This is an optimization exercise on Yosys and OpenROAD, whose aim is small area, a short achievable clock period and few clock cycles, not a production implementation. Only simulation tests tie the RTL to the original design; equivalence was not proved. The series may have gaps, and a smaller design here may also do less where the tests do not look.

<file path="flow/design.v">
`timescale 1ns/100ps
`default_nettype none
module m1(
input logic Clock,
input logic StartBit,
input logic Resetn,
input logic [15:0] ReadData,
output logic [15:0] WriteData,
output logic [17:0] SRAM_Address,
output logic Wen,
output logic StopBit
);
typedef enum logic [4:0] {
	 S_LEADIN0,  
    S_LEADIN1,  
	 S_LEADIN2,  
	 S_LEADIN3,  
	 S_LEADIN4,  
	 S_LEADIN5,  
	 S_LEADIN6,  
	 S_LEADIN7,  
	 S_LEADIN8,  
	 S_LEADIN9,  
	 S_LEADIN10, 
	 S_LEADIN11, 
	 S_LEADIN12, 
	 S_LEADIN13, 
    S_COMMONCASE0, 
	 S_COMMONCASE1, 
	 S_COMMONCASE2, 
	 S_COMMONCASE3, 
	 S_COMMONCASE4, 
	 S_COMMONCASE5, 
    S_LEADOUT0,
	 S_LEADOUT1,
	 S_LEADOUT2,
	 S_LEADOUT3,
    S_M1_IDLE
} M1_state_type;
M1_state_type state;
logic [31:0] M1a, M1b, M2a, M2b, M3a, M3b, M4a, M4b, M1Result, M2Result, M3Result, M4Result, RaccE, GaccE, BaccE, RaccO, GaccO, BaccO, RaccEStore, GaccEStore, BaccEStore, RaccOStore, GaccOStore, BaccOStore;
logic [63:0] M1ResultLong, M2ResultLong, M3ResultLong, M4ResultLong;
logic [15:0] UEUO, VEVO, UEUO1, UEUOT1, UEUOT2, VEVO1, VEVOT1, VEVOT2, YEYO, UR [5:0], VR [5:0];
logic [17:0] RGB_Address, U_Address, V_Address, Y_Address;
logic flag1;
logic [16:0] n, m;
logic [31:0] Ueven, Veven, Uodd, Vodd, UoddStore, VoddStore, UoddStoreShifted, VoddStoreShifted, YE, YO, YETemp, YOTemp, VevenShifted, VoddShifted, UevenShifted, UoddShifted, n1;
logic [7:0] RedE, GreenE, BlueE, RedO, GreenO, BlueO;
assign M1ResultLong = M1a * M1b;
assign M1Result = M1ResultLong[31:0];
assign M2ResultLong = M2a * M2b;
assign M2Result = M2ResultLong[31:0];
assign M3ResultLong = M3a * M3b;
assign M3Result = M3ResultLong[31:0];
assign M4ResultLong = M4a * M4b;
assign M4Result = M4ResultLong[31:0];
assign UoddStoreShifted = {{8{UoddStore[31]}}, UoddStore[31:8]};
assign VoddStoreShifted = {{8{VoddStore[31]}}, VoddStore[31:8]};
assign YE = YEYO[15:8] - 8'd16;
assign YO = YEYO[7:0] - 8'd16;
assign VevenShifted = {24'd0, Veven[7:0]} - 32'd128;
assign VoddShifted = VoddStoreShifted - 32'd128;
assign UevenShifted = {24'd0, Ueven[7:0]}  - 32'd128;
assign UoddShifted = UoddStoreShifted - 32'd128;
assign RedE = RaccE[31]? 8'd0:|RaccE[30:24]? 8'd255:RaccE[23:16];
assign GreenE = GaccE[31]? 8'd0:|GaccE[30:24]? 8'd255:GaccE[23:16];
assign BlueE = BaccE[31]? 8'd0:|BaccE[30:24]? 8'd255:BaccE[23:16];
assign RedO = RaccO[31]? 8'd0:|RaccO[30:24]? 8'd255:RaccO[23:16];
assign GreenO = GaccO[31]? 8'd0:|GaccO[30:24]? 8'd255:GaccO[23:16];
assign BlueO = BaccO[31]? 8'd0:|BaccO[30:24]? 8'd255:BaccO[23:16];
always_comb begin
	UEUO = 16'd0;
   VEVO = 16'd0;
	YEYO = 16'd0;
	WriteData = 16'd0;
	if (state == S_LEADIN2) begin
		UEUO = ReadData;
	end else if (state == S_LEADIN3) begin
		UEUO = ReadData;
	end else if (state == S_LEADIN4) begin
		VEVO = ReadData;
	end else if (state == S_LEADIN5) begin
		VEVO = ReadData;
	end else if (state == S_LEADIN6) begin
		YEYO = ReadData;
	end else if (state == S_LEADIN7) begin
		UEUO = ReadData;
	end else if (state == S_LEADIN8) begin
		VEVO = ReadData;
	end else if (state == S_COMMONCASE0) begin
		YEYO = ReadData;
	end else if (state == S_COMMONCASE1) begin
		WriteData = {RedE, GreenE};
	end else if (state == S_COMMONCASE2) begin
		if (flag1 != 1'b0) begin
			UEUO = ReadData;
		end
	end else if (state == S_COMMONCASE3) begin
		WriteData = {BlueE, RedO};
	end else if (state == S_COMMONCASE4) begin
		if (flag1 != 1'b0) begin
			VEVO = ReadData;
		end
	end else if (state == S_COMMONCASE5) begin
		WriteData = {GreenO, BlueO};
	end else if (state == S_LEADOUT0) begin
		YEYO = ReadData;
	end else if (state == S_LEADOUT1) begin
		WriteData = {RedE, GreenE};
	end else if (state == S_LEADOUT2) begin
		WriteData = {BlueE, RedO};
	end else if (state == S_LEADOUT3) begin
		WriteData = {GreenO, BlueO};
	end
end
always_ff@(posedge Clock or negedge Resetn) begin
	if (~Resetn) begin
		state <= S_M1_IDLE;
		SRAM_Address <= 18'd0;
		Wen <= 1'b1;
		StopBit <= 1'b0;
		M1a <= 32'd0;
		M1b <= 32'd0;
		M2a <= 32'd0;
		M2b <= 32'd0;
		M3a <= 32'd0;
		M3b <= 32'd0;
		M4a <= 32'd0;
		M4b <= 32'd0;
		UR[0] <= 16'd0; 
		UR[1] <= 16'd0;
		UR[2] <= 16'd0;
		UR[3] <= 16'd0;
		UR[4] <= 16'd0;
		UR[5] <= 16'd0;
		VR[0] <= 16'd0; 
		VR[1] <= 16'd0;
		VR[2] <= 16'd0;
		VR[3] <= 16'd0;
		VR[4] <= 16'd0;
		VR[5] <= 16'd0;
		RGB_Address <= 18'd146944;
		U_Address <= 18'd38400;
		V_Address <= 18'd57600;
		Y_Address <= 18'd0;
		flag1 <= 1'b0;
		Uodd <= 32'd0;
		Vodd <= 32'd0;
		UoddStore <= 32'd0;
		VoddStore <= 32'd0;
		UEUOT1 <= 32'd0;
		UEUOT2 <= 32'd0;
		VEVOT1 <= 32'd0;
		VEVOT2 <= 32'd0;
		YETemp <= 32'd0;
		YOTemp <= 32'd0;
		n <= 17'd5;
		n1 <= 32'd0;
		m <= 17'd0;
		RaccE <= 32'd0;
		GaccE <= 32'd0;
		BaccE <= 32'd0;
		RaccO <= 32'd0;
		GaccO <= 32'd0;
		BaccO <= 32'd0;
		RaccEStore <= 32'd0;
		GaccEStore <= 32'd0;
		BaccEStore <= 32'd0;
		RaccOStore <= 32'd0;
		GaccOStore <= 32'd0;
		BaccOStore <= 32'd0;
	end else begin
		case (state)
		S_M1_IDLE: begin
			if (StartBit == 1'b1) begin
				U_Address <= U_Address + 18'b1;
				SRAM_Address <= U_Address;
				state <= S_LEADIN0;
			end
		end
		S_LEADIN0: begin
			U_Address <= U_Address + 18'b1;
			SRAM_Address <= U_Address;
			state <= S_LEADIN1;
		end
		S_LEADIN1: begin
			V_Address <= V_Address + 18'b1;
			SRAM_Address <= V_Address;
			state <= S_LEADIN2;
		end
		S_LEADIN2: begin
			V_Address <= V_Address + 18'b1;
			SRAM_Address <= V_Address;
			UR[0] <= UEUO[15:8];
			UR[1] <= UEUO[15:8];
			UR[2] <= UEUO[15:8];
			UR[3] <= UEUO[7:0];
			state <= S_LEADIN3;
		end
		S_LEADIN3: begin
			Y_Address <= Y_Address + 18'b1;
			SRAM_Address <= Y_Address;
			UR[4] <= UEUO[15:8];
			UR[5] <= UEUO[7:0];
			M1a <= UR[0]; 
			M1b <= 32'd21;
			M2a <= UR[1];
			M2b <= 32'b11111111111111111111111111001100;
			M3a <= UR[2];
			M3b <= 32'd159;
			M4a <= UR[3];
			M4b <= 32'd159;
			Ueven <= UR[1];
			state <= S_LEADIN4;
		end
		S_LEADIN4: begin
			U_Address <= U_Address + 18'b1;
			SRAM_Address <= U_Address;
			M1a <= UR[4];
			M1b <= -32'd52;
			M2a <= UR[5];
			M2b <= 32'd21;
			Uodd <= M1Result + M2Result + M3Result + M4Result;
			VR[0] <= VEVO[15:8];
			VR[1] <= VEVO[15:8];
			VR[2] <= VEVO[15:8];
			VR[3] <= VEVO[7:0];
			state <= S_LEADIN5;
		end
		S_LEADIN5: begin
			V_Address <= V_Address + 18'b1;
			SRAM_Address <= V_Address;
			UoddStore <= Uodd + 31'd128 + M1Result + M2Result;
			VR[4] <= VEVO[15:8];
			VR[5] <= VEVO[7:0];
			M1a <= VR[0];
			M1b <= 32'd21;
			M2a <= VR[1];
			M2b <= -32'd52;
			M3a <= VR[2];
			M3b <= 32'd159;
			M4a <= VR[3];
			M4b <= 32'd159;
			Veven <= VR[1];
			state <= S_LEADIN6;
		end
		S_LEADIN6: begin
			YETemp <= YE;
			YOTemp <= YO;
			M1a <= VR[4];
			M1b <= -32'd52;
			M2a <= VR[5];
			M2b <= 32'd21;
			Vodd <= M1Result + M2Result + M3Result + M4Result;
			UR[4] <= UR[5];
			UR[3] <= UR[4];
			UR[2] <= UR[3];
			UR[1] <= UR[2];
			UR[0] <= UR[1];
			VR[4] <= VR[5];
			VR[3] <= VR[4];
			VR[2] <= VR[3];
			VR[1] <= VR[2];
			VR[0] <= VR[1];
			state <= S_LEADIN7;
		end
		S_LEADIN7: begin
			UEUO1 <= UEUO;
			UR[5] <= UEUO[15:8];
			VoddStore <= Vodd + 31'd128 + M1Result + M2Result;
			M1a <= UR[0];
			M1b <= 32'd21;
			M2a <= VR[0];
			M2b <= 32'd21;
			M3a <= YETemp;
			M3b <= 32'd76284;
			M4a <= YOTemp;
			M4b <= 32'd76284;
			Uodd <= 31'd128;
			Vodd <= 31'd128;
			state <= S_LEADIN8;
		end
		S_LEADIN8: begin
			VEVO1 <= VEVO;
			VR[5] <= VEVO[15:8];
			M1a <= UR[1];
			M1b <= -32'd52;
			M2a <= VR[1];
			M2b <= -32'd52;
			M3a <= VevenShifted;
			M3b <= 32'd104595;
			M4a <= VoddShifted;
			M4b <= 32'd104595;
			Uodd <= Uodd + M1Result;
			Vodd <= Vodd + M2Result;
			RaccEStore <= RaccEStore + M3Result;
			RaccOStore <= RaccOStore + M4Result;
			GaccEStore <= GaccEStore + M3Result;
			GaccOStore <= GaccOStore + M4Result;
			BaccEStore <= BaccEStore + M3Result;
			BaccOStore <= BaccOStore + M4Result;
			state <= S_LEADIN9;
		end
		S_LEADIN9: begin
			M1a <= UR[2];
			M1b <= 32'd159;
			M2a <= VR[2];
			M2b <= 32'd159;
			M3a <= UevenShifted;
			M3b <= 32'b11111111111111111001101111101000;
			M4a <= UoddShifted;
			M4b <= 32'b11111111111111111001101111101000;
			Uodd <= Uodd + M1Result;
			Vodd <= Vodd + M2Result;
			RaccEStore <= RaccEStore + M3Result;
			RaccOStore <= RaccOStore + M4Result;
			state <= S_LEADIN10;
		end
		S_LEADIN10: begin
			M1a <= UR[3];
			M1b <= 32'd159;
			M2a <= VR[3];
			M2b <= 32'd159;	
			M3a <= VevenShifted;
			M3b <= 32'b11111111111111110010111111011111;
			M4a <= VoddShifted;
			M4b <= 32'b11111111111111110010111111011111;
			Uodd <= Uodd + M1Result;
			Vodd <= Vodd + M2Result;
			GaccEStore <= GaccEStore + M3Result;
			GaccOStore <= GaccOStore + M4Result;
			state <= S_LEADIN11;
		end
		S_LEADIN11: begin
			Y_Address <= Y_Address + 18'b1;
			SRAM_Address <= Y_Address;
			M1a <= UR[4];
			M1b <= 32'b11111111111111111111111111001100;
			M2a <= VR[4];
			M2b <= 32'b11111111111111111111111111001100;
			M3a <= UevenShifted;
			M3b <= 32'd132251;
			M4a <= UoddShifted;
			M4b <= 32'd132251;
			Uodd <= Uodd + M1Result;
			Vodd <= Vodd + M2Result;
			GaccEStore <= GaccEStore + M3Result;
			GaccOStore <= GaccOStore + M4Result;
			state <= S_LEADIN12;
		end
		S_LEADIN12: begin
			M1a <= UR[5];
			M1b <= 32'd21;
			M2a <= VR[5];
			M2b <= 32'd21;
			Uodd <= Uodd + M1Result;
			Vodd <= Vodd + M2Result;
			RaccE <= RaccEStore;
			RaccO <= RaccOStore;
			GaccE <= GaccEStore;
			GaccO <= GaccOStore;
			BaccE <= BaccEStore + M3Result;
			BaccO <= BaccOStore + M4Result;
			RaccEStore <= 32'd0;
			GaccEStore <= 32'd0;
			BaccEStore <= 32'd0;
			RaccOStore <= 32'd0;
			GaccOStore <= 32'd0;
			BaccOStore <= 32'd0;
			state <= S_LEADIN13;
		end
		S_LEADIN13: begin	
			U_Address <= U_Address + 18'b1;
			SRAM_Address <= U_Address;
			UoddStore <= Uodd + M1Result;
			VoddStore <= Vodd + M2Result;
			Uodd <= 32'd128;
			Vodd <= 32'd128;
			UR[5] <= UEUO1[7:0];
			VR[5] <= VEVO1[7:0];
			UR[4] <= UR[5];
			UR[3] <= UR[4];
			UR[2] <= UR[3];
			UR[1] <= UR[2];
			UR[0] <= UR[1];
			VR[4] <= VR[5];
			VR[3] <= VR[4];
			VR[2] <= VR[3];
			VR[1] <= VR[2];
			VR[0] <= VR[1];
			state <= S_COMMONCASE0;
		end
		S_COMMONCASE0: begin
			RGB_Address <= RGB_Address + 18'b1;
			SRAM_Address <= RGB_Address;
			Wen <= 1'b0;
			flag1 <= ~flag1;
			M1a <= UR[4];
			M1b <= 32'b11111111111111111111111111001100;
			M2a <= VR[4];
			M2b <= 32'b11111111111111111111111111001100;
			M3a <= YE;
			M3b <= 32'd76284;
			M4a <= YO;
			M4b <= 32'd76284;
			if (n != 17'd1) begin
				Ueven <= UR[1];
				Veven <= VR[1];
			end
			Uodd <= Uodd + M1Result;
			Vodd <= Vodd + M2Result;
			n1 <= n1 + 32'b1;
			state <= S_COMMONCASE1;
		end
		S_COMMONCASE1: begin
			if (flag1 != 1'b0) begin
				V_Address <= V_Address + 18'b1;
				SRAM_Address <= V_Address;
			end
			Wen <= 1'b1;
			M1a <= UR[3];
			M1b <= 32'd159;
			M2a <= VR[3];
			M2b <= 32'd159;	
			M3a <= VevenShifted;
			M3b <= 32'd104595;
			M4a <= VoddShifted;
			M4b <= 32'd104595;
			Uodd <= Uodd + M1Result;
			Vodd <= Vodd + M2Result;
			RaccEStore <= RaccEStore + M3Result;
			RaccOStore <= RaccOStore + M4Result;
			GaccEStore <= GaccEStore + M3Result;
			GaccOStore <= GaccOStore + M4Result;
			BaccEStore <= BaccEStore + M3Result;
			BaccOStore <= BaccOStore + M4Result;
			n1 <= n1 + 32'b1;
			state <= S_COMMONCASE2;
		end
		S_COMMONCASE2: begin
			RGB_Address <= RGB_Address + 18'b1;
			SRAM_Address <= RGB_Address;
			Wen <= 1'b0;
			if (flag1 != 1'b0 && (n < 17'd313 || n > 17'd319)) begin
				UEUO1 <= UEUO;
			end else if (n == 313) begin
				UEUOT1 <= UEUO;
			end else if (n == 317) begin
				UEUOT2 <= UEUO;
			end
			M1a <= UR[2];
			M1b <= 32'd159;
			M2a <= VR[2];
			M2b <= 32'd159;
			M3a <= UevenShifted;
			M3b <= 32'b11111111111111111001101111101000;
			M4a <= UoddShifted;
			M4b <= 32'b11111111111111111001101111101000;
			Uodd <= Uodd + M1Result;
			Vodd <= Vodd + M2Result;
			RaccEStore <= RaccEStore + M3Result;
			RaccOStore <= RaccOStore + M4Result;
			n1 <= n1 + 32'b1;
			state <= S_COMMONCASE3;
		end
		S_COMMONCASE3: begin
			Y_Address <= Y_Address + 18'b1;
			SRAM_Address <= Y_Address;
			Wen <= 1'b1;
			M1a <= UR[1];
			M1b <= 32'b11111111111111111111111111001100;
			M2a <= VR[1];
			M2b <= 32'b11111111111111111111111111001100;
			M3a <= VevenShifted;
			M3b <= 32'b11111111111111110010111111011111;
			M4a <= VoddShifted;
			M4b <= 32'b11111111111111110010111111011111;
			Uodd <= Uodd + M1Result;
			Vodd <= Vodd + M2Result;
			GaccEStore <= GaccEStore + M3Result;
			GaccOStore <= GaccOStore + M4Result;
			n1 <= n1 + 32'b1;
			state <= S_COMMONCASE4;
		end
		S_COMMONCASE4: begin
			RGB_Address <= RGB_Address + 18'b1;
			SRAM_Address <= RGB_Address;
			Wen <= 1'b0;
			if (flag1 != 1'b0 && (n < 17'd313 || n > 17'd319)) begin
				VEVO1 <= VEVO;
			end else if (n == 313) begin
				VEVOT1 <= VEVO;
			end else if (n == 317) begin
				VEVOT2 <= VEVO;
			end
			M1a <= UR[0];
			M1b <= 32'd21;
			M2a <= VR[0];
			M2b <= 32'd21;
			M3a <= UevenShifted;
			M3b <= 32'd132251;
			M4a <= UoddShifted;
			M4b <= 32'd132251;
			Uodd <= Uodd + M1Result;
			Vodd <= Vodd + M2Result;
			GaccEStore <= GaccEStore + M3Result;
			GaccOStore <= GaccOStore + M4Result;
			n1 <= n1 + 32'b1;
			state <= S_COMMONCASE5;
		end
		S_COMMONCASE5: begin
			if (flag1 == 1'b0) begin
				U_Address <= U_Address + 18'b1;
				SRAM_Address <= U_Address;
			end
			Wen <= 1'b1;
			if (n < 17'd313 || n > 17'd319) begin
				if (flag1 != 1'b0) begin
					M1a <= UEUO1[15:8];
					M1b <= 32'd21;
					M2a <= VEVO1[15:8];
					M2b <= 32'd21;
					UR[5] <= UEUO1[15:8];
					VR[5] <= VEVO1[15:8];
				end else begin
					M1a <= UEUO1[7:0];
					M1b <= 32'd21;
					M2a <= VEVO1[7:0];
					M2b <= 32'd21;
					UR[5] <= UEUO1[7:0];
					VR[5] <= VEVO1[7:0];
				end
				UR[4] <= UR[5];
				UR[3] <= UR[4];
				UR[2] <= UR[3];
				UR[1] <= UR[2];
				UR[0] <= UR[1];
				VR[4] <= VR[5];
				VR[3] <= VR[4];
				VR[2] <= VR[3];
				VR[1] <= VR[2];
				VR[0] <= VR[1];
			end else if (n == 17'd313 || n == 17'd315 || n == 17'd317) begin
				M1a <= UEUO1[7:0];
				M1b <= 32'd21;
				M2a <= VEVO1[7:0];
				M2b <= 32'd21;
				UR[5] <= UEUO1[7:0];
				VR[5] <= VEVO1[7:0];
				UR[4] <= UR[5];
				UR[3] <= UR[4];
				UR[2] <= UR[3];
				UR[1] <= UR[2];
				UR[0] <= UR[1];
				VR[4] <= VR[5];
				VR[3] <= VR[4];
				VR[2] <= VR[3];
				VR[1] <= VR[2];
				VR[0] <= VR[1];
			end else if (n == 17'd319) begin
				M1a <= UEUOT2[7:0];
				M1b <= 32'd21;
				M2a <= VEVOT2[7:0];
				M2b <= 32'd21;
				UR[5] <= UEUOT2[7:0];
				UR[4] <= UEUOT2[15:8];
				UR[3] <= UEUOT1[7:0];
				UR[2] <= UEUOT1[15:8];
				UR[1] <= UEUOT1[15:8];
				UR[0] <= UEUOT1[15:8];
				VR[5] <= VEVOT2[7:0];
				VR[4] <= VEVOT2[15:8];
				VR[3] <= VEVOT1[7:0];
				VR[2] <= VEVOT1[15:8];
				VR[1] <= VEVOT1[15:8];
				VR[0] <= VEVOT1[15:8];
				Ueven <= UR[5];
				Veven <= VR[5];
			end
			UoddStore <= Uodd + M1Result;
			VoddStore <= Vodd + M2Result;
			Uodd <= 32'd128;
			Vodd <= 32'd128;
			RaccE <= RaccEStore;
			RaccO <= RaccOStore;
			GaccE <= GaccEStore;
			GaccO <= GaccOStore;
			BaccE <= BaccEStore + M3Result;
			BaccO <= BaccOStore + M4Result;
			RaccEStore <= 32'd0;
			GaccEStore <= 32'd0;
			BaccEStore <= 32'd0;
			RaccOStore <= 32'd0;
			GaccOStore <= 32'd0;
			BaccOStore <= 32'd0;
			if (n == 17'd319) begin
				n <= 17'd1;  
				m <= m + 17'd1;  
			end else begin
				n <= n + 17'd2;  
			end
			n1 <= n1 + 32'b1;
			if (m == 17'd240) begin
				state <= S_LEADOUT0;
			end else begin
				state <= S_COMMONCASE0;
			end
		end
		S_LEADOUT0: begin
			RGB_Address <= RGB_Address + 18'b1;
			SRAM_Address <= RGB_Address;
			Wen <= 1'b0;
			state <= S_LEADOUT1;
		end
		S_LEADOUT1: begin
			RGB_Address <= RGB_Address + 18'b1;
			SRAM_Address <= RGB_Address;
			Wen <= 1'b0;
			state <= S_LEADOUT2;
		end
		S_LEADOUT2: begin
			RGB_Address <= RGB_Address + 18'b1;
			SRAM_Address <= RGB_Address;
			Wen <= 1'b0;
			state <= S_LEADOUT3;
		end
		S_LEADOUT3: begin
			Wen <= 1'b1;
			StopBit <= 1'b1;
			state <= S_M1_IDLE;
		end
		default: state <= S_M1_IDLE;
		endcase
	end
end
endmodule
</file>
<file path="flow/run.sh">
#!/bin/bash
# synth_recipe.tcl (not shown) runs the flow's synth.tcl, then flattens the netlist and writes it again
# the make line also repeats each setting of config.mk as NAME=value (left out here)
make -C /OpenROAD-flow-scripts/flow DESIGN_CONFIG=/design/flow/config.mk WORK_HOME=/design/flow/orfs CLKGATE_MAP_FILE= SYNTH_SCRIPT=/design/flow/synth_recipe.tcl finish
</file>
<file path="flow/config.mk">
export PLATFORM = sky130hd
export DESIGN_NAME = m1
export DESIGN_NICKNAME = m1
export VERILOG_FILES = /design/flow/design.v
export SDC_FILE = /design/flow/constraint.sdc
export NUM_CORES = 4
export LEC_CHECK = 0
export CAP_MARGIN = 20
export CORE_MARGIN = 2
export CORE_UTILIZATION = 40
export SLEW_MARGIN = 20
</file>
<file path="flow/constraint.sdc">
create_clock -name core_clock -period 12.0 [get_ports {Clock}]
set_input_delay 2.4000 -clock core_clock [delete_from_list [all_inputs] [get_ports {Clock}]]
set_output_delay 2.4000 -clock core_clock [all_outputs]
set_load 0.01 [all_outputs]
</file>
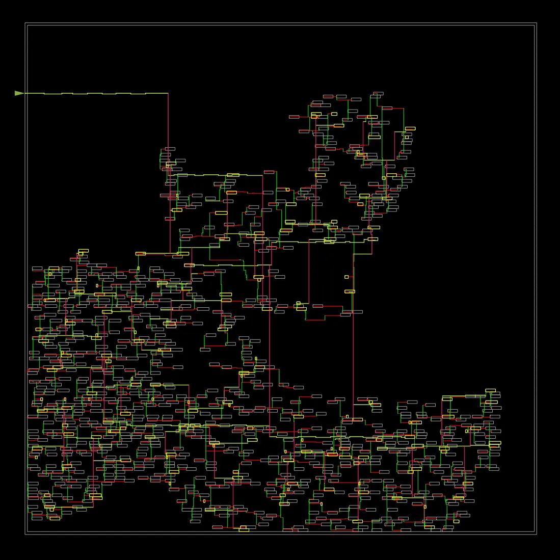
**Above:** run 1 (the clock network).
number of clock buffers in the layout: 148
Max Clock Skew: 0.0858 ns
seq_cells: 831
Worst-Skew Late Latency: 0.78 ns
clock sink count: 831

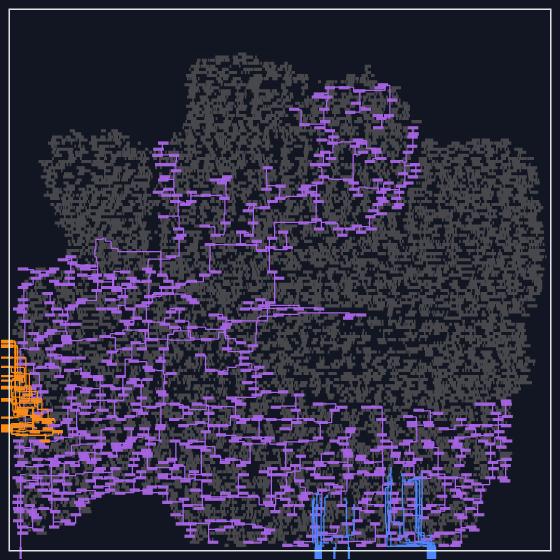
**Above:** run 1 (port wiring).
- `Resetn`: purple (bits 1; direction input; edge south; end cells 786; buffers 9; wire 7850 microns)
- `SRAM_Address`: orange (bits 18; direction output; edge west; end cells 18; buffers 18; wire 983 microns)
- `WriteData`: blue (bits 16; direction output; edge south; end cells 16; buffers 16; wire 1100 microns)

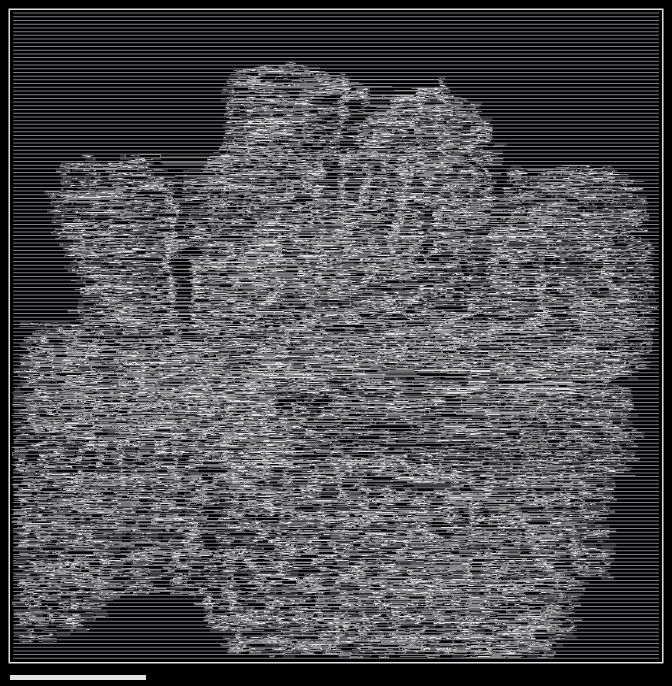
**Above:** run 1 (met1 routing).
Scale bar: 100 microns. Supply wires on this layer in grey.
- longest straight run: 138 microns
- share of all routed wire: 44%
- nets with wire on the layer: 11273

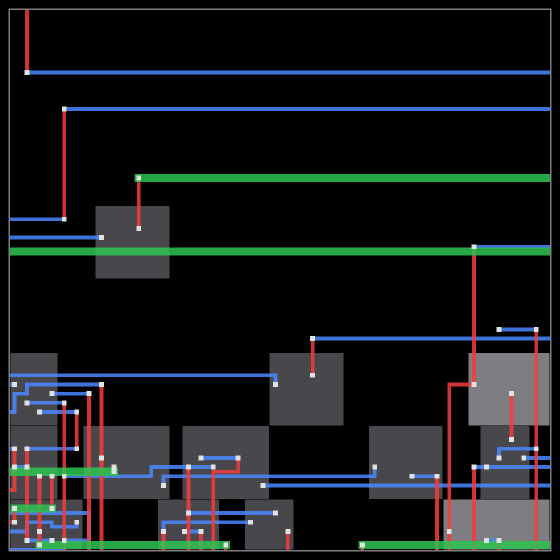
**Above:** run 1 (close-up of the layout).
Window x 110 to 130, y 349 to 369 microns. Cells in grey, sequential cells in the stronger grey; small squares are vias.
- met1: blue
- met2: red
- met3: green
- most frequent: buf_4 (3), xnor2_1 (2)
- cells with their middle in the window: 11
- sequential cells in the window: 0

## run 1: metrics by stage
step | cells
floorplan | 9876
global placement | 12741
detailed placement | 12742
CTS | 12932
global route | 12933
finish | 12936
## run 1: worst register-to-register path: cells and delay by family, from the launching register on
kind,cells,cell delay [ns]
and+or+nand+nor,5,0.98
buffers and inverters,5,0.83
AOI/OAI and AO/OA,10,2.10
adders and majority gates,11,5.46
xor gates and xnor gates,2,0.85
DFF,1,0.78
## run 1: cells by family after synthesis
family,after synthesis
AND/OR/NAND/NOR,2684
AO/OA/AOI/OAI,2095
adder cells (fa/ha/maj),1964
buffers and inverters,1659
flip-flops,831
XOR/XNOR,626
multiplexers,17
## run 1: cells in the final DEF, fill, tap and decap left out, drive strengths merged, types with 38 or more instances in the layout
cell           instances
nor2b                 63
o22ai                 40
a31oi                 50
inv                 1318
fa                   947
a222oi                72
and2                 254
xor2                 227
a21o                 153
o21ai                660
clkdlybuf4s50         53
a21oi                549
o21a                  66
a22oi                 78
nand3                195
dfrtp                764
edfxtp                48
ha                  1007
o21bai                41
nand2b                78
nand4                 40
a22o                  41
nor3                 109
buf                  165
or3                   38
nand2               1246
xnor2                398
clkbuf               148
and3                  58
a211oi                53
nor2                 507
## run 1: routing by layer
metal | global-route usage [%] | part of all wire (%)
met5 | 0 | 0.016
met4 | 9.59 | 4.4
met3 | 3.65 | 6.7
met2 | 38.0 | 45
met1 | 34.0 | 44
## run 1: state kept, by name, indices dropped and copies added, names as in the netlist, 18 cells and up
| register | flops |
|---|---|
| M4a | 25 |
| RaccOStore | 32 |
| RGB_Address | 18 |
| U_Address | 18 |
| Uodd | 32 |
| VoddStore | 24 |
| GaccEStore | 32 |
| Y_Address | 18 |
| GaccOStore | 32 |
| V_Address | 18 |
| Vodd | 32 |
| BaccOStore | 32 |
| SRAM_Address | 18 |
| RaccEStore | 32 |
| UR | 48 |
| BaccEStore | 32 |
| UoddStore | 24 |
| VR | 48 |
==> flow_metrics.tcl, run 1 <==
set metrics [dict create \
    status "finished clean" \
    worstRegToRegCells 33 \
    worstSetupEndpoint "RaccEStore[31]" \
    dp_slack_ns 1.12 \
    drcViolationCount 0 \
    fin_crit_ns 11.08 \
    max_slew_margin_pct 16.4 \
    antenna_found_initial 9 \
    n_all_buffers 218 \
    whs_endpoint "n[0]" \
    critPathLaunchType "register" \
    synth_fa_ha_area_share_pct 35.2 \
    gr-total-overflow 0 \
    drt-total-wl_mm 281 \
    slew_violations 0 \
    netlist_area_sq_um 90000 \
    port_buffers 54 \
    rr_startpoint "M3a[30]" \
    r2r-end "RaccEStore[31]" \
    wl_per_cell_microns 21.7 \
    buf_share_pct 1.87 \
    cts_root_buf "clkbuf_16" \
    cp_common_cell "fa_1" \
    dominant_cells "multi-input combinational cells" \
    worst_pin_slew_ns 1.25 \
    final.setup.tns_ns 0 \
    post-route-period-util_pct 92.3 \
    synth_top_family_by_area "adder cells" \
    synth_top_area_share_pct 21.2 \
    yosysUniqueCellTypes 93 \
    synth_simple_gate_area_share_pct 13.5 \
    fin_nets 11827 \
    synthTopCellsByCount "1315 x inv_1, 1246 x nand2_1, 1007 x ha_1, 947 x fa_1, 764 x dfrtp_1" \
    dieHeight_microns 478 \
    cts_resized 0 \
    cap_violations 0 \
    dieArea_sq_um 229000 \
    cts_setup_buffers 0 \
    grt_util_all_layers_pct 24.4 \
    crit_start "M3a[30]" \
    vias_per_cell 5.51 \
    worst_hold_slack_ns 0.406 \
    drive_above_1_share_pct 4.59 \
    clockBufferDepth 3 \
    cpMaxStageDelayCell "dfrtp_1" \
    taps 2992 \
    fin_ws_ns 0.923 \
    synthFlopType "dfrtp_1" \
    synthTopCellsByArea "dfrtp_1 21%, fa_1 21%, ha_1 14%" \
    seq_share_pct 21.4 \
    antenna_left 0 \
    slowest_delay_ns 0.78 \
    initial_core_util_pct 40.1 \
    multi_input_area_sq_um 63000 \
    finalSetupViolations 0 \
    cp.required_ns 12.68 \
    cp_max_fo 17 \
    synth-compound-area-share_pct 14.7 \
    postLayoutCoreUtil_pct 43.8 \
    yosysMostFrequentCell "inv_1" \
    drtIter0Drc 5854 \
    clock_area_share_pct 3.71 \
    synth-xor-area-share_pct 6.13 \
    ys_ff_latch 831 \
    numCtsBuffers 101 \
    synthCells 9876 \
    ys_async_sr_fraction_pct 94.2 \
    grt_max_degree 167 \
    gp_congestion 0.948 \
    dp.final_hpwl_mm 222 \
    cts_hold_buf 0 \
    h-tree-depth 3 \
    cts_tree "built" \
    yosys_warnings 3 \
    area_growth_syn_to_layout_pct 9.17 \
    multi_input_area_share_pct 64.1 \
    ys_seq_area_share_pct 23.4 \
    die_x_microns 478 \
    grt_pass1_vias 72659 \
    design.portCount 55 \
    num_vias 71221 \
    min_path_type "register to register" \
    stdcell_area_sq_um 98200 \
    seqCellArea_sq_um 21100 \
    report.final.hold_viol_count 0 \
    whs_path_depth 0 \
    avgSynthCellArea_sq_um 9.11 \
    rsz0062_at_grt "no" \
    end_kind "register" \
    core_area_sq_um 224000 \
    rows 174 \
    critPathTopFamily "adder cells" \
    fmax_mhz 90.3 \
    yosysTopAreaCell "dfrtp_1" \
    worstHoldStart "n[0]" \
    synth_nets 11849 \
    clkTransAtPathRegs_ns 0.06 \
    multi_input_gates 7386 \
    critPathArrivalTime_ns 11.76 \
    fill_cells 22004 \
    post_dp_cell_area_sq_um 94600 \
    path_class "register to register" \
    muxShareOfSynthArea_pct 0.199 \
    grt_pass1_wl_mm 436 \
    r2r_slack_ns 0.92 \
    n_all_inverters 1316 \
    synth_edf_count 48 \
    cp.depth 33 \
    path_buf_inv 5 \
]
Testbench counts for the RTL of run 1, summed over its fixed seeds: cycles 1,382,478.
--- run 2 (changed files replaced; the others as in run 1) ---
==> flow/design.v <==
`timescale 1ns/100ps
`default_nettype none
module m1(
input logic Clock,
input logic StartBit,
input logic Resetn,
input logic [15:0] ReadData,
output logic [15:0] WriteData,
output logic [17:0] SRAM_Address,
output logic Wen,
output logic StopBit
);
localparam logic [17:0] U_BASE   = 18'd38400;
localparam logic [17:0] V_BASE   = 18'd57600;
localparam logic [17:0] RGB_BASE = 18'd146944;
logic        run;
logic [2:0]  ph;       
logic [15:0] S;        
logic [7:0]  col;      
logic [17:0] Wa;       
wire wr_ok = (S >= 16'd5);    
always_ff @(posedge Clock or negedge Resetn) begin
	if (~Resetn) begin
		run <= 1'b0;
		ph <= 3'd0;
		S <= 16'd0;
		col <= 8'd156;
		Wa <= RGB_BASE;
		SRAM_Address <= 18'd0;
		Wen <= 1'b1;
		StopBit <= 1'b0;
	end else if (~run) begin
		if (StartBit && ~StopBit) begin
			run <= 1'b1;
			ph <= 3'd0;
			SRAM_Address <= U_BASE;
			Wen <= 1'b1;
		end
	end else begin
		case (ph)
		3'd0: begin
			ph <= 3'd1;
			SRAM_Address <= {2'b00, S - 16'd4};
			Wen <= 1'b1;
		end
		3'd1, 3'd2, 3'd3: begin
			ph <= ph + 3'd1;
			SRAM_Address <= Wa;
			Wen <= ~wr_ok;
			if (wr_ok) Wa <= Wa + 18'd1;
		end
		default: begin
			ph <= 3'd0;
			S <= S + 16'd1;
			col <= (col == 8'd159) ? 8'd0 : col + 8'd1;
			Wen <= 1'b1;
			if (S[0]) SRAM_Address <= U_BASE + {3'b000, S[15:1]} + 18'd1;
			else      SRAM_Address <= V_BASE + {3'b000, S[15:1]};
			if (~Wen && (&SRAM_Address)) begin
				StopBit <= 1'b1;
				run <= 1'b0;
			end
		end
		endcase
	end
end
logic [7:0] ut [0:5];
logic [7:0] vt [0:5];
logic [15:0] upend;
logic [7:0]  vpend;
always_ff @(posedge Clock) begin
	if (run && ph == 3'd2) begin
		for (int k = 0; k < 5; k++) begin
			ut[k] <= ut[k+1];
			vt[k] <= vt[k+1];
		end
		if (S[0]) begin
			ut[5] <= upend[15:8];
			vt[5] <= ReadData[15:8];
			vpend <= ReadData[7:0];
		end else begin
			ut[5] <= upend[7:0];
			upend <= ReadData;
			vt[5] <= vpend;
		end
	end
end
wire c0 = (col == 8'd0);
wire c1 = (col == 8'd1);
wire c157 = (col == 8'd157);
wire c158 = (col == 8'd158);
wire c159 = (col == 8'd159);
wire quirk = (S == 16'd6);       
wire usev = (ph == 3'd4);
logic [7:0] w [0:5];
always_comb for (int k = 0; k < 6; k++) w[k] = usev ? vt[k] : ut[k];
logic [7:0] a1, b1, a2, b2, a3, b3;
always_comb begin
	a1 = w[2];
	b1 = c159 ? w[2] : w[3];
	a2 = c0 ? w[2] : w[1];
	b2 = c159 ? w[2] : c158 ? w[3] : w[4];
	a3 = c0 ? w[2] : c1 ? w[1] : w[0];
	b3 = c159 ? w[2] : c158 ? w[3] : (c157 || quirk) ? w[4] : w[5];
end
wire [8:0] s1 = a1 + b1;
wire [8:0] s2 = a2 + b2;
wire [8:0] s3 = a3 + b3;
wire [16:0] isum = ({s1, 7'd0} + {s1, 5'd0} - s1) - ({s2, 6'd0} - {s2, 4'd0} + {s2, 2'd0})
                 + ({s3, 4'd0} + {s3, 2'd0} + s3) + 17'd32896;
logic [8:0] uo, vo;     
always_ff @(posedge Clock) begin
	if (ph == 3'd3) uo <= isum[16:8];
	if (ph == 3'd4) vo <= isum[16:8];
end
logic [15:0] yw;
always_ff @(posedge Clock) if (ph == 3'd3) yw <= ReadData;
wire odd = (ph == 3'd2);
wire [7:0] yy = odd ? yw[7:0] : yw[15:8];
wire [8:0] xu = odd ? uo : {1'b0, ut[2]};
wire [8:0] xv = odd ? vo : {1'b0, vt[2]};
wire signed [27:0] y = {20'd0, yy} - 28'd16;
wire signed [27:0] u = {19'd0, xu} - (odd ? 28'd256 : 28'd128);
wire signed [27:0] v = {19'd0, xv} - (odd ? 28'd256 : 28'd128);
wire signed [27:0] yt = (y <<< 16) + (y <<< 13) + (y <<< 11) + (y <<< 9) - (y <<< 2);
wire signed [27:0] sr = yt + (v <<< 17) - (v <<< 15) + (v <<< 13) - (v <<< 11) + (v <<< 7) + (v <<< 4) + (v <<< 2) - v;
wire signed [27:0] sg = yt - ((u <<< 15) - (u <<< 13) + (u <<< 10) + (u <<< 5) - (u <<< 3))
                           - ((v <<< 16) - (v <<< 14) + (v <<< 12) + (v <<< 5) + v);
wire signed [27:0] sb = yt + (u <<< 17) + (u <<< 10) + (u <<< 7) + (u <<< 5) - (u <<< 2) - u;
function automatic logic [7:0] clip(input logic signed [27:0] s);
	clip = s[27] ? 8'd0 : (|s[26:24]) ? 8'd255 : s[23:16];
endfunction
wire [7:0] rr = clip(sr);
wire [7:0] gg = clip(sg);
wire [7:0] bb = clip(sb);
logic [7:0]  bh;
logic [15:0] gbh;
always_ff @(posedge Clock) begin
	if (ph == 3'd1) begin
		WriteData <= {rr, gg};
		bh <= bb;
	end else if (ph == 3'd2) begin
		WriteData <= {bh, rr};
		gbh <= {gg, bb};
	end else if (ph == 3'd3) begin
		WriteData <= gbh;
	end
end
endmodule
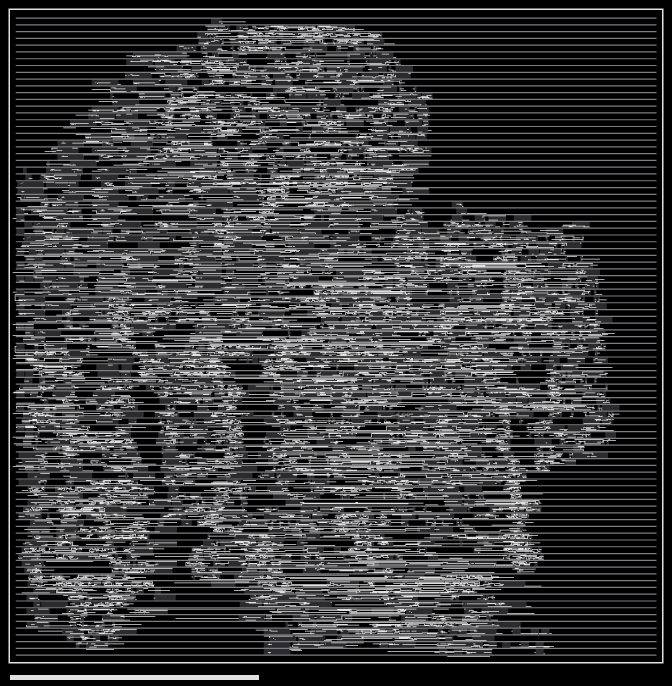
**Above:** run 2 (met1 routing).
Scale bar: 100 microns. Supply wires on this layer in grey.
- main direction: horizontal
- wire length on this layer: 32.2 mm
- nets with wire on the layer: 3072
- share of all routed wire: 46%
- longest straight run: 116 microns
final WL: 70.0 mm
via count: 18495
GRT met1 Usage: 29.8%

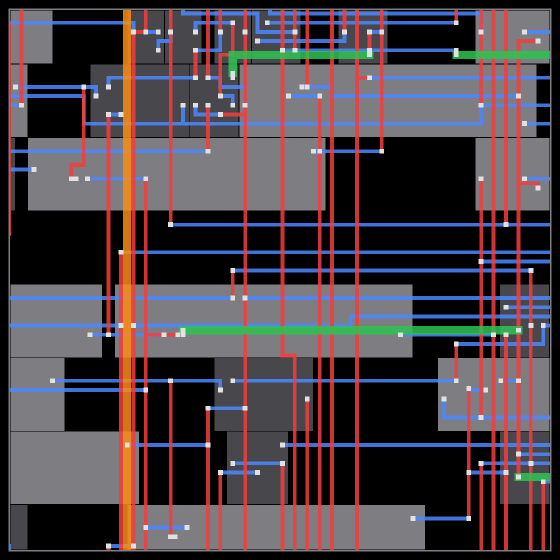
**Above:** run 2 (close-up of the layout).
Window x 55 to 75, y 186 to 206 microns. Cells in grey, sequential cells in the stronger grey; small squares are vias.
- met1: blue
- met3: green
- met2: red
- met4: orange
- most frequent: edfxtp_1 (4)
- sequential cells in the window: 4
- netlist names of flops here include: `vt` (3), `ut` (1)
- cells with their middle in the window: 15

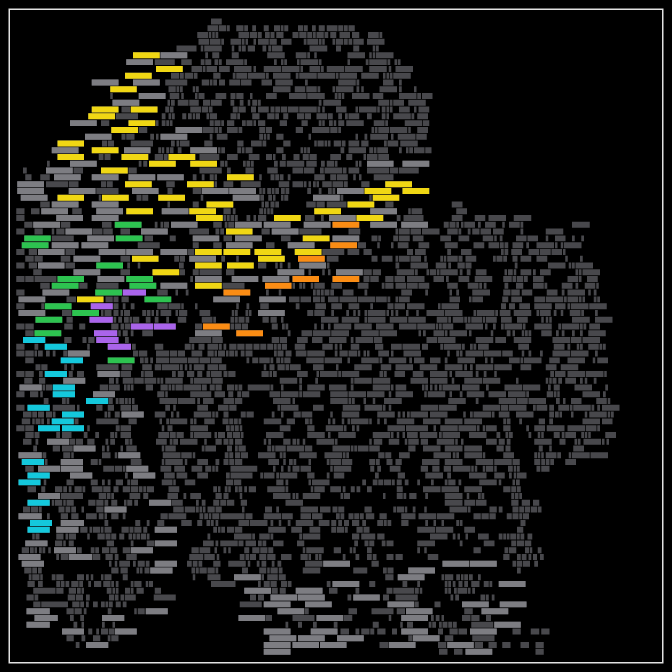
**Above:** run 2 (sequential cells grouped by signal name).
Other sequential cells in the stronger grey, the rest of the logic in the fainter grey.
- `vt`: yellow (placed flops 48)
- `yw`: green (placed flops 16; where west)
- `vo`: orange (placed flops 9; where centre)
- `col`: purple (placed flops 8; where west)
- `SRAM_Address`: cyan (placed flops 18)
- not coloured: 161
fin util: 44.4%
Seq area share: 25.7%
Register Area: 7490 sq um

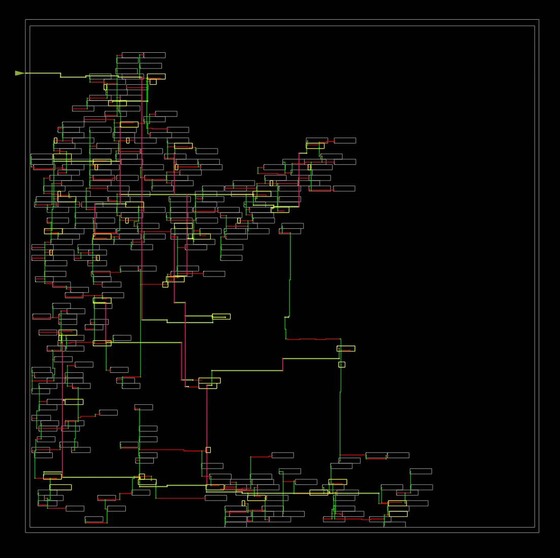
**Above:** run 2 (the clock network).
clock sink count: 260
seq_cells: 260

==> run 2 against run 1 <==
Core utilization increased by 0.57 points. Area after synthesis is 70% lower. Still clean. Worst hold slack better by 0.038 ns. Highest routed layer is now met4. Fmax up 2.5%. Register-to-register slack better by 0.27 ns.
==> flow_metrics.tcl, run 2 <==
set metrics [dict create \
    status "finished clean" \
    synth_top_area_share_pct 21.9 \
    cap_violations 0 \
    drive_above_1_share_pct 5.95 \
    wl_per_cell_microns 20.0 \
    final.setup.tns_ns 0 \
    yosysMostFrequentCell "inv_1" \
    cp_max_fo 13 \
    die_x_microns 262 \
    synthCells 2549 \
    synth_nets 3157 \
    grt_pass1_vias 19219 \
    drtIter0Drc 1224 \
    synthTopCellsByArea "edfxtp_1 22%, fa_1 21%, ha_1 15%" \
    grt_max_degree 97 \
    avgSynthCellArea_sq_um 10.4 \
    cp.required_ns 12.34 \
    n_antenna_cell 0 \
    cts_hold_buf 0 \
    top_regs "ut (48), vt (48)" \
    clkTransAtPathRegs_ns 0.06 \
    netlist_area_sq_um 26600 \
    yosysTopAreaCell "edfxtp_1" \
    synthFlopType "edfxtp_1" \
    vias_per_cell 5.28 \
    cpMaxStageDelayCell "nor2b_4" \
    core_area_sq_um 65700 \
    worst_hold_slack_ns 0.445 \
    rows 94 \
    ys_async_sr_fraction_pct 25.4 \
    yosys_warnings 4 \
    final_cell_mix "473 x inv_1, 317 x ha_1, 272 x fa_1" \
    critPathLaunchType "register" \
    cts_root_buf "clkbuf_16" \
    cts_tree "built" \
    cts_setup_buffers 0 \
    synthTopCellsByCount "473 x inv_1, 317 x ha_1, 272 x fa_1, 194 x edfxtp_1, 178 x nand2_1" \
    antenna_left 0 \
    slew_violations 0 \
    fin_nets 3225 \
    cts_resized 0 \
    critPathArrivalTime_ns 11.15 \
    finalSetupViolations 0 \
    antenna_found_initial 0 \
    fill_cells 6125 \
    cp_common_cell "inv_1" \
    min_path_type "register to register" \
    post-route-period-util_pct 90.1 \
    synth_edf_count 194 \
    dieArea_sq_um 68500 \
    ys_ff_latch 260 \
    port_buffers 54 \
    rsz0062_at_grt "no" \
    worst_pin_slew_ns 1.04 \
    gr-total-overflow 0 \
    grt_pass1_wl_mm 111 \
    dp.final_hpwl_mm 56.2 \
    yosysUniqueCellTypes 90 \
    gp_congestion 0.877 \
    end_kind "register" \
    initial_core_util_pct 40.4 \
    layout_commonest_cell "inv_1" \
    numCtsBuffers 28 \
    report.final.hold_viol_count 0 \
    max_slew_margin_pct 30.4 \
    path_class "register to register" \
    h-tree-depth 1 \
    ys_seq_area_share_pct 28.2 \
    fin_crit_ns 10.81 \
    fmax_mhz 92.5 \
    dr.pass1.iters 5 \
    area_growth_syn_to_layout_pct 9.89 \
    drcViolationCount 0 \
    design.portCount 55 \
    fin_skew_ns 0.0287 \
    clockBufferDepth 3 \
    clock_latency_ns 0.59 \
    slowest_delay_ns 0.55 \
    grt_util_all_layers_pct 21.0 \
    dieHeight_microns 262 \
]
Testbench counts for the RTL of run 2, summed over its fixed seeds: cycles 1,152,156.
run 2: kinds of logic after synthesis:
| logic type | count (synthesis) | share of synthesized area (%) |
|---|---|---|
| AOI/OAI and AO/OA | 418 | 10.1 |
| xor gates and xnor gates | 167 | 5.66 |
| buffers and inverters | 524 | 7.44 |
| DFF | 260 | 28.2 |
| other | 1 | 0.0141 |
| and+or+nand+nor | 494 | 8.87 |
| muxes | 96 | 4.22 |
| adders and majority gates | 589 | 35.4 |
run 2: metrics by stage:
step	instance area (sq um)	utilization (%)	setup WS, ns	std cells
2_1_floorplan	26600	-	2.72	2549
3_3_place_gp	28200	43.0	1.58	3451
3_5_place_dp	28200	43.0	1.31	3451
4_1_cts	29200	44.4	1.23	3503
5_1_grt	29200	44.4	0.438	3503
6_report	29200	44.4	1.19	3503
run 2: layout make-up:
type	count	area, sq um	share of cell area [%]
Inverter	476	1790	6.12
Clock buffer	39	806	2.76
Timing Repair Buffer	86	779	2.67
Sequential cell	260	7490	25.7
Multi-Input combinational cell	1765	17100	58.6
Clock inverter	13	121	0.416
Tap cell	864	1080	3.71
run 2: critical path: cells and delay by family (launching register included):
family	cells	cell delay [ns]
fa+ha+maj	9	3.71
buf+inv	8	1.16
simple gates	10	2.57
xor+xnor	1	0.43
flops	1	0.40
compound gates	8	1.97
mux	1	0.29
run 2: per-layer routing:
layer  track usage [%]  routed length, microns  up-vias
met1              29.8                   32200     9291
met3              2.89                    3560       71
li1                  -                       -     8687
met4              4.37                    1300        0
met5                 0                       0        -
met2              34.3                   32900      446
run 2: final timing paths:
kind                       startpoint      endpoint  slack, ns  cells after the start
max in group asynchronous      Resetn         S[15]       9.41                      2
min                          ut[5][5]      ut[4][5]       0.44                      0
max                             ph[0]  WriteData[6]       1.19                     37
max reg2reg                     ph[0]  WriteData[6]       1.19                     37
min reg2reg                  ut[5][5]      ut[4][5]       0.44                      0
min in group asynchronous      Resetn       StopBit       2.00                      2
**Run 2: port wiring**

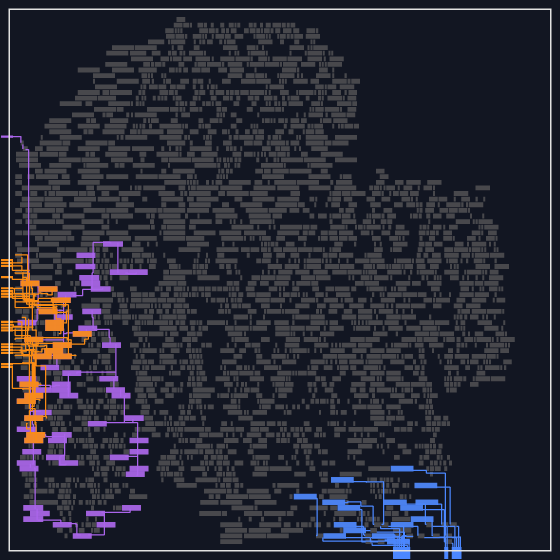

==> run 3: too many edits to list; what changed since run 2 <==
flow/design.v: 149 -> 894 lines; modules unchanged: 0
  m1: edited, 147 -> 137 lines
  m1_pix: new, 598 lines
  m1_interp: new, 157 lines
==> module m1 as of run 3 <==
module m1(
input logic Clock,
input logic StartBit,
input logic Resetn,
input logic [15:0] ReadData,
output logic [15:0] WriteData,
output logic [17:0] SRAM_Address,
output logic Wen,
output logic StopBit
);
localparam logic [17:0] U_BASE   = 18'd38400;
localparam logic [17:0] V_BASE   = 18'd57600;
localparam logic [17:0] RGB_BASE = 18'd146944;
logic        run;
logic [4:0]  p;        
logic [15:0] S;        
logic [7:0]  col;      
logic [17:0] Wa;       
logic        wr_ok;    
always_ff @(posedge Clock or negedge Resetn) begin
	if (~Resetn) begin
		run <= 1'b0;
		p <= 5'b00001;
		S <= 16'd0;
		col <= 8'd156;
		Wa <= RGB_BASE;
		wr_ok <= 1'b0;
		SRAM_Address <= 18'd0;
		Wen <= 1'b1;
		StopBit <= 1'b0;
	end else if (~run) begin
		if (StartBit && ~StopBit) begin
			run <= 1'b1;
			SRAM_Address <= U_BASE;
			Wen <= 1'b1;
		end
	end else begin
		p <= {p[3:0], p[4]};
		if (p[0]) begin
			SRAM_Address <= {2'b00, S - 16'd4};
			Wen <= 1'b1;
		end
		if (p[1] | p[2] | p[3]) begin
			SRAM_Address <= Wa;
			Wen <= ~wr_ok;
			if (wr_ok) Wa <= Wa + 18'd1;
		end
		if (p[4]) begin
			S <= S + 16'd1;
			col <= (col == 8'd159) ? 8'd0 : col + 8'd1;
			if (S == 16'd4) wr_ok <= 1'b1;
			Wen <= 1'b1;
			if (S[0]) SRAM_Address <= U_BASE + {3'b000, S[15:1]} + 18'd1;
			else      SRAM_Address <= V_BASE + {3'b000, S[15:1]};
			if (~Wen && (&SRAM_Address)) begin
				StopBit <= 1'b1;
				run <= 1'b0;
			end
		end
	end
end
logic [7:0] ur [0:5];
logic [7:0] vr [0:5];
logic [15:0] upend;
logic [7:0]  vpend;
wire ins = run & p[2];
always_ff @(posedge Clock) begin
	for (int k = 0; k < 5; k++) begin
		ur[k] <= ur[k+1];
		vr[k] <= vr[k+1];
	end
	ur[5] <= ur[0];
	vr[5] <= vr[0];
	if (ins) begin
		ur[0] <= S[0] ? upend[15:8] : upend[7:0];
		vr[0] <= S[0] ? ReadData[15:8] : vpend;
	end
	if (ins & ~S[0]) upend <= ReadData;
	if (ins & S[0]) vpend <= ReadData[7:0];
end
wire c0 = (col == 8'd0);
wire c1 = (col == 8'd1);
wire c157 = (col == 8'd157);
wire c158 = (col == 8'd158);
wire c159 = (col == 8'd159);
wire quirk = (S == 16'd6);       
logic [7:0] w [0:5];
always_comb begin
	if (p[3]) for (int k = 0; k < 6; k++) w[k] = ur[5-k];
	else      for (int k = 0; k < 6; k++) w[k] = vr[(10-k) % 6];
end
logic [7:0] a1, b1, a2, b2, a3, b3;
always_comb begin
	a1 = w[2];
	b1 = c159 ? w[2] : w[3];
	a2 = c0 ? w[2] : w[1];
	b2 = c159 ? w[2] : c158 ? w[3] : w[4];
	a3 = c0 ? w[2] : c1 ? w[1] : w[0];
	b3 = c159 ? w[2] : c158 ? w[3] : (c157 || quirk) ? w[4] : w[5];
end
logic [8:0] s1, s2, s3;
always_ff @(posedge Clock) begin
	s1 <= a1 + b1;
	s2 <= a2 + b2;
	s3 <= a3 + b3;
end
wire [8:0] io;
m1_interp u_interp(.s1(s1), .s2(s2), .s3(s3), .o(io));
logic [8:0] uo;     
always_ff @(posedge Clock) uo <= io;
logic [15:0] yw;
always_ff @(posedge Clock) if (p[3]) yw <= ReadData;
logic [7:0] py;
logic [8:0] pu, pv;
always_ff @(posedge Clock) begin
	if (p[4]) begin
		py <= yw[15:8];
		pu <= {ur[2][7], ~ur[2][7], ur[2][6:0]};
		pv <= {vr[2][7], ~vr[2][7], vr[2][6:0]};
	end else begin
		py <= yw[7:0];
		pu <= uo;
		pv <= io;
	end
end
wire [7:0] rr, gg, bb;
m1_pix u_pix(.Clock(Clock), .Y(py), .U(pu), .V(pv), .R(rr), .G(gg), .B(bb));
logic [7:0]  bh;
logic [15:0] gbh;
always_ff @(posedge Clock) begin
	bh <= bb;
	gbh <= {gg, bb};
	if (p[1])      WriteData <= {rr, gg};
	else if (p[2]) WriteData <= {bh, rr};
	else           WriteData <= gbh;
end
endmodule
==> module m1_interp as of run 3 <==
module m1_interp(
input logic [8:0] s1,
input logic [8:0] s2,
input logic [8:0] s3,
output logic [8:0] o
);
wire ip_1 = s1[0] ^ s1[2];
wire ip_2 = s1[0] & s1[2];
wire ip_3 = s1[1] ^ s1[3];
wire ip_4 = s1[1] & s1[3];
wire ip_5 = s1[0] ^ s2[1];
wire ip_6 = s1[0] & s2[1];
wire ip_7 = 1'b0 ^ s1[6] ^ s2[0];
wire ip_8 = (1'b0 & s1[6]) | (1'b0 & s2[0]) | (s1[6] & s2[0]);
wire ip_9 = s1[1] ^ s2[2] ^ s3[2];
wire ip_10 = (s1[1] & s2[2]) | (s1[1] & s3[2]) | (s2[2] & s3[2]);
wire ip_11 = 1'b0 ^ s1[7] ^ s2[1];
wire ip_12 = (1'b0 & s1[7]) | (1'b0 & s2[1]) | (s1[7] & s2[1]);
wire ip_13 = s2[3] ^ s3[3] ^ s3[5];
wire ip_14 = (s2[3] & s3[3]) | (s2[3] & s3[5]) | (s3[3] & s3[5]);
wire ip_15 = s3[7] ^ ip_1;
wire ip_16 = s3[7] & ip_1;
wire ip_17 = s1[8] ^ s2[2] ^ s2[6];
wire ip_18 = (s1[8] & s2[2]) | (s1[8] & s2[6]) | (s2[2] & s2[6]);
wire ip_19 = s2[4] ^ s3[4] ^ s3[6];
wire ip_20 = (s2[4] & s3[4]) | (s2[4] & s3[6]) | (s3[4] & s3[6]);
wire ip_21 = s3[8] ^ ip_2 ^ ip_3;
wire ip_22 = (s3[8] & ip_2) | (s3[8] & ip_3) | (ip_2 & ip_3);
wire ip_23 = ~1'b0 ^ s1[2] ^ s1[4];
wire ip_24 = (~1'b0 & s1[2]) | (~1'b0 & s1[4]) | (s1[2] & s1[4]);
wire ip_25 = s2[3] ^ ~s2[5] ^ s2[7];
wire ip_26 = (s2[3] & ~s2[5]) | (s2[3] & s2[7]) | (~s2[5] & s2[7]);
wire ip_27 = s3[5] ^ s3[7] ^ ip_4;
wire ip_28 = (s3[5] & s3[7]) | (s3[5] & ip_4) | (s3[7] & ip_4);
wire ip_29 = ~1'b0 ^ s1[3] ^ s1[5];
wire ip_30 = (~1'b0 & s1[3]) | (~1'b0 & s1[5]) | (s1[3] & s1[5]);
wire ip_31 = s2[4] ^ ~s2[6] ^ s2[8];
wire ip_32 = (s2[4] & ~s2[6]) | (s2[4] & s2[8]) | (~s2[6] & s2[8]);
wire ip_33 = s3[6] ^ s3[8];
wire ip_34 = s3[6] & s3[8];
wire ip_35 = s1[4] ^ s1[6] ^ s2[7];
wire ip_36 = (s1[4] & s1[6]) | (s1[4] & s2[7]) | (s1[6] & s2[7]);
wire ip_37 = s1[5] ^ s1[7];
wire ip_38 = s1[5] & s1[7];
wire ip_39 = ~1'b0 ^ ~s1[2];
wire ip_40 = ~1'b0 & ~s1[2];
wire ip_41 = ~s1[3] ^ ~s2[1];
wire ip_42 = ~s1[3] & ~s2[1];
wire ip_43 = s1[4] ^ ~s2[0] ^ s2[2];
wire ip_44 = (s1[4] & ~s2[0]) | (s1[4] & s2[2]) | (~s2[0] & s2[2]);
wire ip_45 = s3[0] ^ s3[2];
wire ip_46 = s3[0] & s3[2];
wire ip_47 = s1[5] ^ s2[3] ^ ~s3[1];
wire ip_48 = (s1[5] & s2[3]) | (s1[5] & ~s3[1]) | (s2[3] & ~s3[1]);
wire ip_49 = s3[3] ^ s3[5] ^ ip_5;
wire ip_50 = (s3[3] & s3[5]) | (s3[3] & ip_5) | (s3[5] & ip_5);
wire ip_51 = s3[4] ^ s3[6] ^ ip_6;
wire ip_52 = (s3[4] & s3[6]) | (s3[4] & ip_6) | (s3[6] & ip_6);
wire ip_53 = s2[4] ^ ip_7 ^ ~ip_9;
wire ip_54 = (s2[4] & ip_7) | (s2[4] & ~ip_9) | (ip_7 & ~ip_9);
wire ip_55 = s2[5] ^ ip_8 ^ ip_11;
wire ip_56 = (s2[5] & ip_8) | (s2[5] & ip_11) | (ip_8 & ip_11);
wire ip_57 = ip_10 ^ ip_13 ^ ip_15;
wire ip_58 = (ip_10 & ip_13) | (ip_10 & ip_15) | (ip_13 & ip_15);
wire ip_59 = ip_12 ^ ~ip_14 ^ ip_17;
wire ip_60 = (ip_12 & ~ip_14) | (ip_12 & ip_17) | (~ip_14 & ip_17);
wire ip_61 = ip_19 ^ ip_16 ^ ip_21;
wire ip_62 = (ip_19 & ip_16) | (ip_19 & ip_21) | (ip_16 & ip_21);
wire ip_63 = ~ip_18 ^ ip_20 ^ ip_23;
wire ip_64 = (~ip_18 & ip_20) | (~ip_18 & ip_23) | (ip_20 & ip_23);
wire ip_65 = ~ip_25 ^ ip_22 ^ ip_27;
wire ip_66 = (~ip_25 & ip_22) | (~ip_25 & ip_27) | (ip_22 & ip_27);
wire ip_67 = ip_33 ^ ip_24 ^ ip_29;
wire ip_68 = (ip_33 & ip_24) | (ip_33 & ip_29) | (ip_24 & ip_29);
wire ip_69 = ip_26 ^ ip_31 ^ ~ip_28;
wire ip_70 = (ip_26 & ip_31) | (ip_26 & ~ip_28) | (ip_31 & ~ip_28);
wire ip_71 = s3[7] ^ ip_34 ^ ip_30;
wire ip_72 = (s3[7] & ip_34) | (s3[7] & ip_30) | (ip_34 & ip_30);
wire ip_73 = s2[5] ^ ip_32 ^ ~ip_35;
wire ip_74 = (s2[5] & ip_32) | (s2[5] & ~ip_35) | (ip_32 & ~ip_35);
wire ip_75 = 1'b0 ^ s2[6] ^ ~s2[8];
wire ip_76 = (1'b0 & s2[6]) | (1'b0 & ~s2[8]) | (s2[6] & ~s2[8]);
wire ip_77 = s3[8] ^ ip_37 ^ ip_36;
wire ip_78 = (s3[8] & ip_37) | (s3[8] & ip_36) | (ip_37 & ip_36);
wire ip_79 = ~1'b0 ^ s1[6] ^ s1[8];
wire ip_80 = (~1'b0 & s1[6]) | (~1'b0 & s1[8]) | (s1[6] & s1[8]);
wire ip_81 = ~s2[7] ^ ip_38;
wire ip_82 = ~s2[7] & ip_38;
wire ip_83 = ~1'b0 ^ ~s2[8];
wire ip_84 = ~1'b0 & ~s2[8];
wire ip_85 = s3[0] ^ s3[2];
wire ip_86 = s3[0] & s3[2];
wire ip_87 = s3[1] ^ s3[3] ^ ip_40;
wire ip_88 = (s3[1] & s3[3]) | (s3[1] & ip_40) | (s3[3] & ip_40);
wire ip_89 = s3[4] ^ ip_45 ^ ip_42;
wire ip_90 = (s3[4] & ip_45) | (s3[4] & ip_42) | (ip_45 & ip_42);
wire ip_91 = ~ip_46 ^ ip_44 ^ ip_47;
wire ip_92 = (~ip_46 & ip_44) | (~ip_46 & ip_47) | (ip_44 & ip_47);
wire ip_93 = ~ip_48 ^ ip_50 ^ ip_51;
wire ip_94 = (~ip_48 & ip_50) | (~ip_48 & ip_51) | (ip_50 & ip_51);
wire ip_95 = ~ip_52 ^ ip_54 ^ ip_55;
wire ip_96 = (~ip_52 & ip_54) | (~ip_52 & ip_55) | (ip_54 & ip_55);
wire ip_97 = ip_56 ^ ip_59 ^ ~ip_58;
wire ip_98 = (ip_56 & ip_59) | (ip_56 & ~ip_58) | (ip_59 & ~ip_58);
wire ip_99 = ip_63 ^ ip_62 ^ ip_65;
wire ip_100 = (ip_63 & ip_62) | (ip_63 & ip_65) | (ip_62 & ip_65);
wire ip_101 = ip_64 ^ ip_67 ^ ip_66;
wire ip_102 = (ip_64 & ip_67) | (ip_64 & ip_66) | (ip_67 & ip_66);
wire ip_103 = ip_68 ^ ip_71 ^ ~ip_73;
wire ip_104 = (ip_68 & ip_71) | (ip_68 & ~ip_73) | (ip_71 & ~ip_73);
wire ip_105 = ~ip_75 ^ ip_72 ^ ip_77;
wire ip_106 = (~ip_75 & ip_72) | (~ip_75 & ip_77) | (ip_72 & ip_77);
wire ip_107 = ip_79 ^ ip_81 ^ ip_78;
wire ip_108 = (ip_79 & ip_81) | (ip_79 & ip_78) | (ip_81 & ip_78);
wire ip_109 = s1[7] ^ ip_83 ^ ip_80;
wire ip_110 = (s1[7] & ip_83) | (s1[7] & ip_80) | (ip_83 & ip_80);
wire ip_111 = s1[8] ^ ip_84;
wire ip_112 = s1[8] & ip_84;
wire ip_113 = ~1'b0 ^ ~s1[0];
wire ip_114 = ~1'b0 & ~s1[0];
wire ip_115 = ~s1[1] ^ s3[1];
wire ip_116 = ~s1[1] & s3[1];
wire ip_117 = ~s2[0] ^ ip_85 ^ ip_39;
wire ip_118 = (~s2[0] & ip_85) | (~s2[0] & ip_39) | (ip_85 & ip_39);
wire ip_119 = ip_86 ^ ip_41 ^ ip_87;
wire ip_120 = (ip_86 & ip_41) | (ip_86 & ip_87) | (ip_41 & ip_87);
wire ip_121 = ~ip_43 ^ ip_88 ^ ip_89;
wire ip_122 = (~ip_43 & ip_88) | (~ip_43 & ip_89) | (ip_88 & ip_89);
wire ip_123 = ip_90 ^ ip_49 ^ ~ip_91;
wire ip_124 = (ip_90 & ip_49) | (ip_90 & ~ip_91) | (ip_49 & ~ip_91);
wire ip_125 = ip_92 ^ ip_53 ^ ~ip_93;
wire ip_126 = (ip_92 & ip_53) | (ip_92 & ~ip_93) | (ip_53 & ~ip_93);
wire ip_127 = ip_57 ^ ip_94 ^ ~ip_95;
wire ip_128 = (ip_57 & ip_94) | (ip_57 & ~ip_95) | (ip_94 & ~ip_95);
wire ip_129 = ~ip_61 ^ ip_96 ^ ip_97;
wire ip_130 = (~ip_61 & ip_96) | (~ip_61 & ip_97) | (ip_96 & ip_97);
wire ip_131 = ip_60 ^ ip_98 ^ ~ip_99;
wire ip_132 = (ip_60 & ip_98) | (ip_60 & ~ip_99) | (ip_98 & ~ip_99);
wire ip_133 = ~ip_69 ^ ip_100 ^ ip_101;
wire ip_134 = (~ip_69 & ip_100) | (~ip_69 & ip_101) | (ip_100 & ip_101);
wire ip_135 = ~ip_70 ^ ip_103 ^ ip_102;
wire ip_136 = (~ip_70 & ip_103) | (~ip_70 & ip_102) | (ip_103 & ip_102);
wire ip_137 = ~ip_74 ^ ip_105 ^ ip_104;
wire ip_138 = (~ip_74 & ip_105) | (~ip_74 & ip_104) | (ip_105 & ip_104);
wire ip_139 = ~ip_76 ^ ip_106 ^ ip_107;
wire ip_140 = (~ip_76 & ip_106) | (~ip_76 & ip_107) | (ip_106 & ip_107);
wire ip_141 = ip_82 ^ ip_109 ^ ip_108;
wire ip_142 = (ip_82 & ip_109) | (ip_82 & ip_108) | (ip_109 & ip_108);
wire ip_143 = ~1'b0 ^ ip_111 ^ ip_110;
wire ip_144 = (~1'b0 & ip_111) | (~1'b0 & ip_110) | (ip_111 & ip_110);
wire ip_145 = ~1'b0 ^ ip_112;
wire ip_146 = ~1'b0 & ip_112;
wire [16:0] ip_a = {ip_144, ip_142, ip_140, ip_138, ip_136, ip_134, ~ip_132, ~ip_130, ip_128, ~ip_126, ip_124, ip_122, ip_120, ip_118, ip_116, ip_114, ip_113};
wire [16:0] ip_b = {ip_145, ip_143, ip_141, ip_139, ip_137, ip_135, ip_133, ~ip_131, ~ip_129, ip_127, ~ip_125, ip_123, ip_121, ip_119, ip_117, ip_115, s3[0]};
wire [16:0] isum = ip_a + ip_b;
assign o = isum[16:8];
endmodule
--- a/flow/config.mk
+++ b/flow/config.mk
@@ -6,4 +6,5 @@
 export NUM_CORES = 4
 export LEC_CHECK = 0
+export ABC_CLOCK_PERIOD_IN_PS = 3000
 export CAP_MARGIN = 20
 export CORE_MARGIN = 2
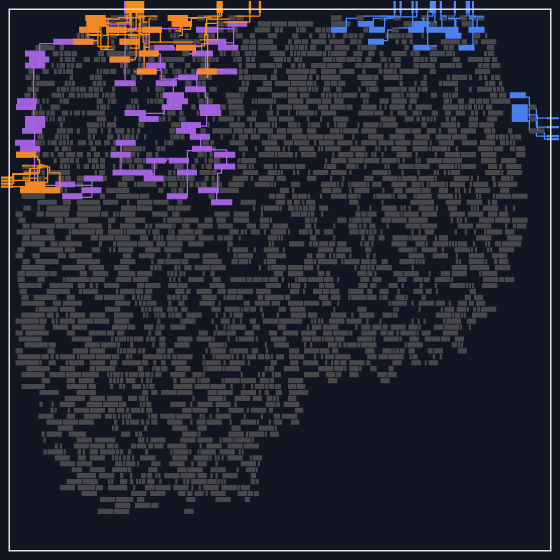
**Above:** run 3 (port wiring).
- `Resetn`: purple (bits 1; direction input; edge north; end cells 69; buffers 2; wire 534 microns)
- `SRAM_Address`: orange (bits 18; direction output; edge 14 north, 4 west; end cells 18; buffers 18; wire 662 microns)
- `WriteData`: blue (bits 16; direction output; edge 12 north, 4 east; end cells 16; buffers 16; wire 255 microns)

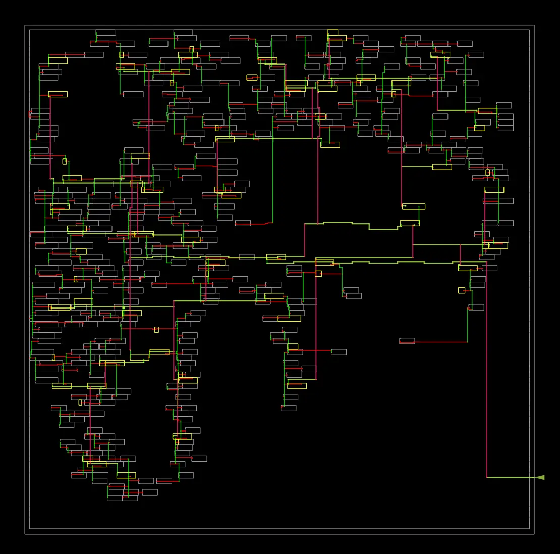
**Above:** run 3 (the clock network).
number of clock buffers in the layout: 63
CTS Buf Count: 44
clock sink count: 379
Max Clock Skew: 0.0249 ns

==> run 3 against run 2 <==
Still clean. Fmax increased by 120%. Critical path type unchanged. Largest cell class unchanged.
==> flow_metrics.tcl, run 3 <==
set metrics [dict create \
    status "finished clean" \
    post_dp_cell_area_sq_um 25000 \
    rsz0062_at_grt "no" \
    wl_per_cell_microns 17.6 \
    critPathArrivalTime_ns 5.32 \
    cpMaxStageDelayCell "fa_1" \
    n_antenna_cell 0 \
    initial_core_util_pct 40.3 \
    ys_seq_area_share_pct 35.3 \
    synthFlopType "dfxtp_1" \
    clkTransAtPathRegs_ns 0.06 \
    grt_pass1_vias 15943 \
    fin_crit_ns 4.85 \
    yosysMostFrequentCell "inv_1" \
    dieArea_sq_um 61000 \
    cap_violations 0 \
    cts_tree "built" \
    synthTopCellsByCount "416 x inv_1, 270 x dfxtp_1, 259 x ha_1, 191 x fa_1, 125 x a21oi_1" \
    design.portCount 55 \
    fin_nets 2754 \
    stdcell_count 3093 \
    slowest_delay_ns 0.56 \
    cp_max_fo 7 \
    dp.final_hpwl_mm 43.6 \
    antenna_left 0 \
    finalSetupViolations 0 \
    grt_util_all_layers_pct 18.5 \
    port_buffers 54 \
    drive_above_1_share_pct 7.54 \
    worst_pin_slew_ns 1.11 \
    vias_per_cell 4.92 \
    synth_edf_count 40 \
    drtIter0Drc 655 \
    min_path_type "register to register" \
    top_regs "ur (48), vr (48)" \
    synth_nets 2698 \
    dr.pass1.iters 5 \
    grt_max_degree 70 \
    netlist_area_sq_um 23600 \
    core_area_sq_um 58700 \
    cts_hold_buf 0 \
    stdcell_area_sq_um 26500 \
    layout_commonest_cell "inv_1" \
    path_class "register to register" \
    clockBufferDepth 3 \
    fin_ws_ns 7.15 \
    rows 89 \
    report.final.hold_viol_count 0 \
    clock_latency_ns 0.60 \
    slew_violations 0 \
    drt-total-wl_mm 54.3 \
    area_growth_syn_to_layout_pct 12.1 \
    postLayoutCoreUtil_pct 45.2 \
    synthCells 2229 \
    end_kind "register" \
    fill_cells 5474 \
    antenna_found_initial 3 \
    seqCellArea_sq_um 8350 \
    cts_resized 0 \
    grt_pass1_wl_mm 87.2 \
    cts_root_buf "clkbuf_16" \
    yosysTopAreaCell "dfxtp_1" \
    synthTopCellsByArea "dfxtp_1 23%, fa_1 16%, ha_1 14%" \
    gr-total-overflow 0 \
    gp_congestion 0.934 \
    yosysUniqueCellTypes 85 \
    placed_cells 3012 \
    cts_setup_buffers 0 \
    final.setup.tns_ns 0 \
    max_slew_margin_pct 25.5 \
    h-tree-depth 2 \
    ys_ff_latch 379 \
    dp_slack_ns 7.18 \
    multi_input_area_sq_um 13500 \
    post-route-period-util_pct 40.4 \
    cp.required_ns 12.47 \
    avgSynthCellArea_sq_um 10.6 \
    yosys_warnings 5 \
    ys_async_sr_fraction_pct 18.2 \
]
Testbench counts for the RTL of run 3, summed over its fixed seeds: cycles 1,152,156.
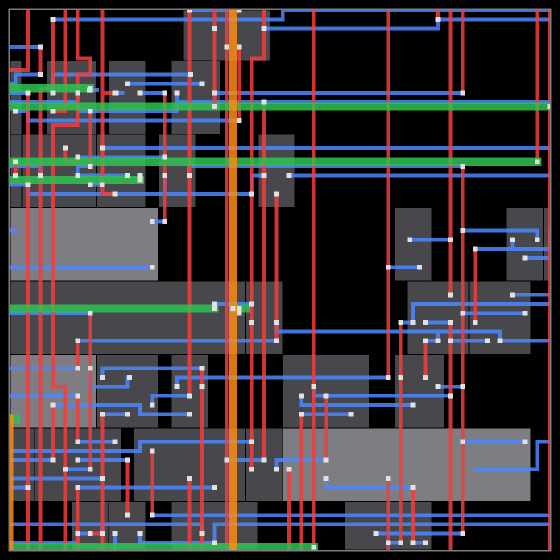
**Above:** run 3 (close-up of the layout).
Window x 52 to 72, y 175 to 195 microns. Cells in grey, sequential cells in the stronger grey; small squares are vias.
- met3: green
- met1: blue
- met4: orange
- met2: red
- netlist names of flops here include: `S` (1), `Wa` (1)
- most frequent: nor2_1 (5), nand2_1 (4), a21oi_1 (3)
- sequential cells in the window: 2
- cells with their middle in the window: 27

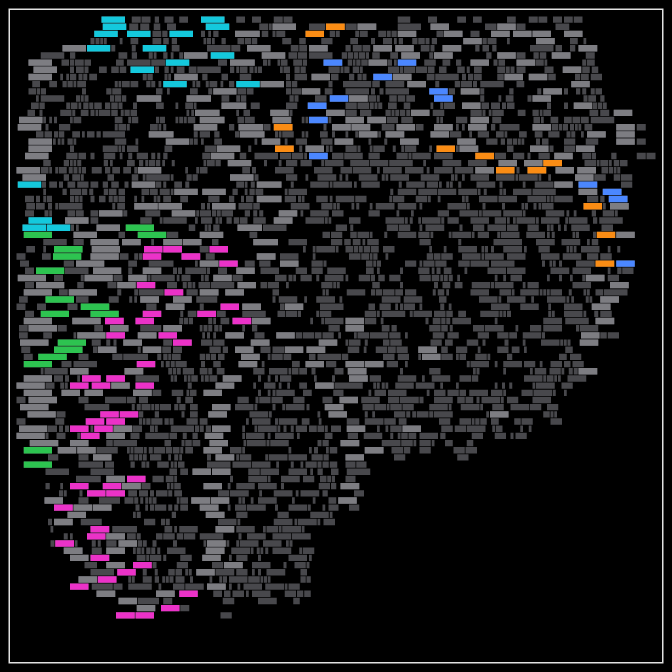
**Above:** run 3 (sequential cells grouped by signal name).
Other sequential cells in the stronger grey, the rest of the logic in the fainter grey.
- `ur`: magenta (placed flops 48)
- `u_pix.g_hb`: orange (placed flops 12)
- `SRAM_Address`: cyan (placed flops 18)
- `yw`: green (placed flops 16; where west)
- `u_pix.r_hb`: blue (placed flops 13)
- not coloured: 272

run 3: changes by cell type after synthesis, sizes merged, moves of 15 or more:
cell / before / now
a21oi: 142 / 126
edfxtp: 194 / 40
nand2: 180 / 99
ha: 317 / 259
xnor2: 130 / 97
inv: 474 / 418
nor2: 121 / 81
dfxtp: 0 / 270
o21a: 25 / 10
fa: 272 / 191
run 3: cells by family after synthesis:
group	share of synthesized area [%]
xor+xnor	5.15
simple gates	6.70
compound gates	9.63
mux	5.66
fa+ha+maj	29.9
flops	35.3
buf+inv	7.64
run 3: path summary, 6_finish.rpt:
path | start | to | slack (ns) | cells after the start
setup / recovery | pv[1] | u_pix.r_c | 7.15 | 17
hold / removal | ur[0][6] | ur[5][6] | 0.34 | 0
setup reg to reg | pv[1] | u_pix.r_c | 7.15 | 17
hold reg to reg | ur[0][6] | ur[5][6] | 0.34 | 0
max in group asynchronous | Resetn | p[3] | 9.38 | 2
min in group asynchronous | Resetn | SRAM_Address[11] | 2.03 | 2
run 3: worst max-delay path, delay by kind of cell, from the launching register on:
| family | cells | cell delay, ns |
|---|---|---|
| adder cells (fa/ha/maj) | 6 | 2.25 |
| buffers and inverters | 2 | 0.19 |
| AO/OA/AOI/OAI | 8 | 1.53 |
| XOR/XNOR | 1 | 0.33 |
| flip-flops | 1 | 0.42 |
run 3: area by class of cell:
cell class	count	share of cell area, %
clock buffers	63	4.81
clock inverters	18	0.774
inverters	419	5.94
multi-input cells	1373	50.9
flip-flops and latches	379	31.5
well taps	773	3.65
repair buffers	68	2.42
run 3: through the flow:
| stage | hold WS, ns |
|---|---|
| floorplan | 0.323 |
| global placement | 0.325 |
| detailed placement | 0.331 |
| CTS | 0.338 |
| global route | 0.346 |
| finish | 0.344 |
run 3: metal layers:
layer	part of all wire, %	wire [microns]	up-vias	global-route usage [%]
met2	47	25500	267	30.6
li1	-	-	7471	-
met5	0	0	-	0
met3	4.3	2310	77	2.89
met4	2.5	1340	0	5.47
met1	46	25200	7403	25.0
## Run 4: what changed since run 3
--- a/flow/config.mk
+++ b/flow/config.mk
@@ -5,7 +5,6 @@
 export SDC_FILE = /design/flow/constraint.sdc
 export NUM_CORES = 4
 export LEC_CHECK = 0
-export ABC_CLOCK_PERIOD_IN_PS = 3000
 export CAP_MARGIN = 20
 export CORE_MARGIN = 2
 export CORE_UTILIZATION = 40
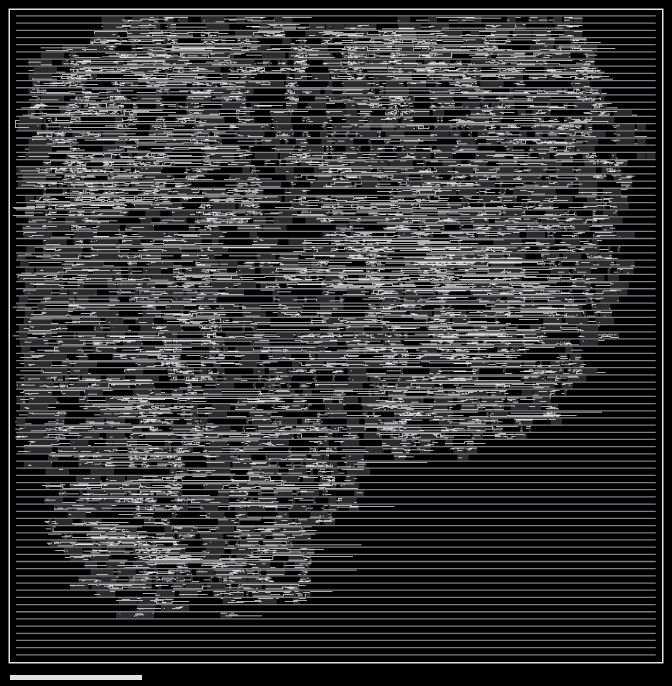
**Above:** run 4 (met1 routing).
Scale bar: 50 microns. Supply wires on this layer in grey.
- wire length on this layer: 25.2 mm
- main direction: horizontal
- longest straight run: 62.6 microns
- share of all routed wire: 46%

==> run 4 against run 3 <==
Cell count is the same. Final area is the same. Core utilization is the same. Synthesized cell count is the same. Flip-flop and latch count is the same. Wire length is the same. Sequential share of layout area is the same. Global-route usage is the same. Largest cell class unchanged.
==> flow_metrics.tcl, run 4 <==
set metrics [dict create \
    status "finished clean" \
    dp_slack_ns 7.18 \
    design.portCount 55 \
    fmax_mhz 206 \
    synth_edf_count 40 \
    top_regs "ur (48), vr (48)" \
    cap_violations 0 \
    num_vias 15218 \
    max_slew_margin_pct 25.5 \
    rsz0062_at_grt "no" \
    synth_nets 2698 \
    avgSynthCellArea_sq_um 10.6 \
    cp_max_fo 7 \
    grt_max_degree 70 \
    end_kind "register" \
    drive_above_1_share_pct 7.54 \
    final_cell_mix "416 x inv_1, 270 x dfxtp_1, 259 x ha_1" \
    clockBufferDepth 3 \
    area_growth_syn_to_layout_pct 12.1 \
    synthTopCellsByArea "dfxtp_1 23%, fa_1 16%, ha_1 14%" \
    drcViolationCount 0 \
    wl_per_cell_microns 17.6 \
    cts_resized 0 \
    synth_top_area_share_pct 22.9 \
    antenna_found_initial 3 \
    grt_util_all_layers_pct 18.5 \
    cts_setup_buffers 0 \
    rows 89 \
    grt_pass1_vias 15943 \
    antenna_left 0 \
    numCtsBuffers 44 \
    gp_congestion 0.934 \
    yosysMostFrequentCell "inv_1" \
    final.setup.tns_ns 0 \
    slew_violations 0 \
    vias_per_cell 4.92 \
    cpMaxStageDelayCell "fa_1" \
    die_x_microns 247 \
    critPathArrivalTime_ns 5.32 \
    clock_latency_ns 0.60 \
    n_antenna_cell 0 \
    r2r_slack_ns 7.15 \
    gr-total-overflow 0 \
    worstRegToRegCells 17 \
    cts_num_sinks 379 \
    fill_cells 5474 \
    fin_skew_ns 0.0249 \
    report.final.hold_viol_count 0 \
    fin_ws_ns 7.15 \
    cp.required_ns 12.47 \
    initial_core_util_pct 40.3 \
    yosysUniqueCellTypes 85 \
    core_area_sq_um 58700 \
    clkTransAtPathRegs_ns 0.06 \
    ys_seq_area_share_pct 35.3 \
    synthTopCellsByCount "416 x inv_1, 270 x dfxtp_1, 259 x ha_1, 191 x fa_1, 125 x a21oi_1" \
    min_path_type "register to register" \
    dr.pass1.iters 5 \
    port_buffers 54 \
    path_class "register to register" \
    yosysTopAreaCell "dfxtp_1" \
    synthFlopType "dfxtp_1" \
    dp.final_hpwl_mm 43.6 \
    post-route-period-util_pct 40.4 \
    h-tree-depth 2 \
    ys_async_sr_fraction_pct 18.2 \
    slowest_delay_ns 0.56 \
    cts_root_buf "clkbuf_16" \
    dieArea_sq_um 61000 \
    finalSetupViolations 0 \
    yosys_warnings 5 \
    critPathLaunchType "register" \
    dieHeight_microns 247 \
    cts_hold_buf 0 \
    cts_tree "built" \
    whs_path_depth 0 \
    fin_nets 2754 \
    synthCells 2229 \
    crit_chain "ha_1 -> fa_1 -> a21o_1 -> a21oi_1 -> o21bai_1 -> a21oi_1 -> xnor2_1 -> inv_1 -> fa_1 -> inv_1 -> fa_1 -> ha_1 -> ha_1 -> a21o_1 -> a21o_1 -> a2111oi_0 -> o21ai_1" \
    grt_pass1_wl_mm 87.2 \
    layout_commonest_cell "inv_1" \
    drt-total-wl_mm 54.3 \
    worst_pin_slew_ns 1.11 \
    drtIter0Drc 655 \
    netlist_area_sq_um 23600 \
    ys_ff_latch 379 \
    fin_crit_ns 4.85 \
    worst_hold_slack_ns 0.344 \
]
-- run 4: cell counts after synthesis --
No cell type changed its count.
-- run 4: layer usage --
metal  part of all wire (%)  routed length [microns]  track usage, %
met3                    4.3                     2310            2.89
met2                     47                    25500            30.6
met4                    2.5                     1340            5.47
met5                      0                        0               0
met1                     46                    25200            25.0
-- run 4: cell families after synthesis --
logic type                 count (synthesis)  synth area share, %
buffers and inverters                    477                 7.64
adders and majority gates                450                 29.9
DFF                                      379                 35.3
AOI/OAI and AO/OA                        358                 9.63
and+or+nand+nor                          319                 6.70
xor gates and xnor gates                 139                 5.15
muxes                                    107                 5.66
-- run 4: layout make-up --
type	instances	area, sq um	share of cell area, %
Multi-Input combinational cell	1373	13500	50.9
Clock inverter	18	205	0.774
Sequential cell	379	8350	31.5
Inverter	419	1570	5.94
Timing Repair Buffer	68	641	2.42
Clock buffer	63	1270	4.81
Tap cell	773	967	3.65
-- run 4: worst max-delay path, delay by kind of cell, from the launching register on --
| family | cells | cell delay, ns |
|---|---|---|
| compound gates | 8 | 1.53 |
| xor+xnor | 1 | 0.33 |
| fa+ha+maj | 6 | 2.25 |
| buf+inv | 2 | 0.19 |
| flops | 1 | 0.42 |
-- run 4: final timing paths --
check | start | to
worst max-delay path | pv[1] | u_pix.r_c
worst min-delay path | ur[0][6] | ur[5][6]
worst max register to register | pv[1] | u_pix.r_c
worst min register to register | ur[0][6] | ur[5][6]
max in group asynchronous | Resetn | p[3]
min in group asynchronous | Resetn | SRAM_Address[11]
-- run 4: metrics by stage --
| stage | utilization [%] | cells | instance area, sq um |
|---|---|---|---|
| 6_report | 45.2 | 3093 | 26500 |
| 3_3_place_gp | 42.6 | 3012 | 25000 |
| 3_5_place_dp | 42.6 | 3012 | 25000 |
| 5_1_grt | 45.2 | 3093 | 26500 |
| 4_1_cts | 45.2 | 3093 | 26500 |
| 2_1_floorplan | - | 2229 | 23600 |
## Run 5: large edit since run 4, in outline
flow/design.v: 894 -> 764 lines; modules unchanged: 0
  m1: edited, 137 -> 158 lines
  m1_yterm: new, 57 lines
  m1_pix: edited, 598 -> 379 lines
  m1_interp: edited, 157 -> 168 lines
==> module m1_interp as of run 5 <==
module m1_interp(
input logic Clock,
input logic [8:0] s1,
input logic [8:0] s2,
input logic [8:0] s3,
output logic [8:0] o,
output logic [10:0] o3
);
wire ip_1 = s1[0] ^ s1[2];
wire ip_2 = s1[0] & s1[2];
wire ip_3 = s1[1] ^ s1[3];
wire ip_4 = s1[1] & s1[3];
wire ip_5 = s1[0] ^ s2[1];
wire ip_6 = s1[0] & s2[1];
wire ip_7 = 1'b0 ^ s1[6] ^ s2[0];
wire ip_8 = (1'b0 & s1[6]) | (1'b0 & s2[0]) | (s1[6] & s2[0]);
wire ip_9 = s1[1] ^ s2[2] ^ s3[2];
wire ip_10 = (s1[1] & s2[2]) | (s1[1] & s3[2]) | (s2[2] & s3[2]);
wire ip_11 = 1'b0 ^ s1[7] ^ s2[1];
wire ip_12 = (1'b0 & s1[7]) | (1'b0 & s2[1]) | (s1[7] & s2[1]);
wire ip_13 = s2[3] ^ s3[3] ^ s3[5];
wire ip_14 = (s2[3] & s3[3]) | (s2[3] & s3[5]) | (s3[3] & s3[5]);
wire ip_15 = s3[7] ^ ip_1;
wire ip_16 = s3[7] & ip_1;
wire ip_17 = s1[8] ^ s2[2] ^ s2[6];
wire ip_18 = (s1[8] & s2[2]) | (s1[8] & s2[6]) | (s2[2] & s2[6]);
wire ip_19 = s2[4] ^ s3[4] ^ s3[6];
wire ip_20 = (s2[4] & s3[4]) | (s2[4] & s3[6]) | (s3[4] & s3[6]);
wire ip_21 = s3[8] ^ ip_2 ^ ip_3;
wire ip_22 = (s3[8] & ip_2) | (s3[8] & ip_3) | (ip_2 & ip_3);
wire ip_23 = ~1'b0 ^ s1[2] ^ s1[4];
wire ip_24 = (~1'b0 & s1[2]) | (~1'b0 & s1[4]) | (s1[2] & s1[4]);
wire ip_25 = s2[3] ^ ~s2[5] ^ s2[7];
wire ip_26 = (s2[3] & ~s2[5]) | (s2[3] & s2[7]) | (~s2[5] & s2[7]);
wire ip_27 = s3[5] ^ s3[7] ^ ip_4;
wire ip_28 = (s3[5] & s3[7]) | (s3[5] & ip_4) | (s3[7] & ip_4);
wire ip_29 = ~1'b0 ^ s1[3] ^ s1[5];
wire ip_30 = (~1'b0 & s1[3]) | (~1'b0 & s1[5]) | (s1[3] & s1[5]);
wire ip_31 = s2[4] ^ ~s2[6] ^ s2[8];
wire ip_32 = (s2[4] & ~s2[6]) | (s2[4] & s2[8]) | (~s2[6] & s2[8]);
wire ip_33 = s3[6] ^ s3[8];
wire ip_34 = s3[6] & s3[8];
wire ip_35 = s1[4] ^ s1[6] ^ s2[7];
wire ip_36 = (s1[4] & s1[6]) | (s1[4] & s2[7]) | (s1[6] & s2[7]);
wire ip_37 = s1[5] ^ s1[7];
wire ip_38 = s1[5] & s1[7];
wire ip_39 = ~1'b0 ^ ~s1[2];
wire ip_40 = ~1'b0 & ~s1[2];
wire ip_41 = ~s1[3] ^ ~s2[1];
wire ip_42 = ~s1[3] & ~s2[1];
wire ip_43 = s1[4] ^ ~s2[0] ^ s2[2];
wire ip_44 = (s1[4] & ~s2[0]) | (s1[4] & s2[2]) | (~s2[0] & s2[2]);
wire ip_45 = s3[0] ^ s3[2];
wire ip_46 = s3[0] & s3[2];
wire ip_47 = s1[5] ^ s2[3] ^ ~s3[1];
wire ip_48 = (s1[5] & s2[3]) | (s1[5] & ~s3[1]) | (s2[3] & ~s3[1]);
wire ip_49 = s3[3] ^ s3[5] ^ ip_5;
wire ip_50 = (s3[3] & s3[5]) | (s3[3] & ip_5) | (s3[5] & ip_5);
wire ip_51 = s3[4] ^ s3[6] ^ ip_6;
wire ip_52 = (s3[4] & s3[6]) | (s3[4] & ip_6) | (s3[6] & ip_6);
wire ip_53 = s2[4] ^ ip_7 ^ ~ip_9;
wire ip_54 = (s2[4] & ip_7) | (s2[4] & ~ip_9) | (ip_7 & ~ip_9);
wire ip_55 = s2[5] ^ ip_8 ^ ip_11;
wire ip_56 = (s2[5] & ip_8) | (s2[5] & ip_11) | (ip_8 & ip_11);
wire ip_57 = ip_10 ^ ip_13 ^ ip_15;
wire ip_58 = (ip_10 & ip_13) | (ip_10 & ip_15) | (ip_13 & ip_15);
wire ip_59 = ip_12 ^ ~ip_14 ^ ip_17;
wire ip_60 = (ip_12 & ~ip_14) | (ip_12 & ip_17) | (~ip_14 & ip_17);
wire ip_61 = ip_19 ^ ip_16 ^ ip_21;
wire ip_62 = (ip_19 & ip_16) | (ip_19 & ip_21) | (ip_16 & ip_21);
wire ip_63 = ~ip_18 ^ ip_20 ^ ip_23;
wire ip_64 = (~ip_18 & ip_20) | (~ip_18 & ip_23) | (ip_20 & ip_23);
wire ip_65 = ~ip_25 ^ ip_22 ^ ip_27;
wire ip_66 = (~ip_25 & ip_22) | (~ip_25 & ip_27) | (ip_22 & ip_27);
wire ip_67 = ip_33 ^ ip_24 ^ ip_29;
wire ip_68 = (ip_33 & ip_24) | (ip_33 & ip_29) | (ip_24 & ip_29);
wire ip_69 = ip_26 ^ ip_31 ^ ~ip_28;
wire ip_70 = (ip_26 & ip_31) | (ip_26 & ~ip_28) | (ip_31 & ~ip_28);
wire ip_71 = s3[7] ^ ip_34 ^ ip_30;
wire ip_72 = (s3[7] & ip_34) | (s3[7] & ip_30) | (ip_34 & ip_30);
wire ip_73 = s2[5] ^ ip_32 ^ ~ip_35;
wire ip_74 = (s2[5] & ip_32) | (s2[5] & ~ip_35) | (ip_32 & ~ip_35);
wire ip_75 = 1'b0 ^ s2[6] ^ ~s2[8];
wire ip_76 = (1'b0 & s2[6]) | (1'b0 & ~s2[8]) | (s2[6] & ~s2[8]);
wire ip_77 = s3[8] ^ ip_37 ^ ip_36;
wire ip_78 = (s3[8] & ip_37) | (s3[8] & ip_36) | (ip_37 & ip_36);
wire ip_79 = ~1'b0 ^ s1[6] ^ s1[8];
wire ip_80 = (~1'b0 & s1[6]) | (~1'b0 & s1[8]) | (s1[6] & s1[8]);
wire ip_81 = ~s2[7] ^ ip_38;
wire ip_82 = ~s2[7] & ip_38;
wire ip_83 = ~1'b0 ^ ~s2[8];
wire ip_84 = ~1'b0 & ~s2[8];
wire ip_85 = s3[0] ^ s3[2];
wire ip_86 = s3[0] & s3[2];
wire ip_87 = s3[1] ^ s3[3] ^ ip_40;
wire ip_88 = (s3[1] & s3[3]) | (s3[1] & ip_40) | (s3[3] & ip_40);
wire ip_89 = s3[4] ^ ip_45 ^ ip_42;
wire ip_90 = (s3[4] & ip_45) | (s3[4] & ip_42) | (ip_45 & ip_42);
wire ip_91 = ~ip_46 ^ ip_44 ^ ip_47;
wire ip_92 = (~ip_46 & ip_44) | (~ip_46 & ip_47) | (ip_44 & ip_47);
wire ip_93 = ~ip_48 ^ ip_50 ^ ip_51;
wire ip_94 = (~ip_48 & ip_50) | (~ip_48 & ip_51) | (ip_50 & ip_51);
wire ip_95 = ~ip_52 ^ ip_54 ^ ip_55;
wire ip_96 = (~ip_52 & ip_54) | (~ip_52 & ip_55) | (ip_54 & ip_55);
wire ip_97 = ip_56 ^ ip_59 ^ ~ip_58;
wire ip_98 = (ip_56 & ip_59) | (ip_56 & ~ip_58) | (ip_59 & ~ip_58);
wire ip_99 = ip_63 ^ ip_62 ^ ip_65;
wire ip_100 = (ip_63 & ip_62) | (ip_63 & ip_65) | (ip_62 & ip_65);
wire ip_101 = ip_64 ^ ip_67 ^ ip_66;
wire ip_102 = (ip_64 & ip_67) | (ip_64 & ip_66) | (ip_67 & ip_66);
wire ip_103 = ip_68 ^ ip_71 ^ ~ip_73;
wire ip_104 = (ip_68 & ip_71) | (ip_68 & ~ip_73) | (ip_71 & ~ip_73);
wire ip_105 = ~ip_75 ^ ip_72 ^ ip_77;
wire ip_106 = (~ip_75 & ip_72) | (~ip_75 & ip_77) | (ip_72 & ip_77);
wire ip_107 = ip_79 ^ ip_81 ^ ip_78;
wire ip_108 = (ip_79 & ip_81) | (ip_79 & ip_78) | (ip_81 & ip_78);
wire ip_109 = s1[7] ^ ip_83 ^ ip_80;
wire ip_110 = (s1[7] & ip_83) | (s1[7] & ip_80) | (ip_83 & ip_80);
wire ip_111 = s1[8] ^ ip_84;
wire ip_112 = s1[8] & ip_84;
wire ip_113 = ~1'b0 ^ ~s1[0];
wire ip_114 = ~1'b0 & ~s1[0];
wire ip_115 = ~s1[1] ^ s3[1];
wire ip_116 = ~s1[1] & s3[1];
wire ip_117 = ~s2[0] ^ ip_85 ^ ip_39;
wire ip_118 = (~s2[0] & ip_85) | (~s2[0] & ip_39) | (ip_85 & ip_39);
wire ip_119 = ip_86 ^ ip_41 ^ ip_87;
wire ip_120 = (ip_86 & ip_41) | (ip_86 & ip_87) | (ip_41 & ip_87);
wire ip_121 = ~ip_43 ^ ip_88 ^ ip_89;
wire ip_122 = (~ip_43 & ip_88) | (~ip_43 & ip_89) | (ip_88 & ip_89);
wire ip_123 = ip_90 ^ ip_49 ^ ~ip_91;
wire ip_124 = (ip_90 & ip_49) | (ip_90 & ~ip_91) | (ip_49 & ~ip_91);
wire ip_125 = ip_92 ^ ip_53 ^ ~ip_93;
wire ip_126 = (ip_92 & ip_53) | (ip_92 & ~ip_93) | (ip_53 & ~ip_93);
wire ip_127 = ip_57 ^ ip_94 ^ ~ip_95;
wire ip_128 = (ip_57 & ip_94) | (ip_57 & ~ip_95) | (ip_94 & ~ip_95);
wire ip_129 = ~ip_61 ^ ip_96 ^ ip_97;
wire ip_130 = (~ip_61 & ip_96) | (~ip_61 & ip_97) | (ip_96 & ip_97);
wire ip_131 = ip_60 ^ ip_98 ^ ~ip_99;
wire ip_132 = (ip_60 & ip_98) | (ip_60 & ~ip_99) | (ip_98 & ~ip_99);
wire ip_133 = ~ip_69 ^ ip_100 ^ ip_101;
wire ip_134 = (~ip_69 & ip_100) | (~ip_69 & ip_101) | (ip_100 & ip_101);
wire ip_135 = ~ip_70 ^ ip_103 ^ ip_102;
wire ip_136 = (~ip_70 & ip_103) | (~ip_70 & ip_102) | (ip_103 & ip_102);
wire ip_137 = ~ip_74 ^ ip_105 ^ ip_104;
wire ip_138 = (~ip_74 & ip_105) | (~ip_74 & ip_104) | (ip_105 & ip_104);
wire ip_139 = ~ip_76 ^ ip_106 ^ ip_107;
wire ip_140 = (~ip_76 & ip_106) | (~ip_76 & ip_107) | (ip_106 & ip_107);
wire ip_141 = ip_82 ^ ip_109 ^ ip_108;
wire ip_142 = (ip_82 & ip_109) | (ip_82 & ip_108) | (ip_109 & ip_108);
wire ip_143 = ~1'b0 ^ ip_111 ^ ip_110;
wire ip_144 = (~1'b0 & ip_111) | (~1'b0 & ip_110) | (ip_111 & ip_110);
wire ip_145 = ~1'b0 ^ ip_112;
wire ip_146 = ~1'b0 & ip_112;
wire [16:0] ip_a = {ip_144, ip_142, ip_140, ip_138, ip_136, ip_134, ~ip_132, ~ip_130, ip_128, ~ip_126, ip_124, ip_122, ip_120, ip_118, ip_116, ip_114, ip_113};
wire [16:0] ip_b = {ip_145, ip_143, ip_141, ip_139, ip_137, ip_135, ip_133, ~ip_131, ~ip_129, ip_127, ~ip_125, ip_123, ip_121, ip_119, ip_117, ip_115, s3[0]};
wire [8:0] ip_lo = {1'b0, ip_a[7:0]} + {1'b0, ip_b[7:0]};
logic [16:8] ip_ha, ip_hb;
logic ip_c;
always_ff @(posedge Clock) begin
	ip_ha <= ip_a[16:8];
	ip_hb <= ip_b[16:8];
	ip_c <= ip_lo[8];
end
wire [16:8] ip_s = ip_ha + ip_hb + {{(8){1'b0}}, ip_c};
assign o = ip_s[16:8];
assign o3 = {o, 1'b0} + {2'b00, o};
endmodule
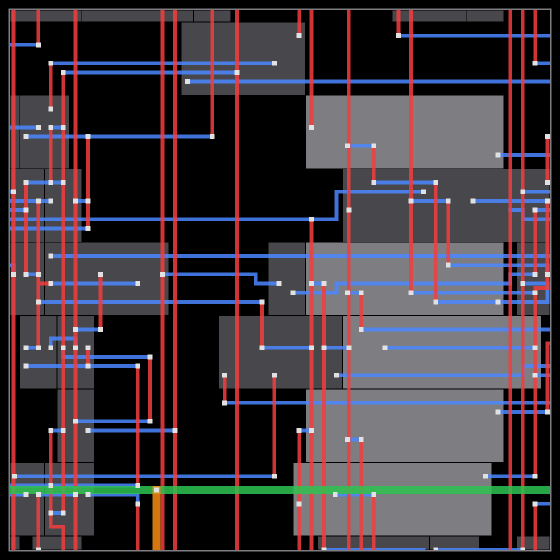
**Above:** run 5 (close-up of the layout).
Window x 53 to 73, y 179 to 199 microns. Cells in grey, sequential cells in the stronger grey; small squares are vias.
- met4: orange
- met2: red
- met3: green
- met1: blue
- most frequent: dfxtp_1 (5), nor2_1 (3), ha_1 (3)
- cells with their middle in the window: 18
- sequential cells in the window: 5
- netlist names of flops here include: `vr` (3), `ur` (2)

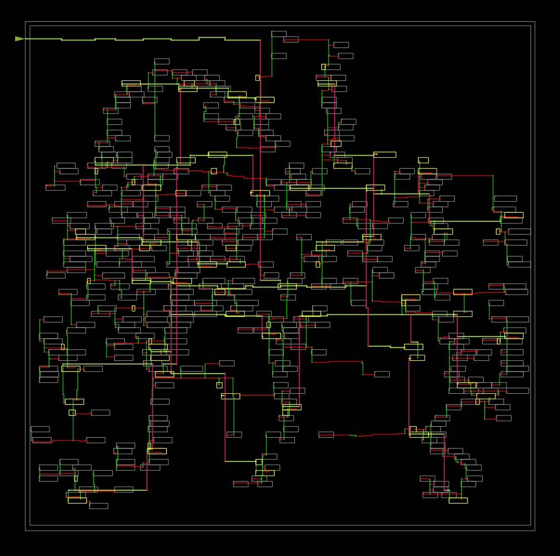
**Above:** run 5 (the clock network).
CTS Buf Count: 47
Max Clock Skew: 0.0303 ns
Worst-Skew Late Latency: 0.61 ns

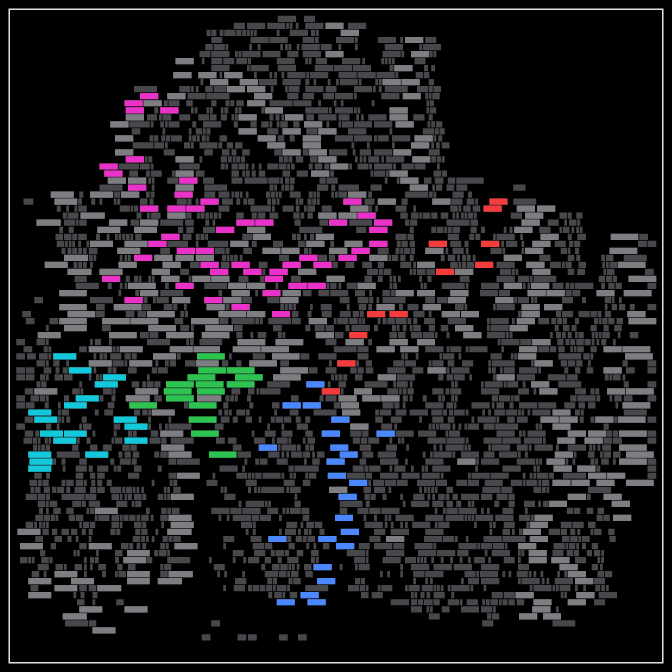
**Above:** run 5 (sequential cells grouped by signal name).
Other sequential cells in the stronger grey, the rest of the logic in the fainter grey.
- `yw`: green (placed flops 16)
- `pv3`: red (placed flops 11)
- `SRAM_Address`: cyan (placed flops 18)
- `pt`: blue (placed flops 23)
- `ur`: magenta (placed flops 48)
- not coloured: 302
Register Area: 9330 sq um
fin util: 44.9%
Seq area share: 33.8%

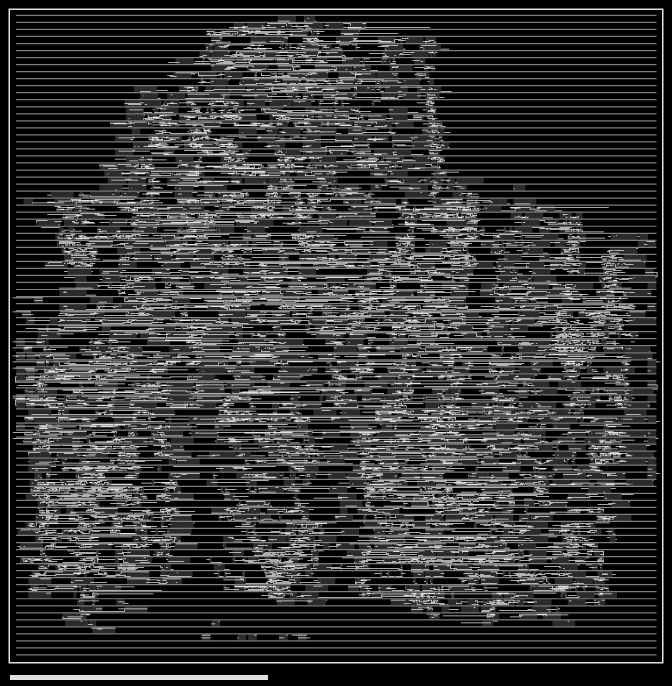
**Above:** run 5 (met1 routing).
Scale bar: 100 microns. Supply wires on this layer in grey.
- longest straight run: 133 microns
- nets with wire on the layer: 2790
- main direction: horizontal
final WL: 58.7 mm
GRT met1 Usage: 23.6%
via count: 16587

==> run 5 against run 4 <==
Die area increased by 4.3%. Wire length is 8.1% higher. Global-route usage grew 0.42 points. Final area rose by 4.0%. Clock skew rose by 0.0054 ns. First-iteration DRC count is 27% higher. Synthesized cell count grew 8.1%. Via count grew 9.0%. Cell count rose by 6.3%. Sequential share of layout area rose by 2.3 points. Largest cell class unchanged. Highest routed layer is now met5.
==> flow_metrics.tcl, run 5 <==
set metrics [dict create \
    cp.required_ns 12.49 \
    grt_pass1_wl_mm 94.0 \
    clockBufferDepth 3 \
    h-tree-depth 2 \
    synthCells 2410 \
    final.setup.tns_ns 0 \
    grt_pass1_vias 17467 \
    top_regs "ur (48), vr (48), pt (23)" \
    dieHeight_microns 252 \
    core_area_sq_um 61400 \
    drtIter0Drc 834 \
    ys_async_sr_fraction_pct 18.2 \
    dp.final_hpwl_mm 46.5 \
    cts_num_sinks 418 \
    cts_resized 0 \
    synthTopCellsByArea "dfxtp_1 23%, fa_1 13%, ha_1 13%" \
    max_slew_margin_pct 33.9 \
    dieArea_sq_um 63700 \
    netlist_area_sq_um 24700 \
    yosys_warnings 6 \
    design.portCount 55 \
    cts_hold_buf 0 \
    finalSetupViolations 0 \
    grt_util_all_layers_pct 18.9 \
    path_class "register to register" \
    yosysMostFrequentCell "inv_1" \
    area_growth_syn_to_layout_pct 11.7 \
    status "finished clean" \
    gp_congestion 0.923 \
    wl_met1_mm 25.6 \
    antenna_left 0 \
    drcViolationCount 0 \
    port_buffers 54 \
    clkTransAtPathRegs_ns 0.06 \
    fin_nets 2901 \
    synth_nets 2848 \
    ys_seq_area_share_pct 37.8 \
    synthTopCellsByCount "415 x inv_1, 286 x dfxtp_1, 256 x ha_1, 163 x fa_1, 148 x nand2_1" \
    dr.pass1.iters 5 \
    layout_commonest_cell "inv_1" \
    slew_violations 0 \
    avgSynthCellArea_sq_um 10.2 \
    cts_root_buf "clkbuf_16" \
    synth_top_area_share_pct 23.2 \
    cpMaxStageDelayCell "dfstp_2" \
    final_cell_mix "415 x inv_1, 286 x dfxtp_1, 256 x ha_1" \
    cts_tree "built" \
    cp_max_fo 16 \
    end_kind "register" \
    die_x_microns 252 \
    critPathArrivalTime_ns 5.00 \
    critPathLaunchType "register" \
    initial_core_util_pct 40.2 \
    grt_max_degree 77 \
    report.final.hold_viol_count 0 \
    antenna_found_initial 1 \
    cap_violations 0 \
    post-route-period-util_pct 37.6 \
    drive_above_1_share_pct 6.77 \
    wl_met2_mm 28.3 \
    fin_crit_ns 4.51 \
    yosysTopAreaCell "dfxtp_1" \
    fmax_mhz 222 \
    top_usage_layer "met2" \
    crit_chain "mux2i_1 -> inv_1 -> ha_1 -> inv_1 -> fa_1 -> ha_1 -> inv_1 -> ha_1 -> a21o_1 -> a21o_1 -> a221o_1 -> o2bb2ai_1 -> o41a_1 -> xor2_1" \
    grt.met3_usage_pct 3.57 \
    min_path_type "register to register" \
    ys_ff_latch 418 \
    gr-total-overflow 0 \
    wl_met3_mm 2.85 \
    rsz0062_at_grt "no" \
    vias_per_cell 5.04 \
    cts_setup_buffers 0 \
    rows 91 \
    highest_layer "met5" \
    synth_edf_count 56 \
    yosysUniqueCellTypes 85 \
    met2_usage_pct 32.5 \
    wl_per_cell_microns 17.9 \
    synthFlopType "dfxtp_1" \
    slowest_delay_ns 0.78 \
    worst_pin_slew_ns 0.989 \
]
Testbench counts for the RTL of run 5, summed over its fixed seeds: cycles 1,152,168.
run 5: worst paths after layout:
check | from | end | slack, ns | depth (start not counted)
worst min register to register | vr[2][2] | vr[1][2] | 0.34 | 0
worst max-delay path | p[0] | pt[20] | 7.49 | 14
worst max register to register | p[0] | pt[20] | 7.49 | 14
min in group asynchronous | Resetn | col[1] | 1.81 | 1
max in group asynchronous | Resetn | p[3] | 9.63 | 1
worst min-delay path | vr[2][2] | vr[1][2] | 0.34 | 0
run 5: worst max-delay path: cells and delay by family (launching register included):
family | cells | cell delay (ns)
adder cells (fa/ha/maj) | 4 | 1.37
buffers and inverters | 3 | 0.29
XOR/XNOR | 1 | 0.14
multiplexers | 1 | 0.62
flip-flops | 1 | 0.78
AO/OA/AOI/OAI | 5 | 1.18
run 5: final cells by class:
cell class | instances | area [sq um]
sequential | 418 | 9330
multi-input combinational | 1517 | 13500
inverter | 416 | 1560
clock buffer | 61 | 1350
tap | 790 | 988
antenna | 1 | 2.50
clock inverter | 22 | 166
timing repair buffer | 63 | 609
fill | 5721 | 33800
run 5: cell families (layout without fill, tap and decap cells):
group | count (synthesis) | count (layout) | synth area share (%)
buffers and inverters | 475 | 562 | 7.30
and+or+nand+nor | 454 | 454 | 8.68
adders and majority gates | 421 | 421 | 26.3
DFF | 418 | 418 | 37.8
AOI/OAI and AO/OA | 416 | 416 | 10.8
xor gates and xnor gates | 130 | 130 | 4.62
muxes | 96 | 96 | 4.52
other | 0 | 1 | 0
run 5: per-stage QoR:
step | setup slack [ns] | cell area [sq um] | cells | hold WS [ns]
3_3_place_gp | 7.49 | 26000 | 3204 | 0.330
3_5_place_dp | 7.35 | 26000 | 3204 | 0.333
2_1_floorplan | 7.70 | 24700 | 2410 | 0.324
6_report | 7.49 | 27600 | 3288 | 0.341
4_1_cts | 7.48 | 27500 | 3287 | 0.346
5_1_grt | 7.24 | 27600 | 3287 | 0.351
**Run 5: port wiring**

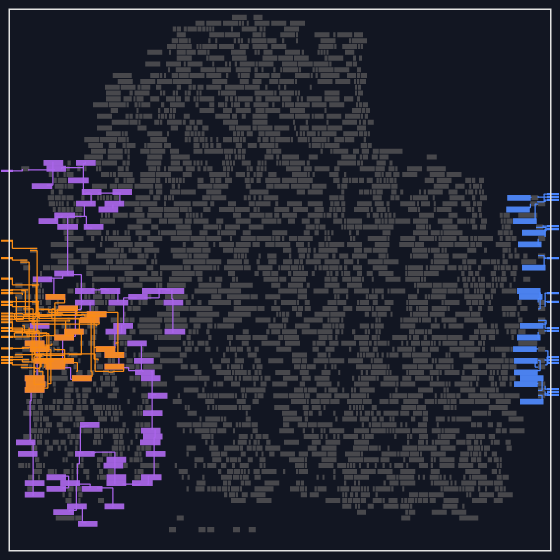

## Run 6: what changed since run 5
--- a/flow/design.v
+++ b/flow/design.v
@@ -21,10 +21,12 @@
 logic        w5, w6;   
 logic        wr;       
 logic        f0, f1, f157, f158, f159, quirk;    
+logic        start;    
 assign Wen = ~wr;
 always_ff @(posedge Clock or negedge Resetn) begin
 	if (~Resetn) begin
 		run <= 1'b0;
+		start <= 1'b0;
 		p <= 5'b00001;
 		S <= 16'd0;
 		col <= 8'd156;
@@ -41,7 +43,8 @@
 		wr <= 1'b0;
 		StopBit <= 1'b0;
 	end else if (~run) begin
-		if (StartBit && ~StopBit) begin
+		start <= StartBit;
+		if (start && ~StopBit) begin
 			run <= 1'b1;
 			SRAM_Address <= U_BASE;
 		end
@@ -121,16 +124,18 @@
 m1_interp u_interp(.Clock(Clock), .s1(s1), .s2(s2), .s3(s3), .o(io), .o3(io3));
 logic [8:0] uo;     
 always_ff @(posedge Clock) uo <= io;
-logic [15:0] yw;
-always_ff @(posedge Clock) if (p[4]) yw <= ReadData;
+logic [7:0] yb, yl;
+always_ff @(posedge Clock) begin
+	yb <= p[4] ? ReadData[15:8] : yl;
+	if (p[4]) yl <= ReadData[7:0];
+end
 wire [7:0] ue = ur[1];
 wire [7:0] ve = vr[1];
 wire [8:0] eu = {ue[7], ~ue[7], ue[6:0]};
 wire [8:0] ev = {ve[7], ~ve[7], ve[6:0]};
 wire [8:0] xu = p[0] ? eu : uo;
-wire [7:0] xy = p[0] ? yw[15:8] : yw[7:0];
 wire [22:0] xt;
-m1_yterm u_yterm(.Y(xy), .T(xt));
+m1_yterm u_yterm(.Y(yb), .T(xt));
 logic [22:0] pt;
 logic [8:0] pu, pv;
 logic [10:0] pu3, pv3;
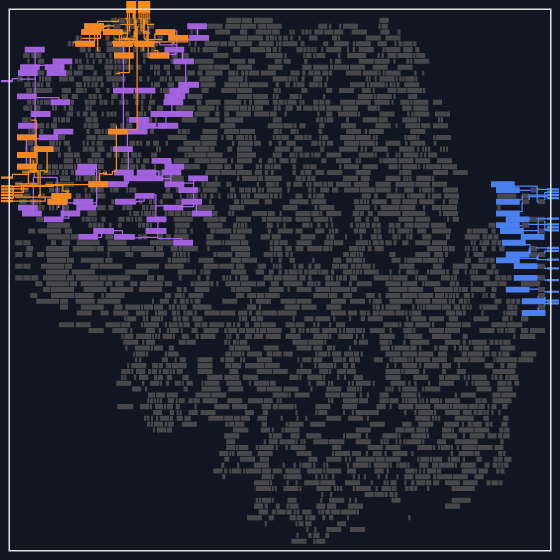
**Above:** run 6 (port wiring).
- `Resetn`: purple (bits 1; direction input; edge west; end cells 77; buffers 1; wire 575 microns)
- `WriteData`: blue (bits 16; direction output; edge east; end cells 16; buffers 16; wire 178 microns)
- `SRAM_Address`: orange (bits 18; direction output; edge 11 north, 7 west; end cells 18; buffers 18; wire 743 microns)

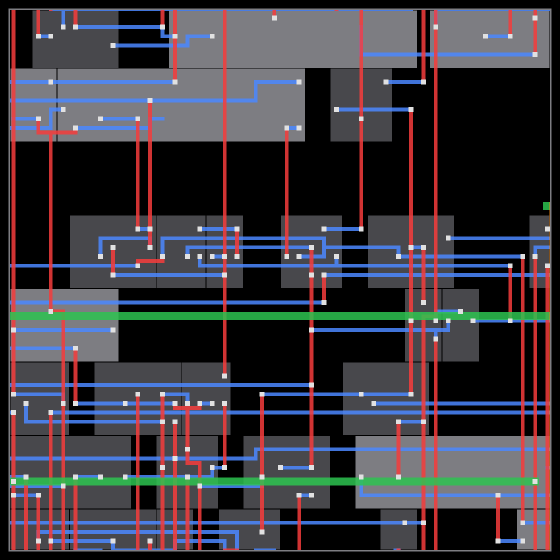
**Above:** run 6 (close-up of the layout).
Window x 53 to 73, y 178 to 198 microns. Cells in grey, sequential cells in the stronger grey; small squares are vias.
- met1: blue
- met3: green
- met4: orange
- met2: red
- most frequent: xnor2_1 (4)
- cells with their middle in the window: 25
- sequential cells in the window: 3
- netlist names of flops here include: `Wa` (3)

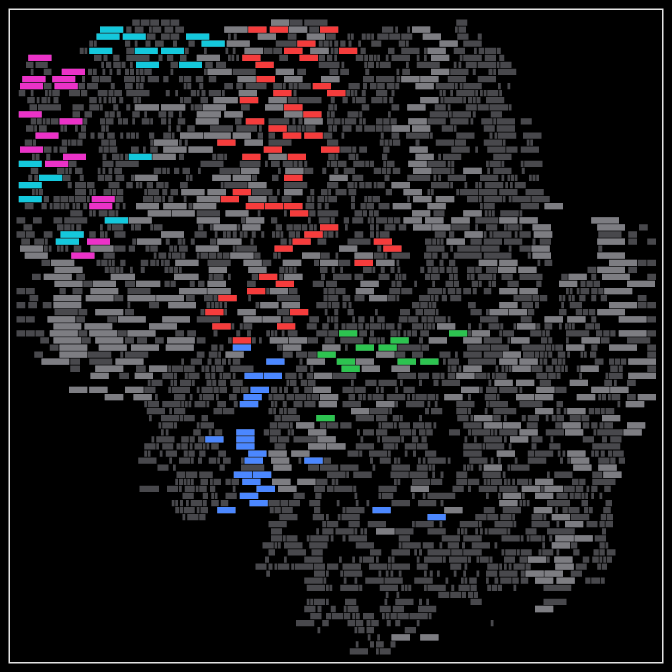
**Above:** run 6 (sequential cells grouped by signal name).
Other sequential cells in the stronger grey, the rest of the logic in the fainter grey.
- `pv3`: green (placed flops 11; where centre)
- `SRAM_Address`: cyan (placed flops 18; where north-west)
- `ur`: red (placed flops 48)
- `S`: magenta (placed flops 16; where north-west)
- `pt`: blue (placed flops 23)
fin util: 45.3%
Seq area share: 33.9%
Register Area: 9270 sq um

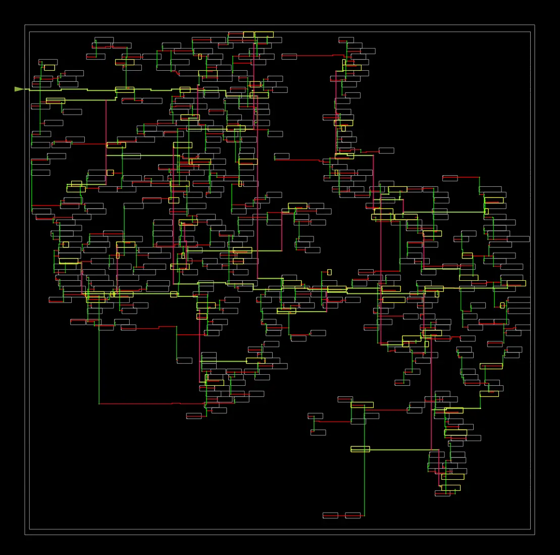
**Above:** run 6 (the clock network).
seq_cells: 419
number of clock buffers in the layout: 65
clock sink count: 419
CTS Buf Count: 44

==> run 6 against run 5 <==
Sequential share of layout area is 0.071 points higher. Non-clock buffer count is 1 lower. Final area is 0.79% lower.
==> flow_metrics.tcl, run 6 <==
set metrics [dict create \
    area_growth_syn_to_layout_pct 12.0 \
    rsz0062_at_grt "no" \
    highest_layer "met4" \
    grt_pass1_vias 16509 \
    wl_met2_mm 26.3 \
    antenna_found_initial 0 \
    netlist_area_sq_um 24400 \
    critPathArrivalTime_ns 1.59 \
    cts_hold_buf 0 \
    dp_slack_ns 8.14 \
    grt_util_all_layers_pct 18.6 \
    ys_ff_latch 419 \
    path_class "register to output pin" \
    stdcell_count 3218 \
    finalSetupViolations 0 \
    yosys_warnings 6 \
    port_buffers 54 \
    post-route-period-util_pct 33.3 \
    synthCells 2348 \
    ys_seq_area_share_pct 38.0 \
    fmax_mhz 251 \
    yosysMostFrequentCell "inv_1" \
    placed_cells 3137 \
    fin_nets 2839 \
    synthTopCellsByCount "424 x inv_1, 294 x dfxtp_1, 256 x ha_1, 163 x fa_1, 120 x nand2_1" \
    yosysUniqueCellTypes 85 \
    dieHeight_microns 251 \
    synth_top_area_share_pct 24.1 \
    dieArea_sq_um 63000 \
    drtIter0Drc 779 \
    synthTopCellsByArea "dfxtp_1 24%, fa_1 13%, ha_1 13%" \
    synthFlopType "dfxtp_1" \
    cp_max_fo 3 \
    critPathLaunchType "register" \
    report.final.hold_viol_count 0 \
    initial_core_util_pct 40.4 \
    design.portCount 55 \
    fin_ws_ns 8.01 \
    worst_pin_slew_ns 1.02 \
    clock_latency_ns 0.58 \
    dp.final_hpwl_mm 46.0 \
    cts_setup_buffers 0 \
    yosysTopAreaCell "dfxtp_1" \
    h-tree-depth 2 \
    fin_skew_ns 0.0249 \
    cp.required_ns 9.60 \
    top_regs "ur (48), vr (48), pt (23)" \
    rows 90 \
    num_vias 15956 \
    n_antenna_cell 0 \
    grt_max_degree 78 \
    cts_tree "built" \
    gp_congestion 0.894 \
    wl_met1_mm 27.4 \
    min_path_type "register to register" \
    die_x_microns 251 \
    end_kind "output pin" \
    multi_input_area_sq_um 13300 \
    max_slew_margin_pct 31.9 \
    final_cell_mix "424 x inv_1, 294 x dfxtp_1, 256 x ha_1" \
    avgSynthCellArea_sq_um 10.4 \
    vias_per_cell 4.96 \
    drcViolationCount 0 \
    cts_root_buf "clkbuf_16" \
    dr.pass1.iters 6 \
    clkTransAtPathRegs_ns 0.06 \
    slew_violations 0 \
    synth_nets 2786 \
    worst_hold_slack_ns 0.345 \
    antenna_left 0 \
    cap_violations 0 \
    gr-total-overflow 0 \
    clockBufferDepth 3 \
    ys_async_sr_fraction_pct 18.4 \
    drt-total-wl_mm 57.7 \
    cts_resized 0 \
    grt_pass1_wl_mm 91.4 \
    status "finished clean" \
    r2r_slack_ns 8.07 \
    core_area_sq_um 60400 \
    fin_crit_ns 3.99 \
    final.setup.tns_ns 0 \
    wl_met3_mm 2.41 \
    drive_above_1_share_pct 6.77 \
    fill_cells 5607 \
    wl_per_cell_microns 17.9 \
    layout_commonest_cell "inv_1" \
    synth_edf_count 48 \
]
Testbench counts for the RTL of run 6, summed over its fixed seeds: cycles 1,152,174.
==> run 6: cell types whose count changed in the layout (fill, tap and decap cells not counted), moves of 9 or more <==
cell / before / now
a21o_1: 42 / 33
a21oi_1: 120 / 109
nor2_1: 126 / 117
o21bai_1: 11 / 21
a211oi_1: 25 / 10
nand2b_1: 14 / 28
nor3_1: 23 / 14
inv_1: 415 / 424
nand3_1: 35 / 24
or2_2: 12 / 1
nand2_1: 148 / 120
==> run 6: area by class of cell <==
class | count | share of cell area (%)
multi-input cells | 1449 | 48.7
inverters | 425 | 5.84
repair buffers | 62 | 2.19
clock inverters | 16 | 0.975
flip-flops and latches | 419 | 33.9
clock buffers | 65 | 4.82
well taps | 782 | 3.58
==> run 6: through the flow <==
step	instance area, sq um
floorplan	24400
global placement	25800
detailed placement	25800
CTS	27300
global route	27300
finish	27300
==> run 6: layer usage <==
metal / GRT usage, % / vias to the layer above
met5: 0 / -
met4: 5.56 / 0
met3: 2.81 / 79
met2: 30.2 / 309
met1: 25.9 / 7714
li1: - / 7854
==> run 6: logic make-up after synthesis <==
group           Yosys count  share of synthesized area (%)
simple gates            401                           7.94
mux                     108                           5.13
fa+ha+maj               420                           26.5
xor+xnor                127                           4.56
compound gates          393                           10.4
buf+inv                 480                           7.47
flops                   419                           38.0
==> run 6: worst paths after layout <==
kind / from / endpoint / cells past startpoint
max: wr / Wen / 2
min: ur[3][5] / ur[2][5] / 0
max reg2reg: pu3[0] / u_pix.b_l[17] / 12
min reg2reg: ur[3][5] / ur[2][5] / 0
max in group asynchronous: Resetn / p[3] / 1
min in group asynchronous: Resetn / S[12] / 1
==> run 6: worst max-delay path: stages, from the launching register on <==
cell and delay [ns]:
dfrtp_1 0.42, inv_1 0.07, clkdlybuf4s50_1 0.52
**Run 6: met1 routing**

Scale bar: 100 microns. Supply wires on this layer in grey.
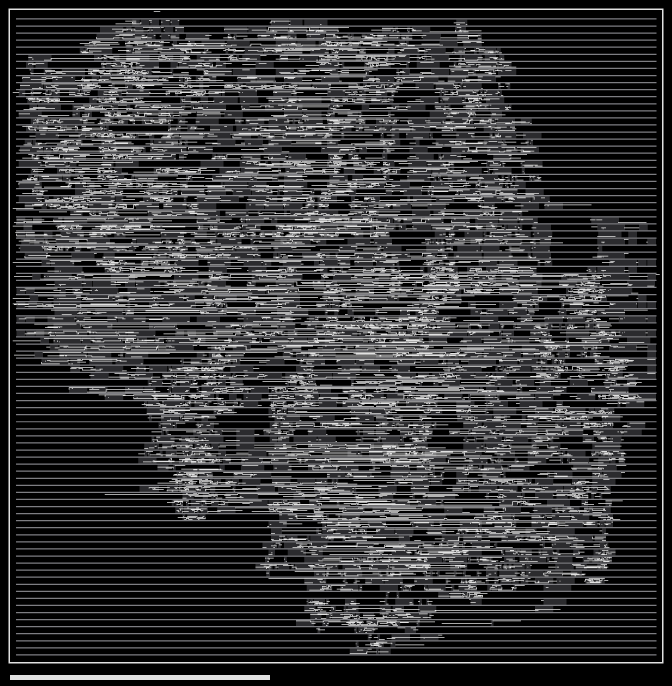

## Run 7: what changed since run 6
==> flow/flow/run.sh (new file) <==
#!/bin/bash
# Standard synthesis, then the standard layout with stronger port buffers
# and timing repair aimed below the design's clock period.
set -euo pipefail
bash standard.sh synth > synth.log 2>&1
bash standard.sh "BUFFER_PORTS_ARGS=-buffer_cell sky130_fd_sc_hd__buf_4" "SETUP_SLACK_MARGIN=8.0" finish > layout.log 2>&1
==> flow/standard.sh (new file) <==
#!/bin/bash
# synth_recipe.tcl (not shown) runs the flow's synth.tcl, then flattens the netlist and writes it again
# the make line also repeats each setting of config.mk as NAME=value (left out here)
make -C /OpenROAD-flow-scripts/flow DESIGN_CONFIG=/design/flow/config.mk WORK_HOME=/design/flow/orfs CLKGATE_MAP_FILE= SYNTH_SCRIPT=/design/flow/synth_recipe.tcl "${@:-finish}"
--- a/flow/config.mk
+++ b/flow/config.mk
@@ -8,4 +8,7 @@
 export CAP_MARGIN = 20
 export CORE_MARGIN = 2
 export CORE_UTILIZATION = 40
+export CTS_BUF_LIST = sky130_fd_sc_hd__clkbuf_8
+export CTS_CLUSTER_DIAMETER = 60
+export CTS_CLUSTER_SIZE = 12
 export SLEW_MARGIN = 20
removed: flow/run.sh
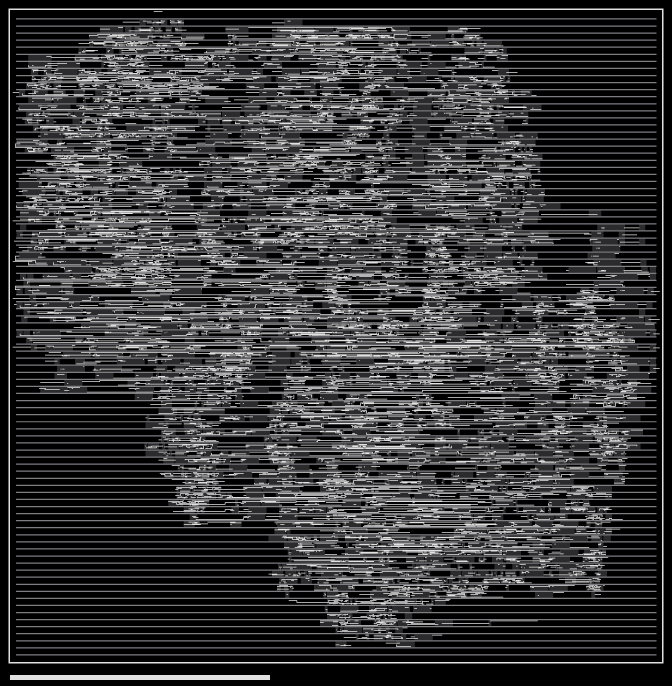
**Above:** run 7 (met1 routing).
Scale bar: 100 microns. Supply wires on this layer in grey.
- longest straight run: 132 microns
- main direction: horizontal
- nets with wire on the layer: 2734

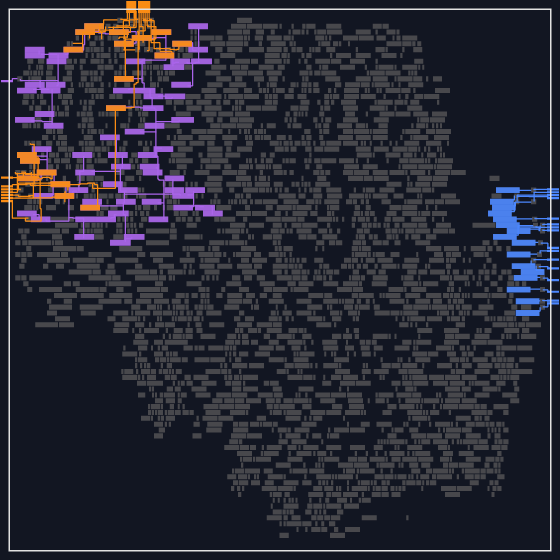
**Above:** run 7 (port wiring).
- `Resetn`: purple (bits 1; direction input; edge west; end cells 77; buffers 1; wire 633 microns)
- `WriteData`: blue (bits 16; direction output; edge east; end cells 16; buffers 16; wire 198 microns)
- `SRAM_Address`: orange (bits 18; direction output; edge 11 north, 7 west; end cells 18; buffers 18; wire 724 microns)

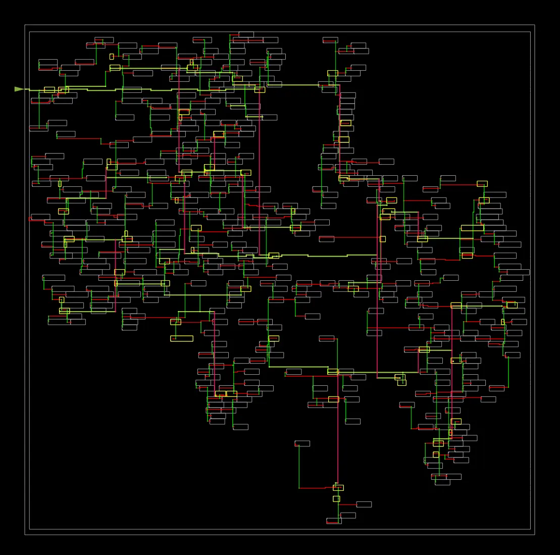
**Above:** run 7 (the clock network).
number of clock buffers in the layout: 48
Worst-Skew Late Latency: 0.64 ns
Max Clock Skew: 0.0467 ns

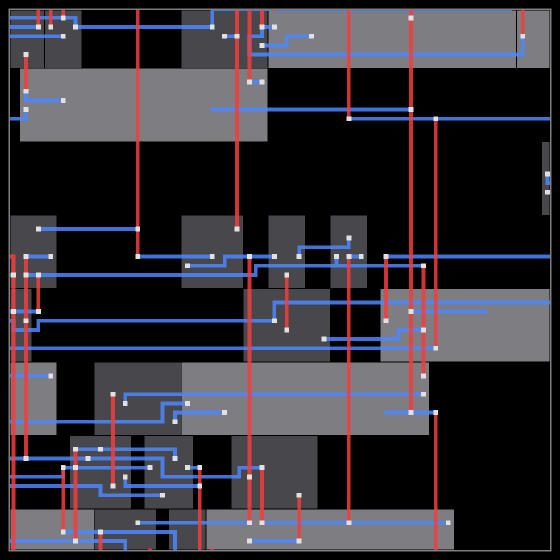
**Above:** run 7 (close-up of the layout).
Window x 53 to 73, y 178 to 198 microns. Cells in grey, sequential cells in the stronger grey; small squares are vias.
- met2: red
- met1: blue
- cells with their middle in the window: 18
- sequential cells in the window: 5
- most frequent: dfrtp_1 (5)
- netlist names of flops here include: `Wa` (5)

==> run 7 against run 6 <==
Still clean. Clock skew is 0.022 ns higher. Synthesized cell count stayed put. Area after synthesis stayed put. Via count is 0.19% higher. Wire length is 1.4% higher. Cell count is 0.28% lower. Flip-flop and latch count stayed put. Fmax is 5.0% higher. Critical path type is now register to register. Critical endpoint is now u_pix.b_l[17].
==> flow_metrics.tcl, run 7 <==
set metrics [dict create \
    port_buffers 54 \
    dr.pass1.iters 5 \
    antenna_found_initial 1 \
    cp_max_fo 3 \
    final_cell_mix "435 x inv_1, 294 x dfxtp_1, 256 x ha_1" \
    synth_fa_ha_area_share_pct 26.5 \
    synth_simple_gate_area_share_pct 7.94 \
    path_class "register to register" \
    stdcell_area_sq_um 26500 \
    muxShareOfSynthArea_pct 5.13 \
    yosysMostFrequentCell "inv_1" \
    end_kind "register" \
    status "finished clean" \
    cts_setup_buffers 0 \
    drtIter0Drc 864 \
    ys_async_sr_fraction_pct 18.4 \
    worst_pin_slew_ns 1.07 \
    yosysTopAreaCell "dfxtp_1" \
    synth_top_area_share_pct 24.1 \
    worstRegToRegCells 12 \
    rsz0062_at_grt "no" \
    grt_max_degree 78 \
    met2_usage_pct 30.5 \
    rows 90 \
    critPathLaunchType "register" \
    cpMaxStageDelayCell "a2111oi_1" \
    synthFlopType "dfxtp_1" \
    cts_root_buf "clkbuf_8" \
    clockBufferDepth 3 \
    grt.met3_usage_pct 2.83 \
    yosys_warnings 6 \
    final.setup.tns_ns 0 \
    post_dp_cell_area_sq_um 25600 \
    dp_slack_ns 8.18 \
    drt-total-wl_mm 58.4 \
    design.portCount 55 \
    synthCells 2348 \
    synthTopCellsByCount "424 x inv_1, 294 x dfxtp_1, 256 x ha_1, 163 x fa_1, 120 x nand2_1" \
    path_buf_inv 2 \
    fmax_mhz 263 \
    grt_pass1_wl_mm 91.6 \
    synth_edf_count 48 \
    dieArea_sq_um 63000 \
    fill_cells 5697 \
    core_area_sq_um 60400 \
    die_x_microns 251 \
    vias_per_cell 4.98 \
    avgSynthCellArea_sq_um 10.4 \
    min_path_type "register to register" \
    ys_ff_latch 419 \
    worst_hold_slack_ns 0.349 \
    layout_commonest_cell "inv_1" \
    synth_nets 2786 \
    whs_path_depth 0 \
    fin_crit_ns 3.80 \
    slowest_delay_ns 0.55 \
    netlist_area_sq_um 24400 \
    synth-xor-area-share_pct 4.56 \
    synthTopCellsByArea "dfxtp_1 24%, fa_1 13%, ha_1 13%" \
    gr-total-overflow 0 \
    synth-compound-area-share_pct 10.4 \
    cap_violations 0 \
    post-route-period-util_pct 31.7 \
    h-tree-depth 2 \
    drcViolationCount 0 \
    critPathTopFamily "adder cells" \
    yosysUniqueCellTypes 85 \
    clkTransAtPathRegs_ns 0.09 \
    initial_core_util_pct 40.4 \
    top_regs "ur (48), vr (48), pt (23)" \
    wl_per_cell_microns 18.2 \
    cts_hold_buf 0 \
    area_growth_syn_to_layout_pct 8.53 \
    num_vias 15987 \
    cts_tree "built" \
]
[run 7: cell counts after synthesis]
No cell type changed its count.
[run 7: cell type report]
class,count,area (sq um),area share [%]
sequential,419,9270,35.0
clock buffer,48,661,2.49
multi-input combinational,1449,13300,50.3
antenna,1,2.50,0.00945
clock inverter,23,185,0.699
timing repair buffer,62,465,1.76
inverter,425,1600,6.02
tap,782,978,3.69
[run 7: worst paths after layout]
kind / start / to
max: pt[8] / u_pix.b_l[17]
min reg2reg: ur[3][2] / ur[2][2]
min: ur[3][2] / ur[2][2]
min in group asynchronous: Resetn / S[5]
max reg2reg: pt[8] / u_pix.b_l[17]
max in group asynchronous: Resetn / p[3]
[run 7: through the flow]
step           cells
3_3_place_gp    3137
5_1_grt         3208
6_report        3209
2_1_floorplan   2348
3_5_place_dp    3137
4_1_cts         3208
[run 7: cell families after synthesis]
kind of cell,count (synthesis)
buf+inv,480
fa+ha+maj,420
flops,419
simple gates,401
compound gates,393
xor+xnor,127
mux,108
[run 7: per-layer routing]
metal | up-vias | routed length [microns]
met2 | 309 | 26600
met3 | 72 | 2480
li1 | 7819 | -
met4 | 0 | 1410
met1 | 7787 | 27900
met5 | - | 0

==> static timing again, ports no longer ideal <==
Ports are ideal in the flow. The routed layouts listed here were re-timed in OpenROAD. Step 1: set_driving_cell puts a clkbuf_16 on Clock and a buf_2 on each other input, an assumption about the parent block. Step 2, shift: input delay + t, output delay - t, t = (earliest + latest rising clock arrival at the registers) / 2. This alone moves slack from input paths to output paths. a / b / c = ideal / step 1 / step 2; a / b = the first two.
run	t (ns)	setup slack, ns	slew at the worst register clock pin (ns)
run 1	0.823	0.923 / 0.923 / 0.923	0.07 / 0.07
run 2	0.643	1.189 / 1.189 / 1.189	0.07 / 0.07
run 3	0.647	7.148 / 7.148 / 7.148	0.07 / 0.07
run 4	0.647	7.148 / 7.148 / 7.148	0.07 / 0.07
run 5	0.658	7.490 / 7.490 / 7.310	0.06 / 0.06
run 6	0.631	8.008 / 7.945 / 8.072	0.07 / 0.07
run 7	0.676	8.199 / 8.199 / 8.199	0.09 / 0.09
After both steps every run listed still meets setup and hold. For run 5, which loses most, drivers alone change the setup slack by 0.000 ns; drivers and shift together by -0.180 ns.
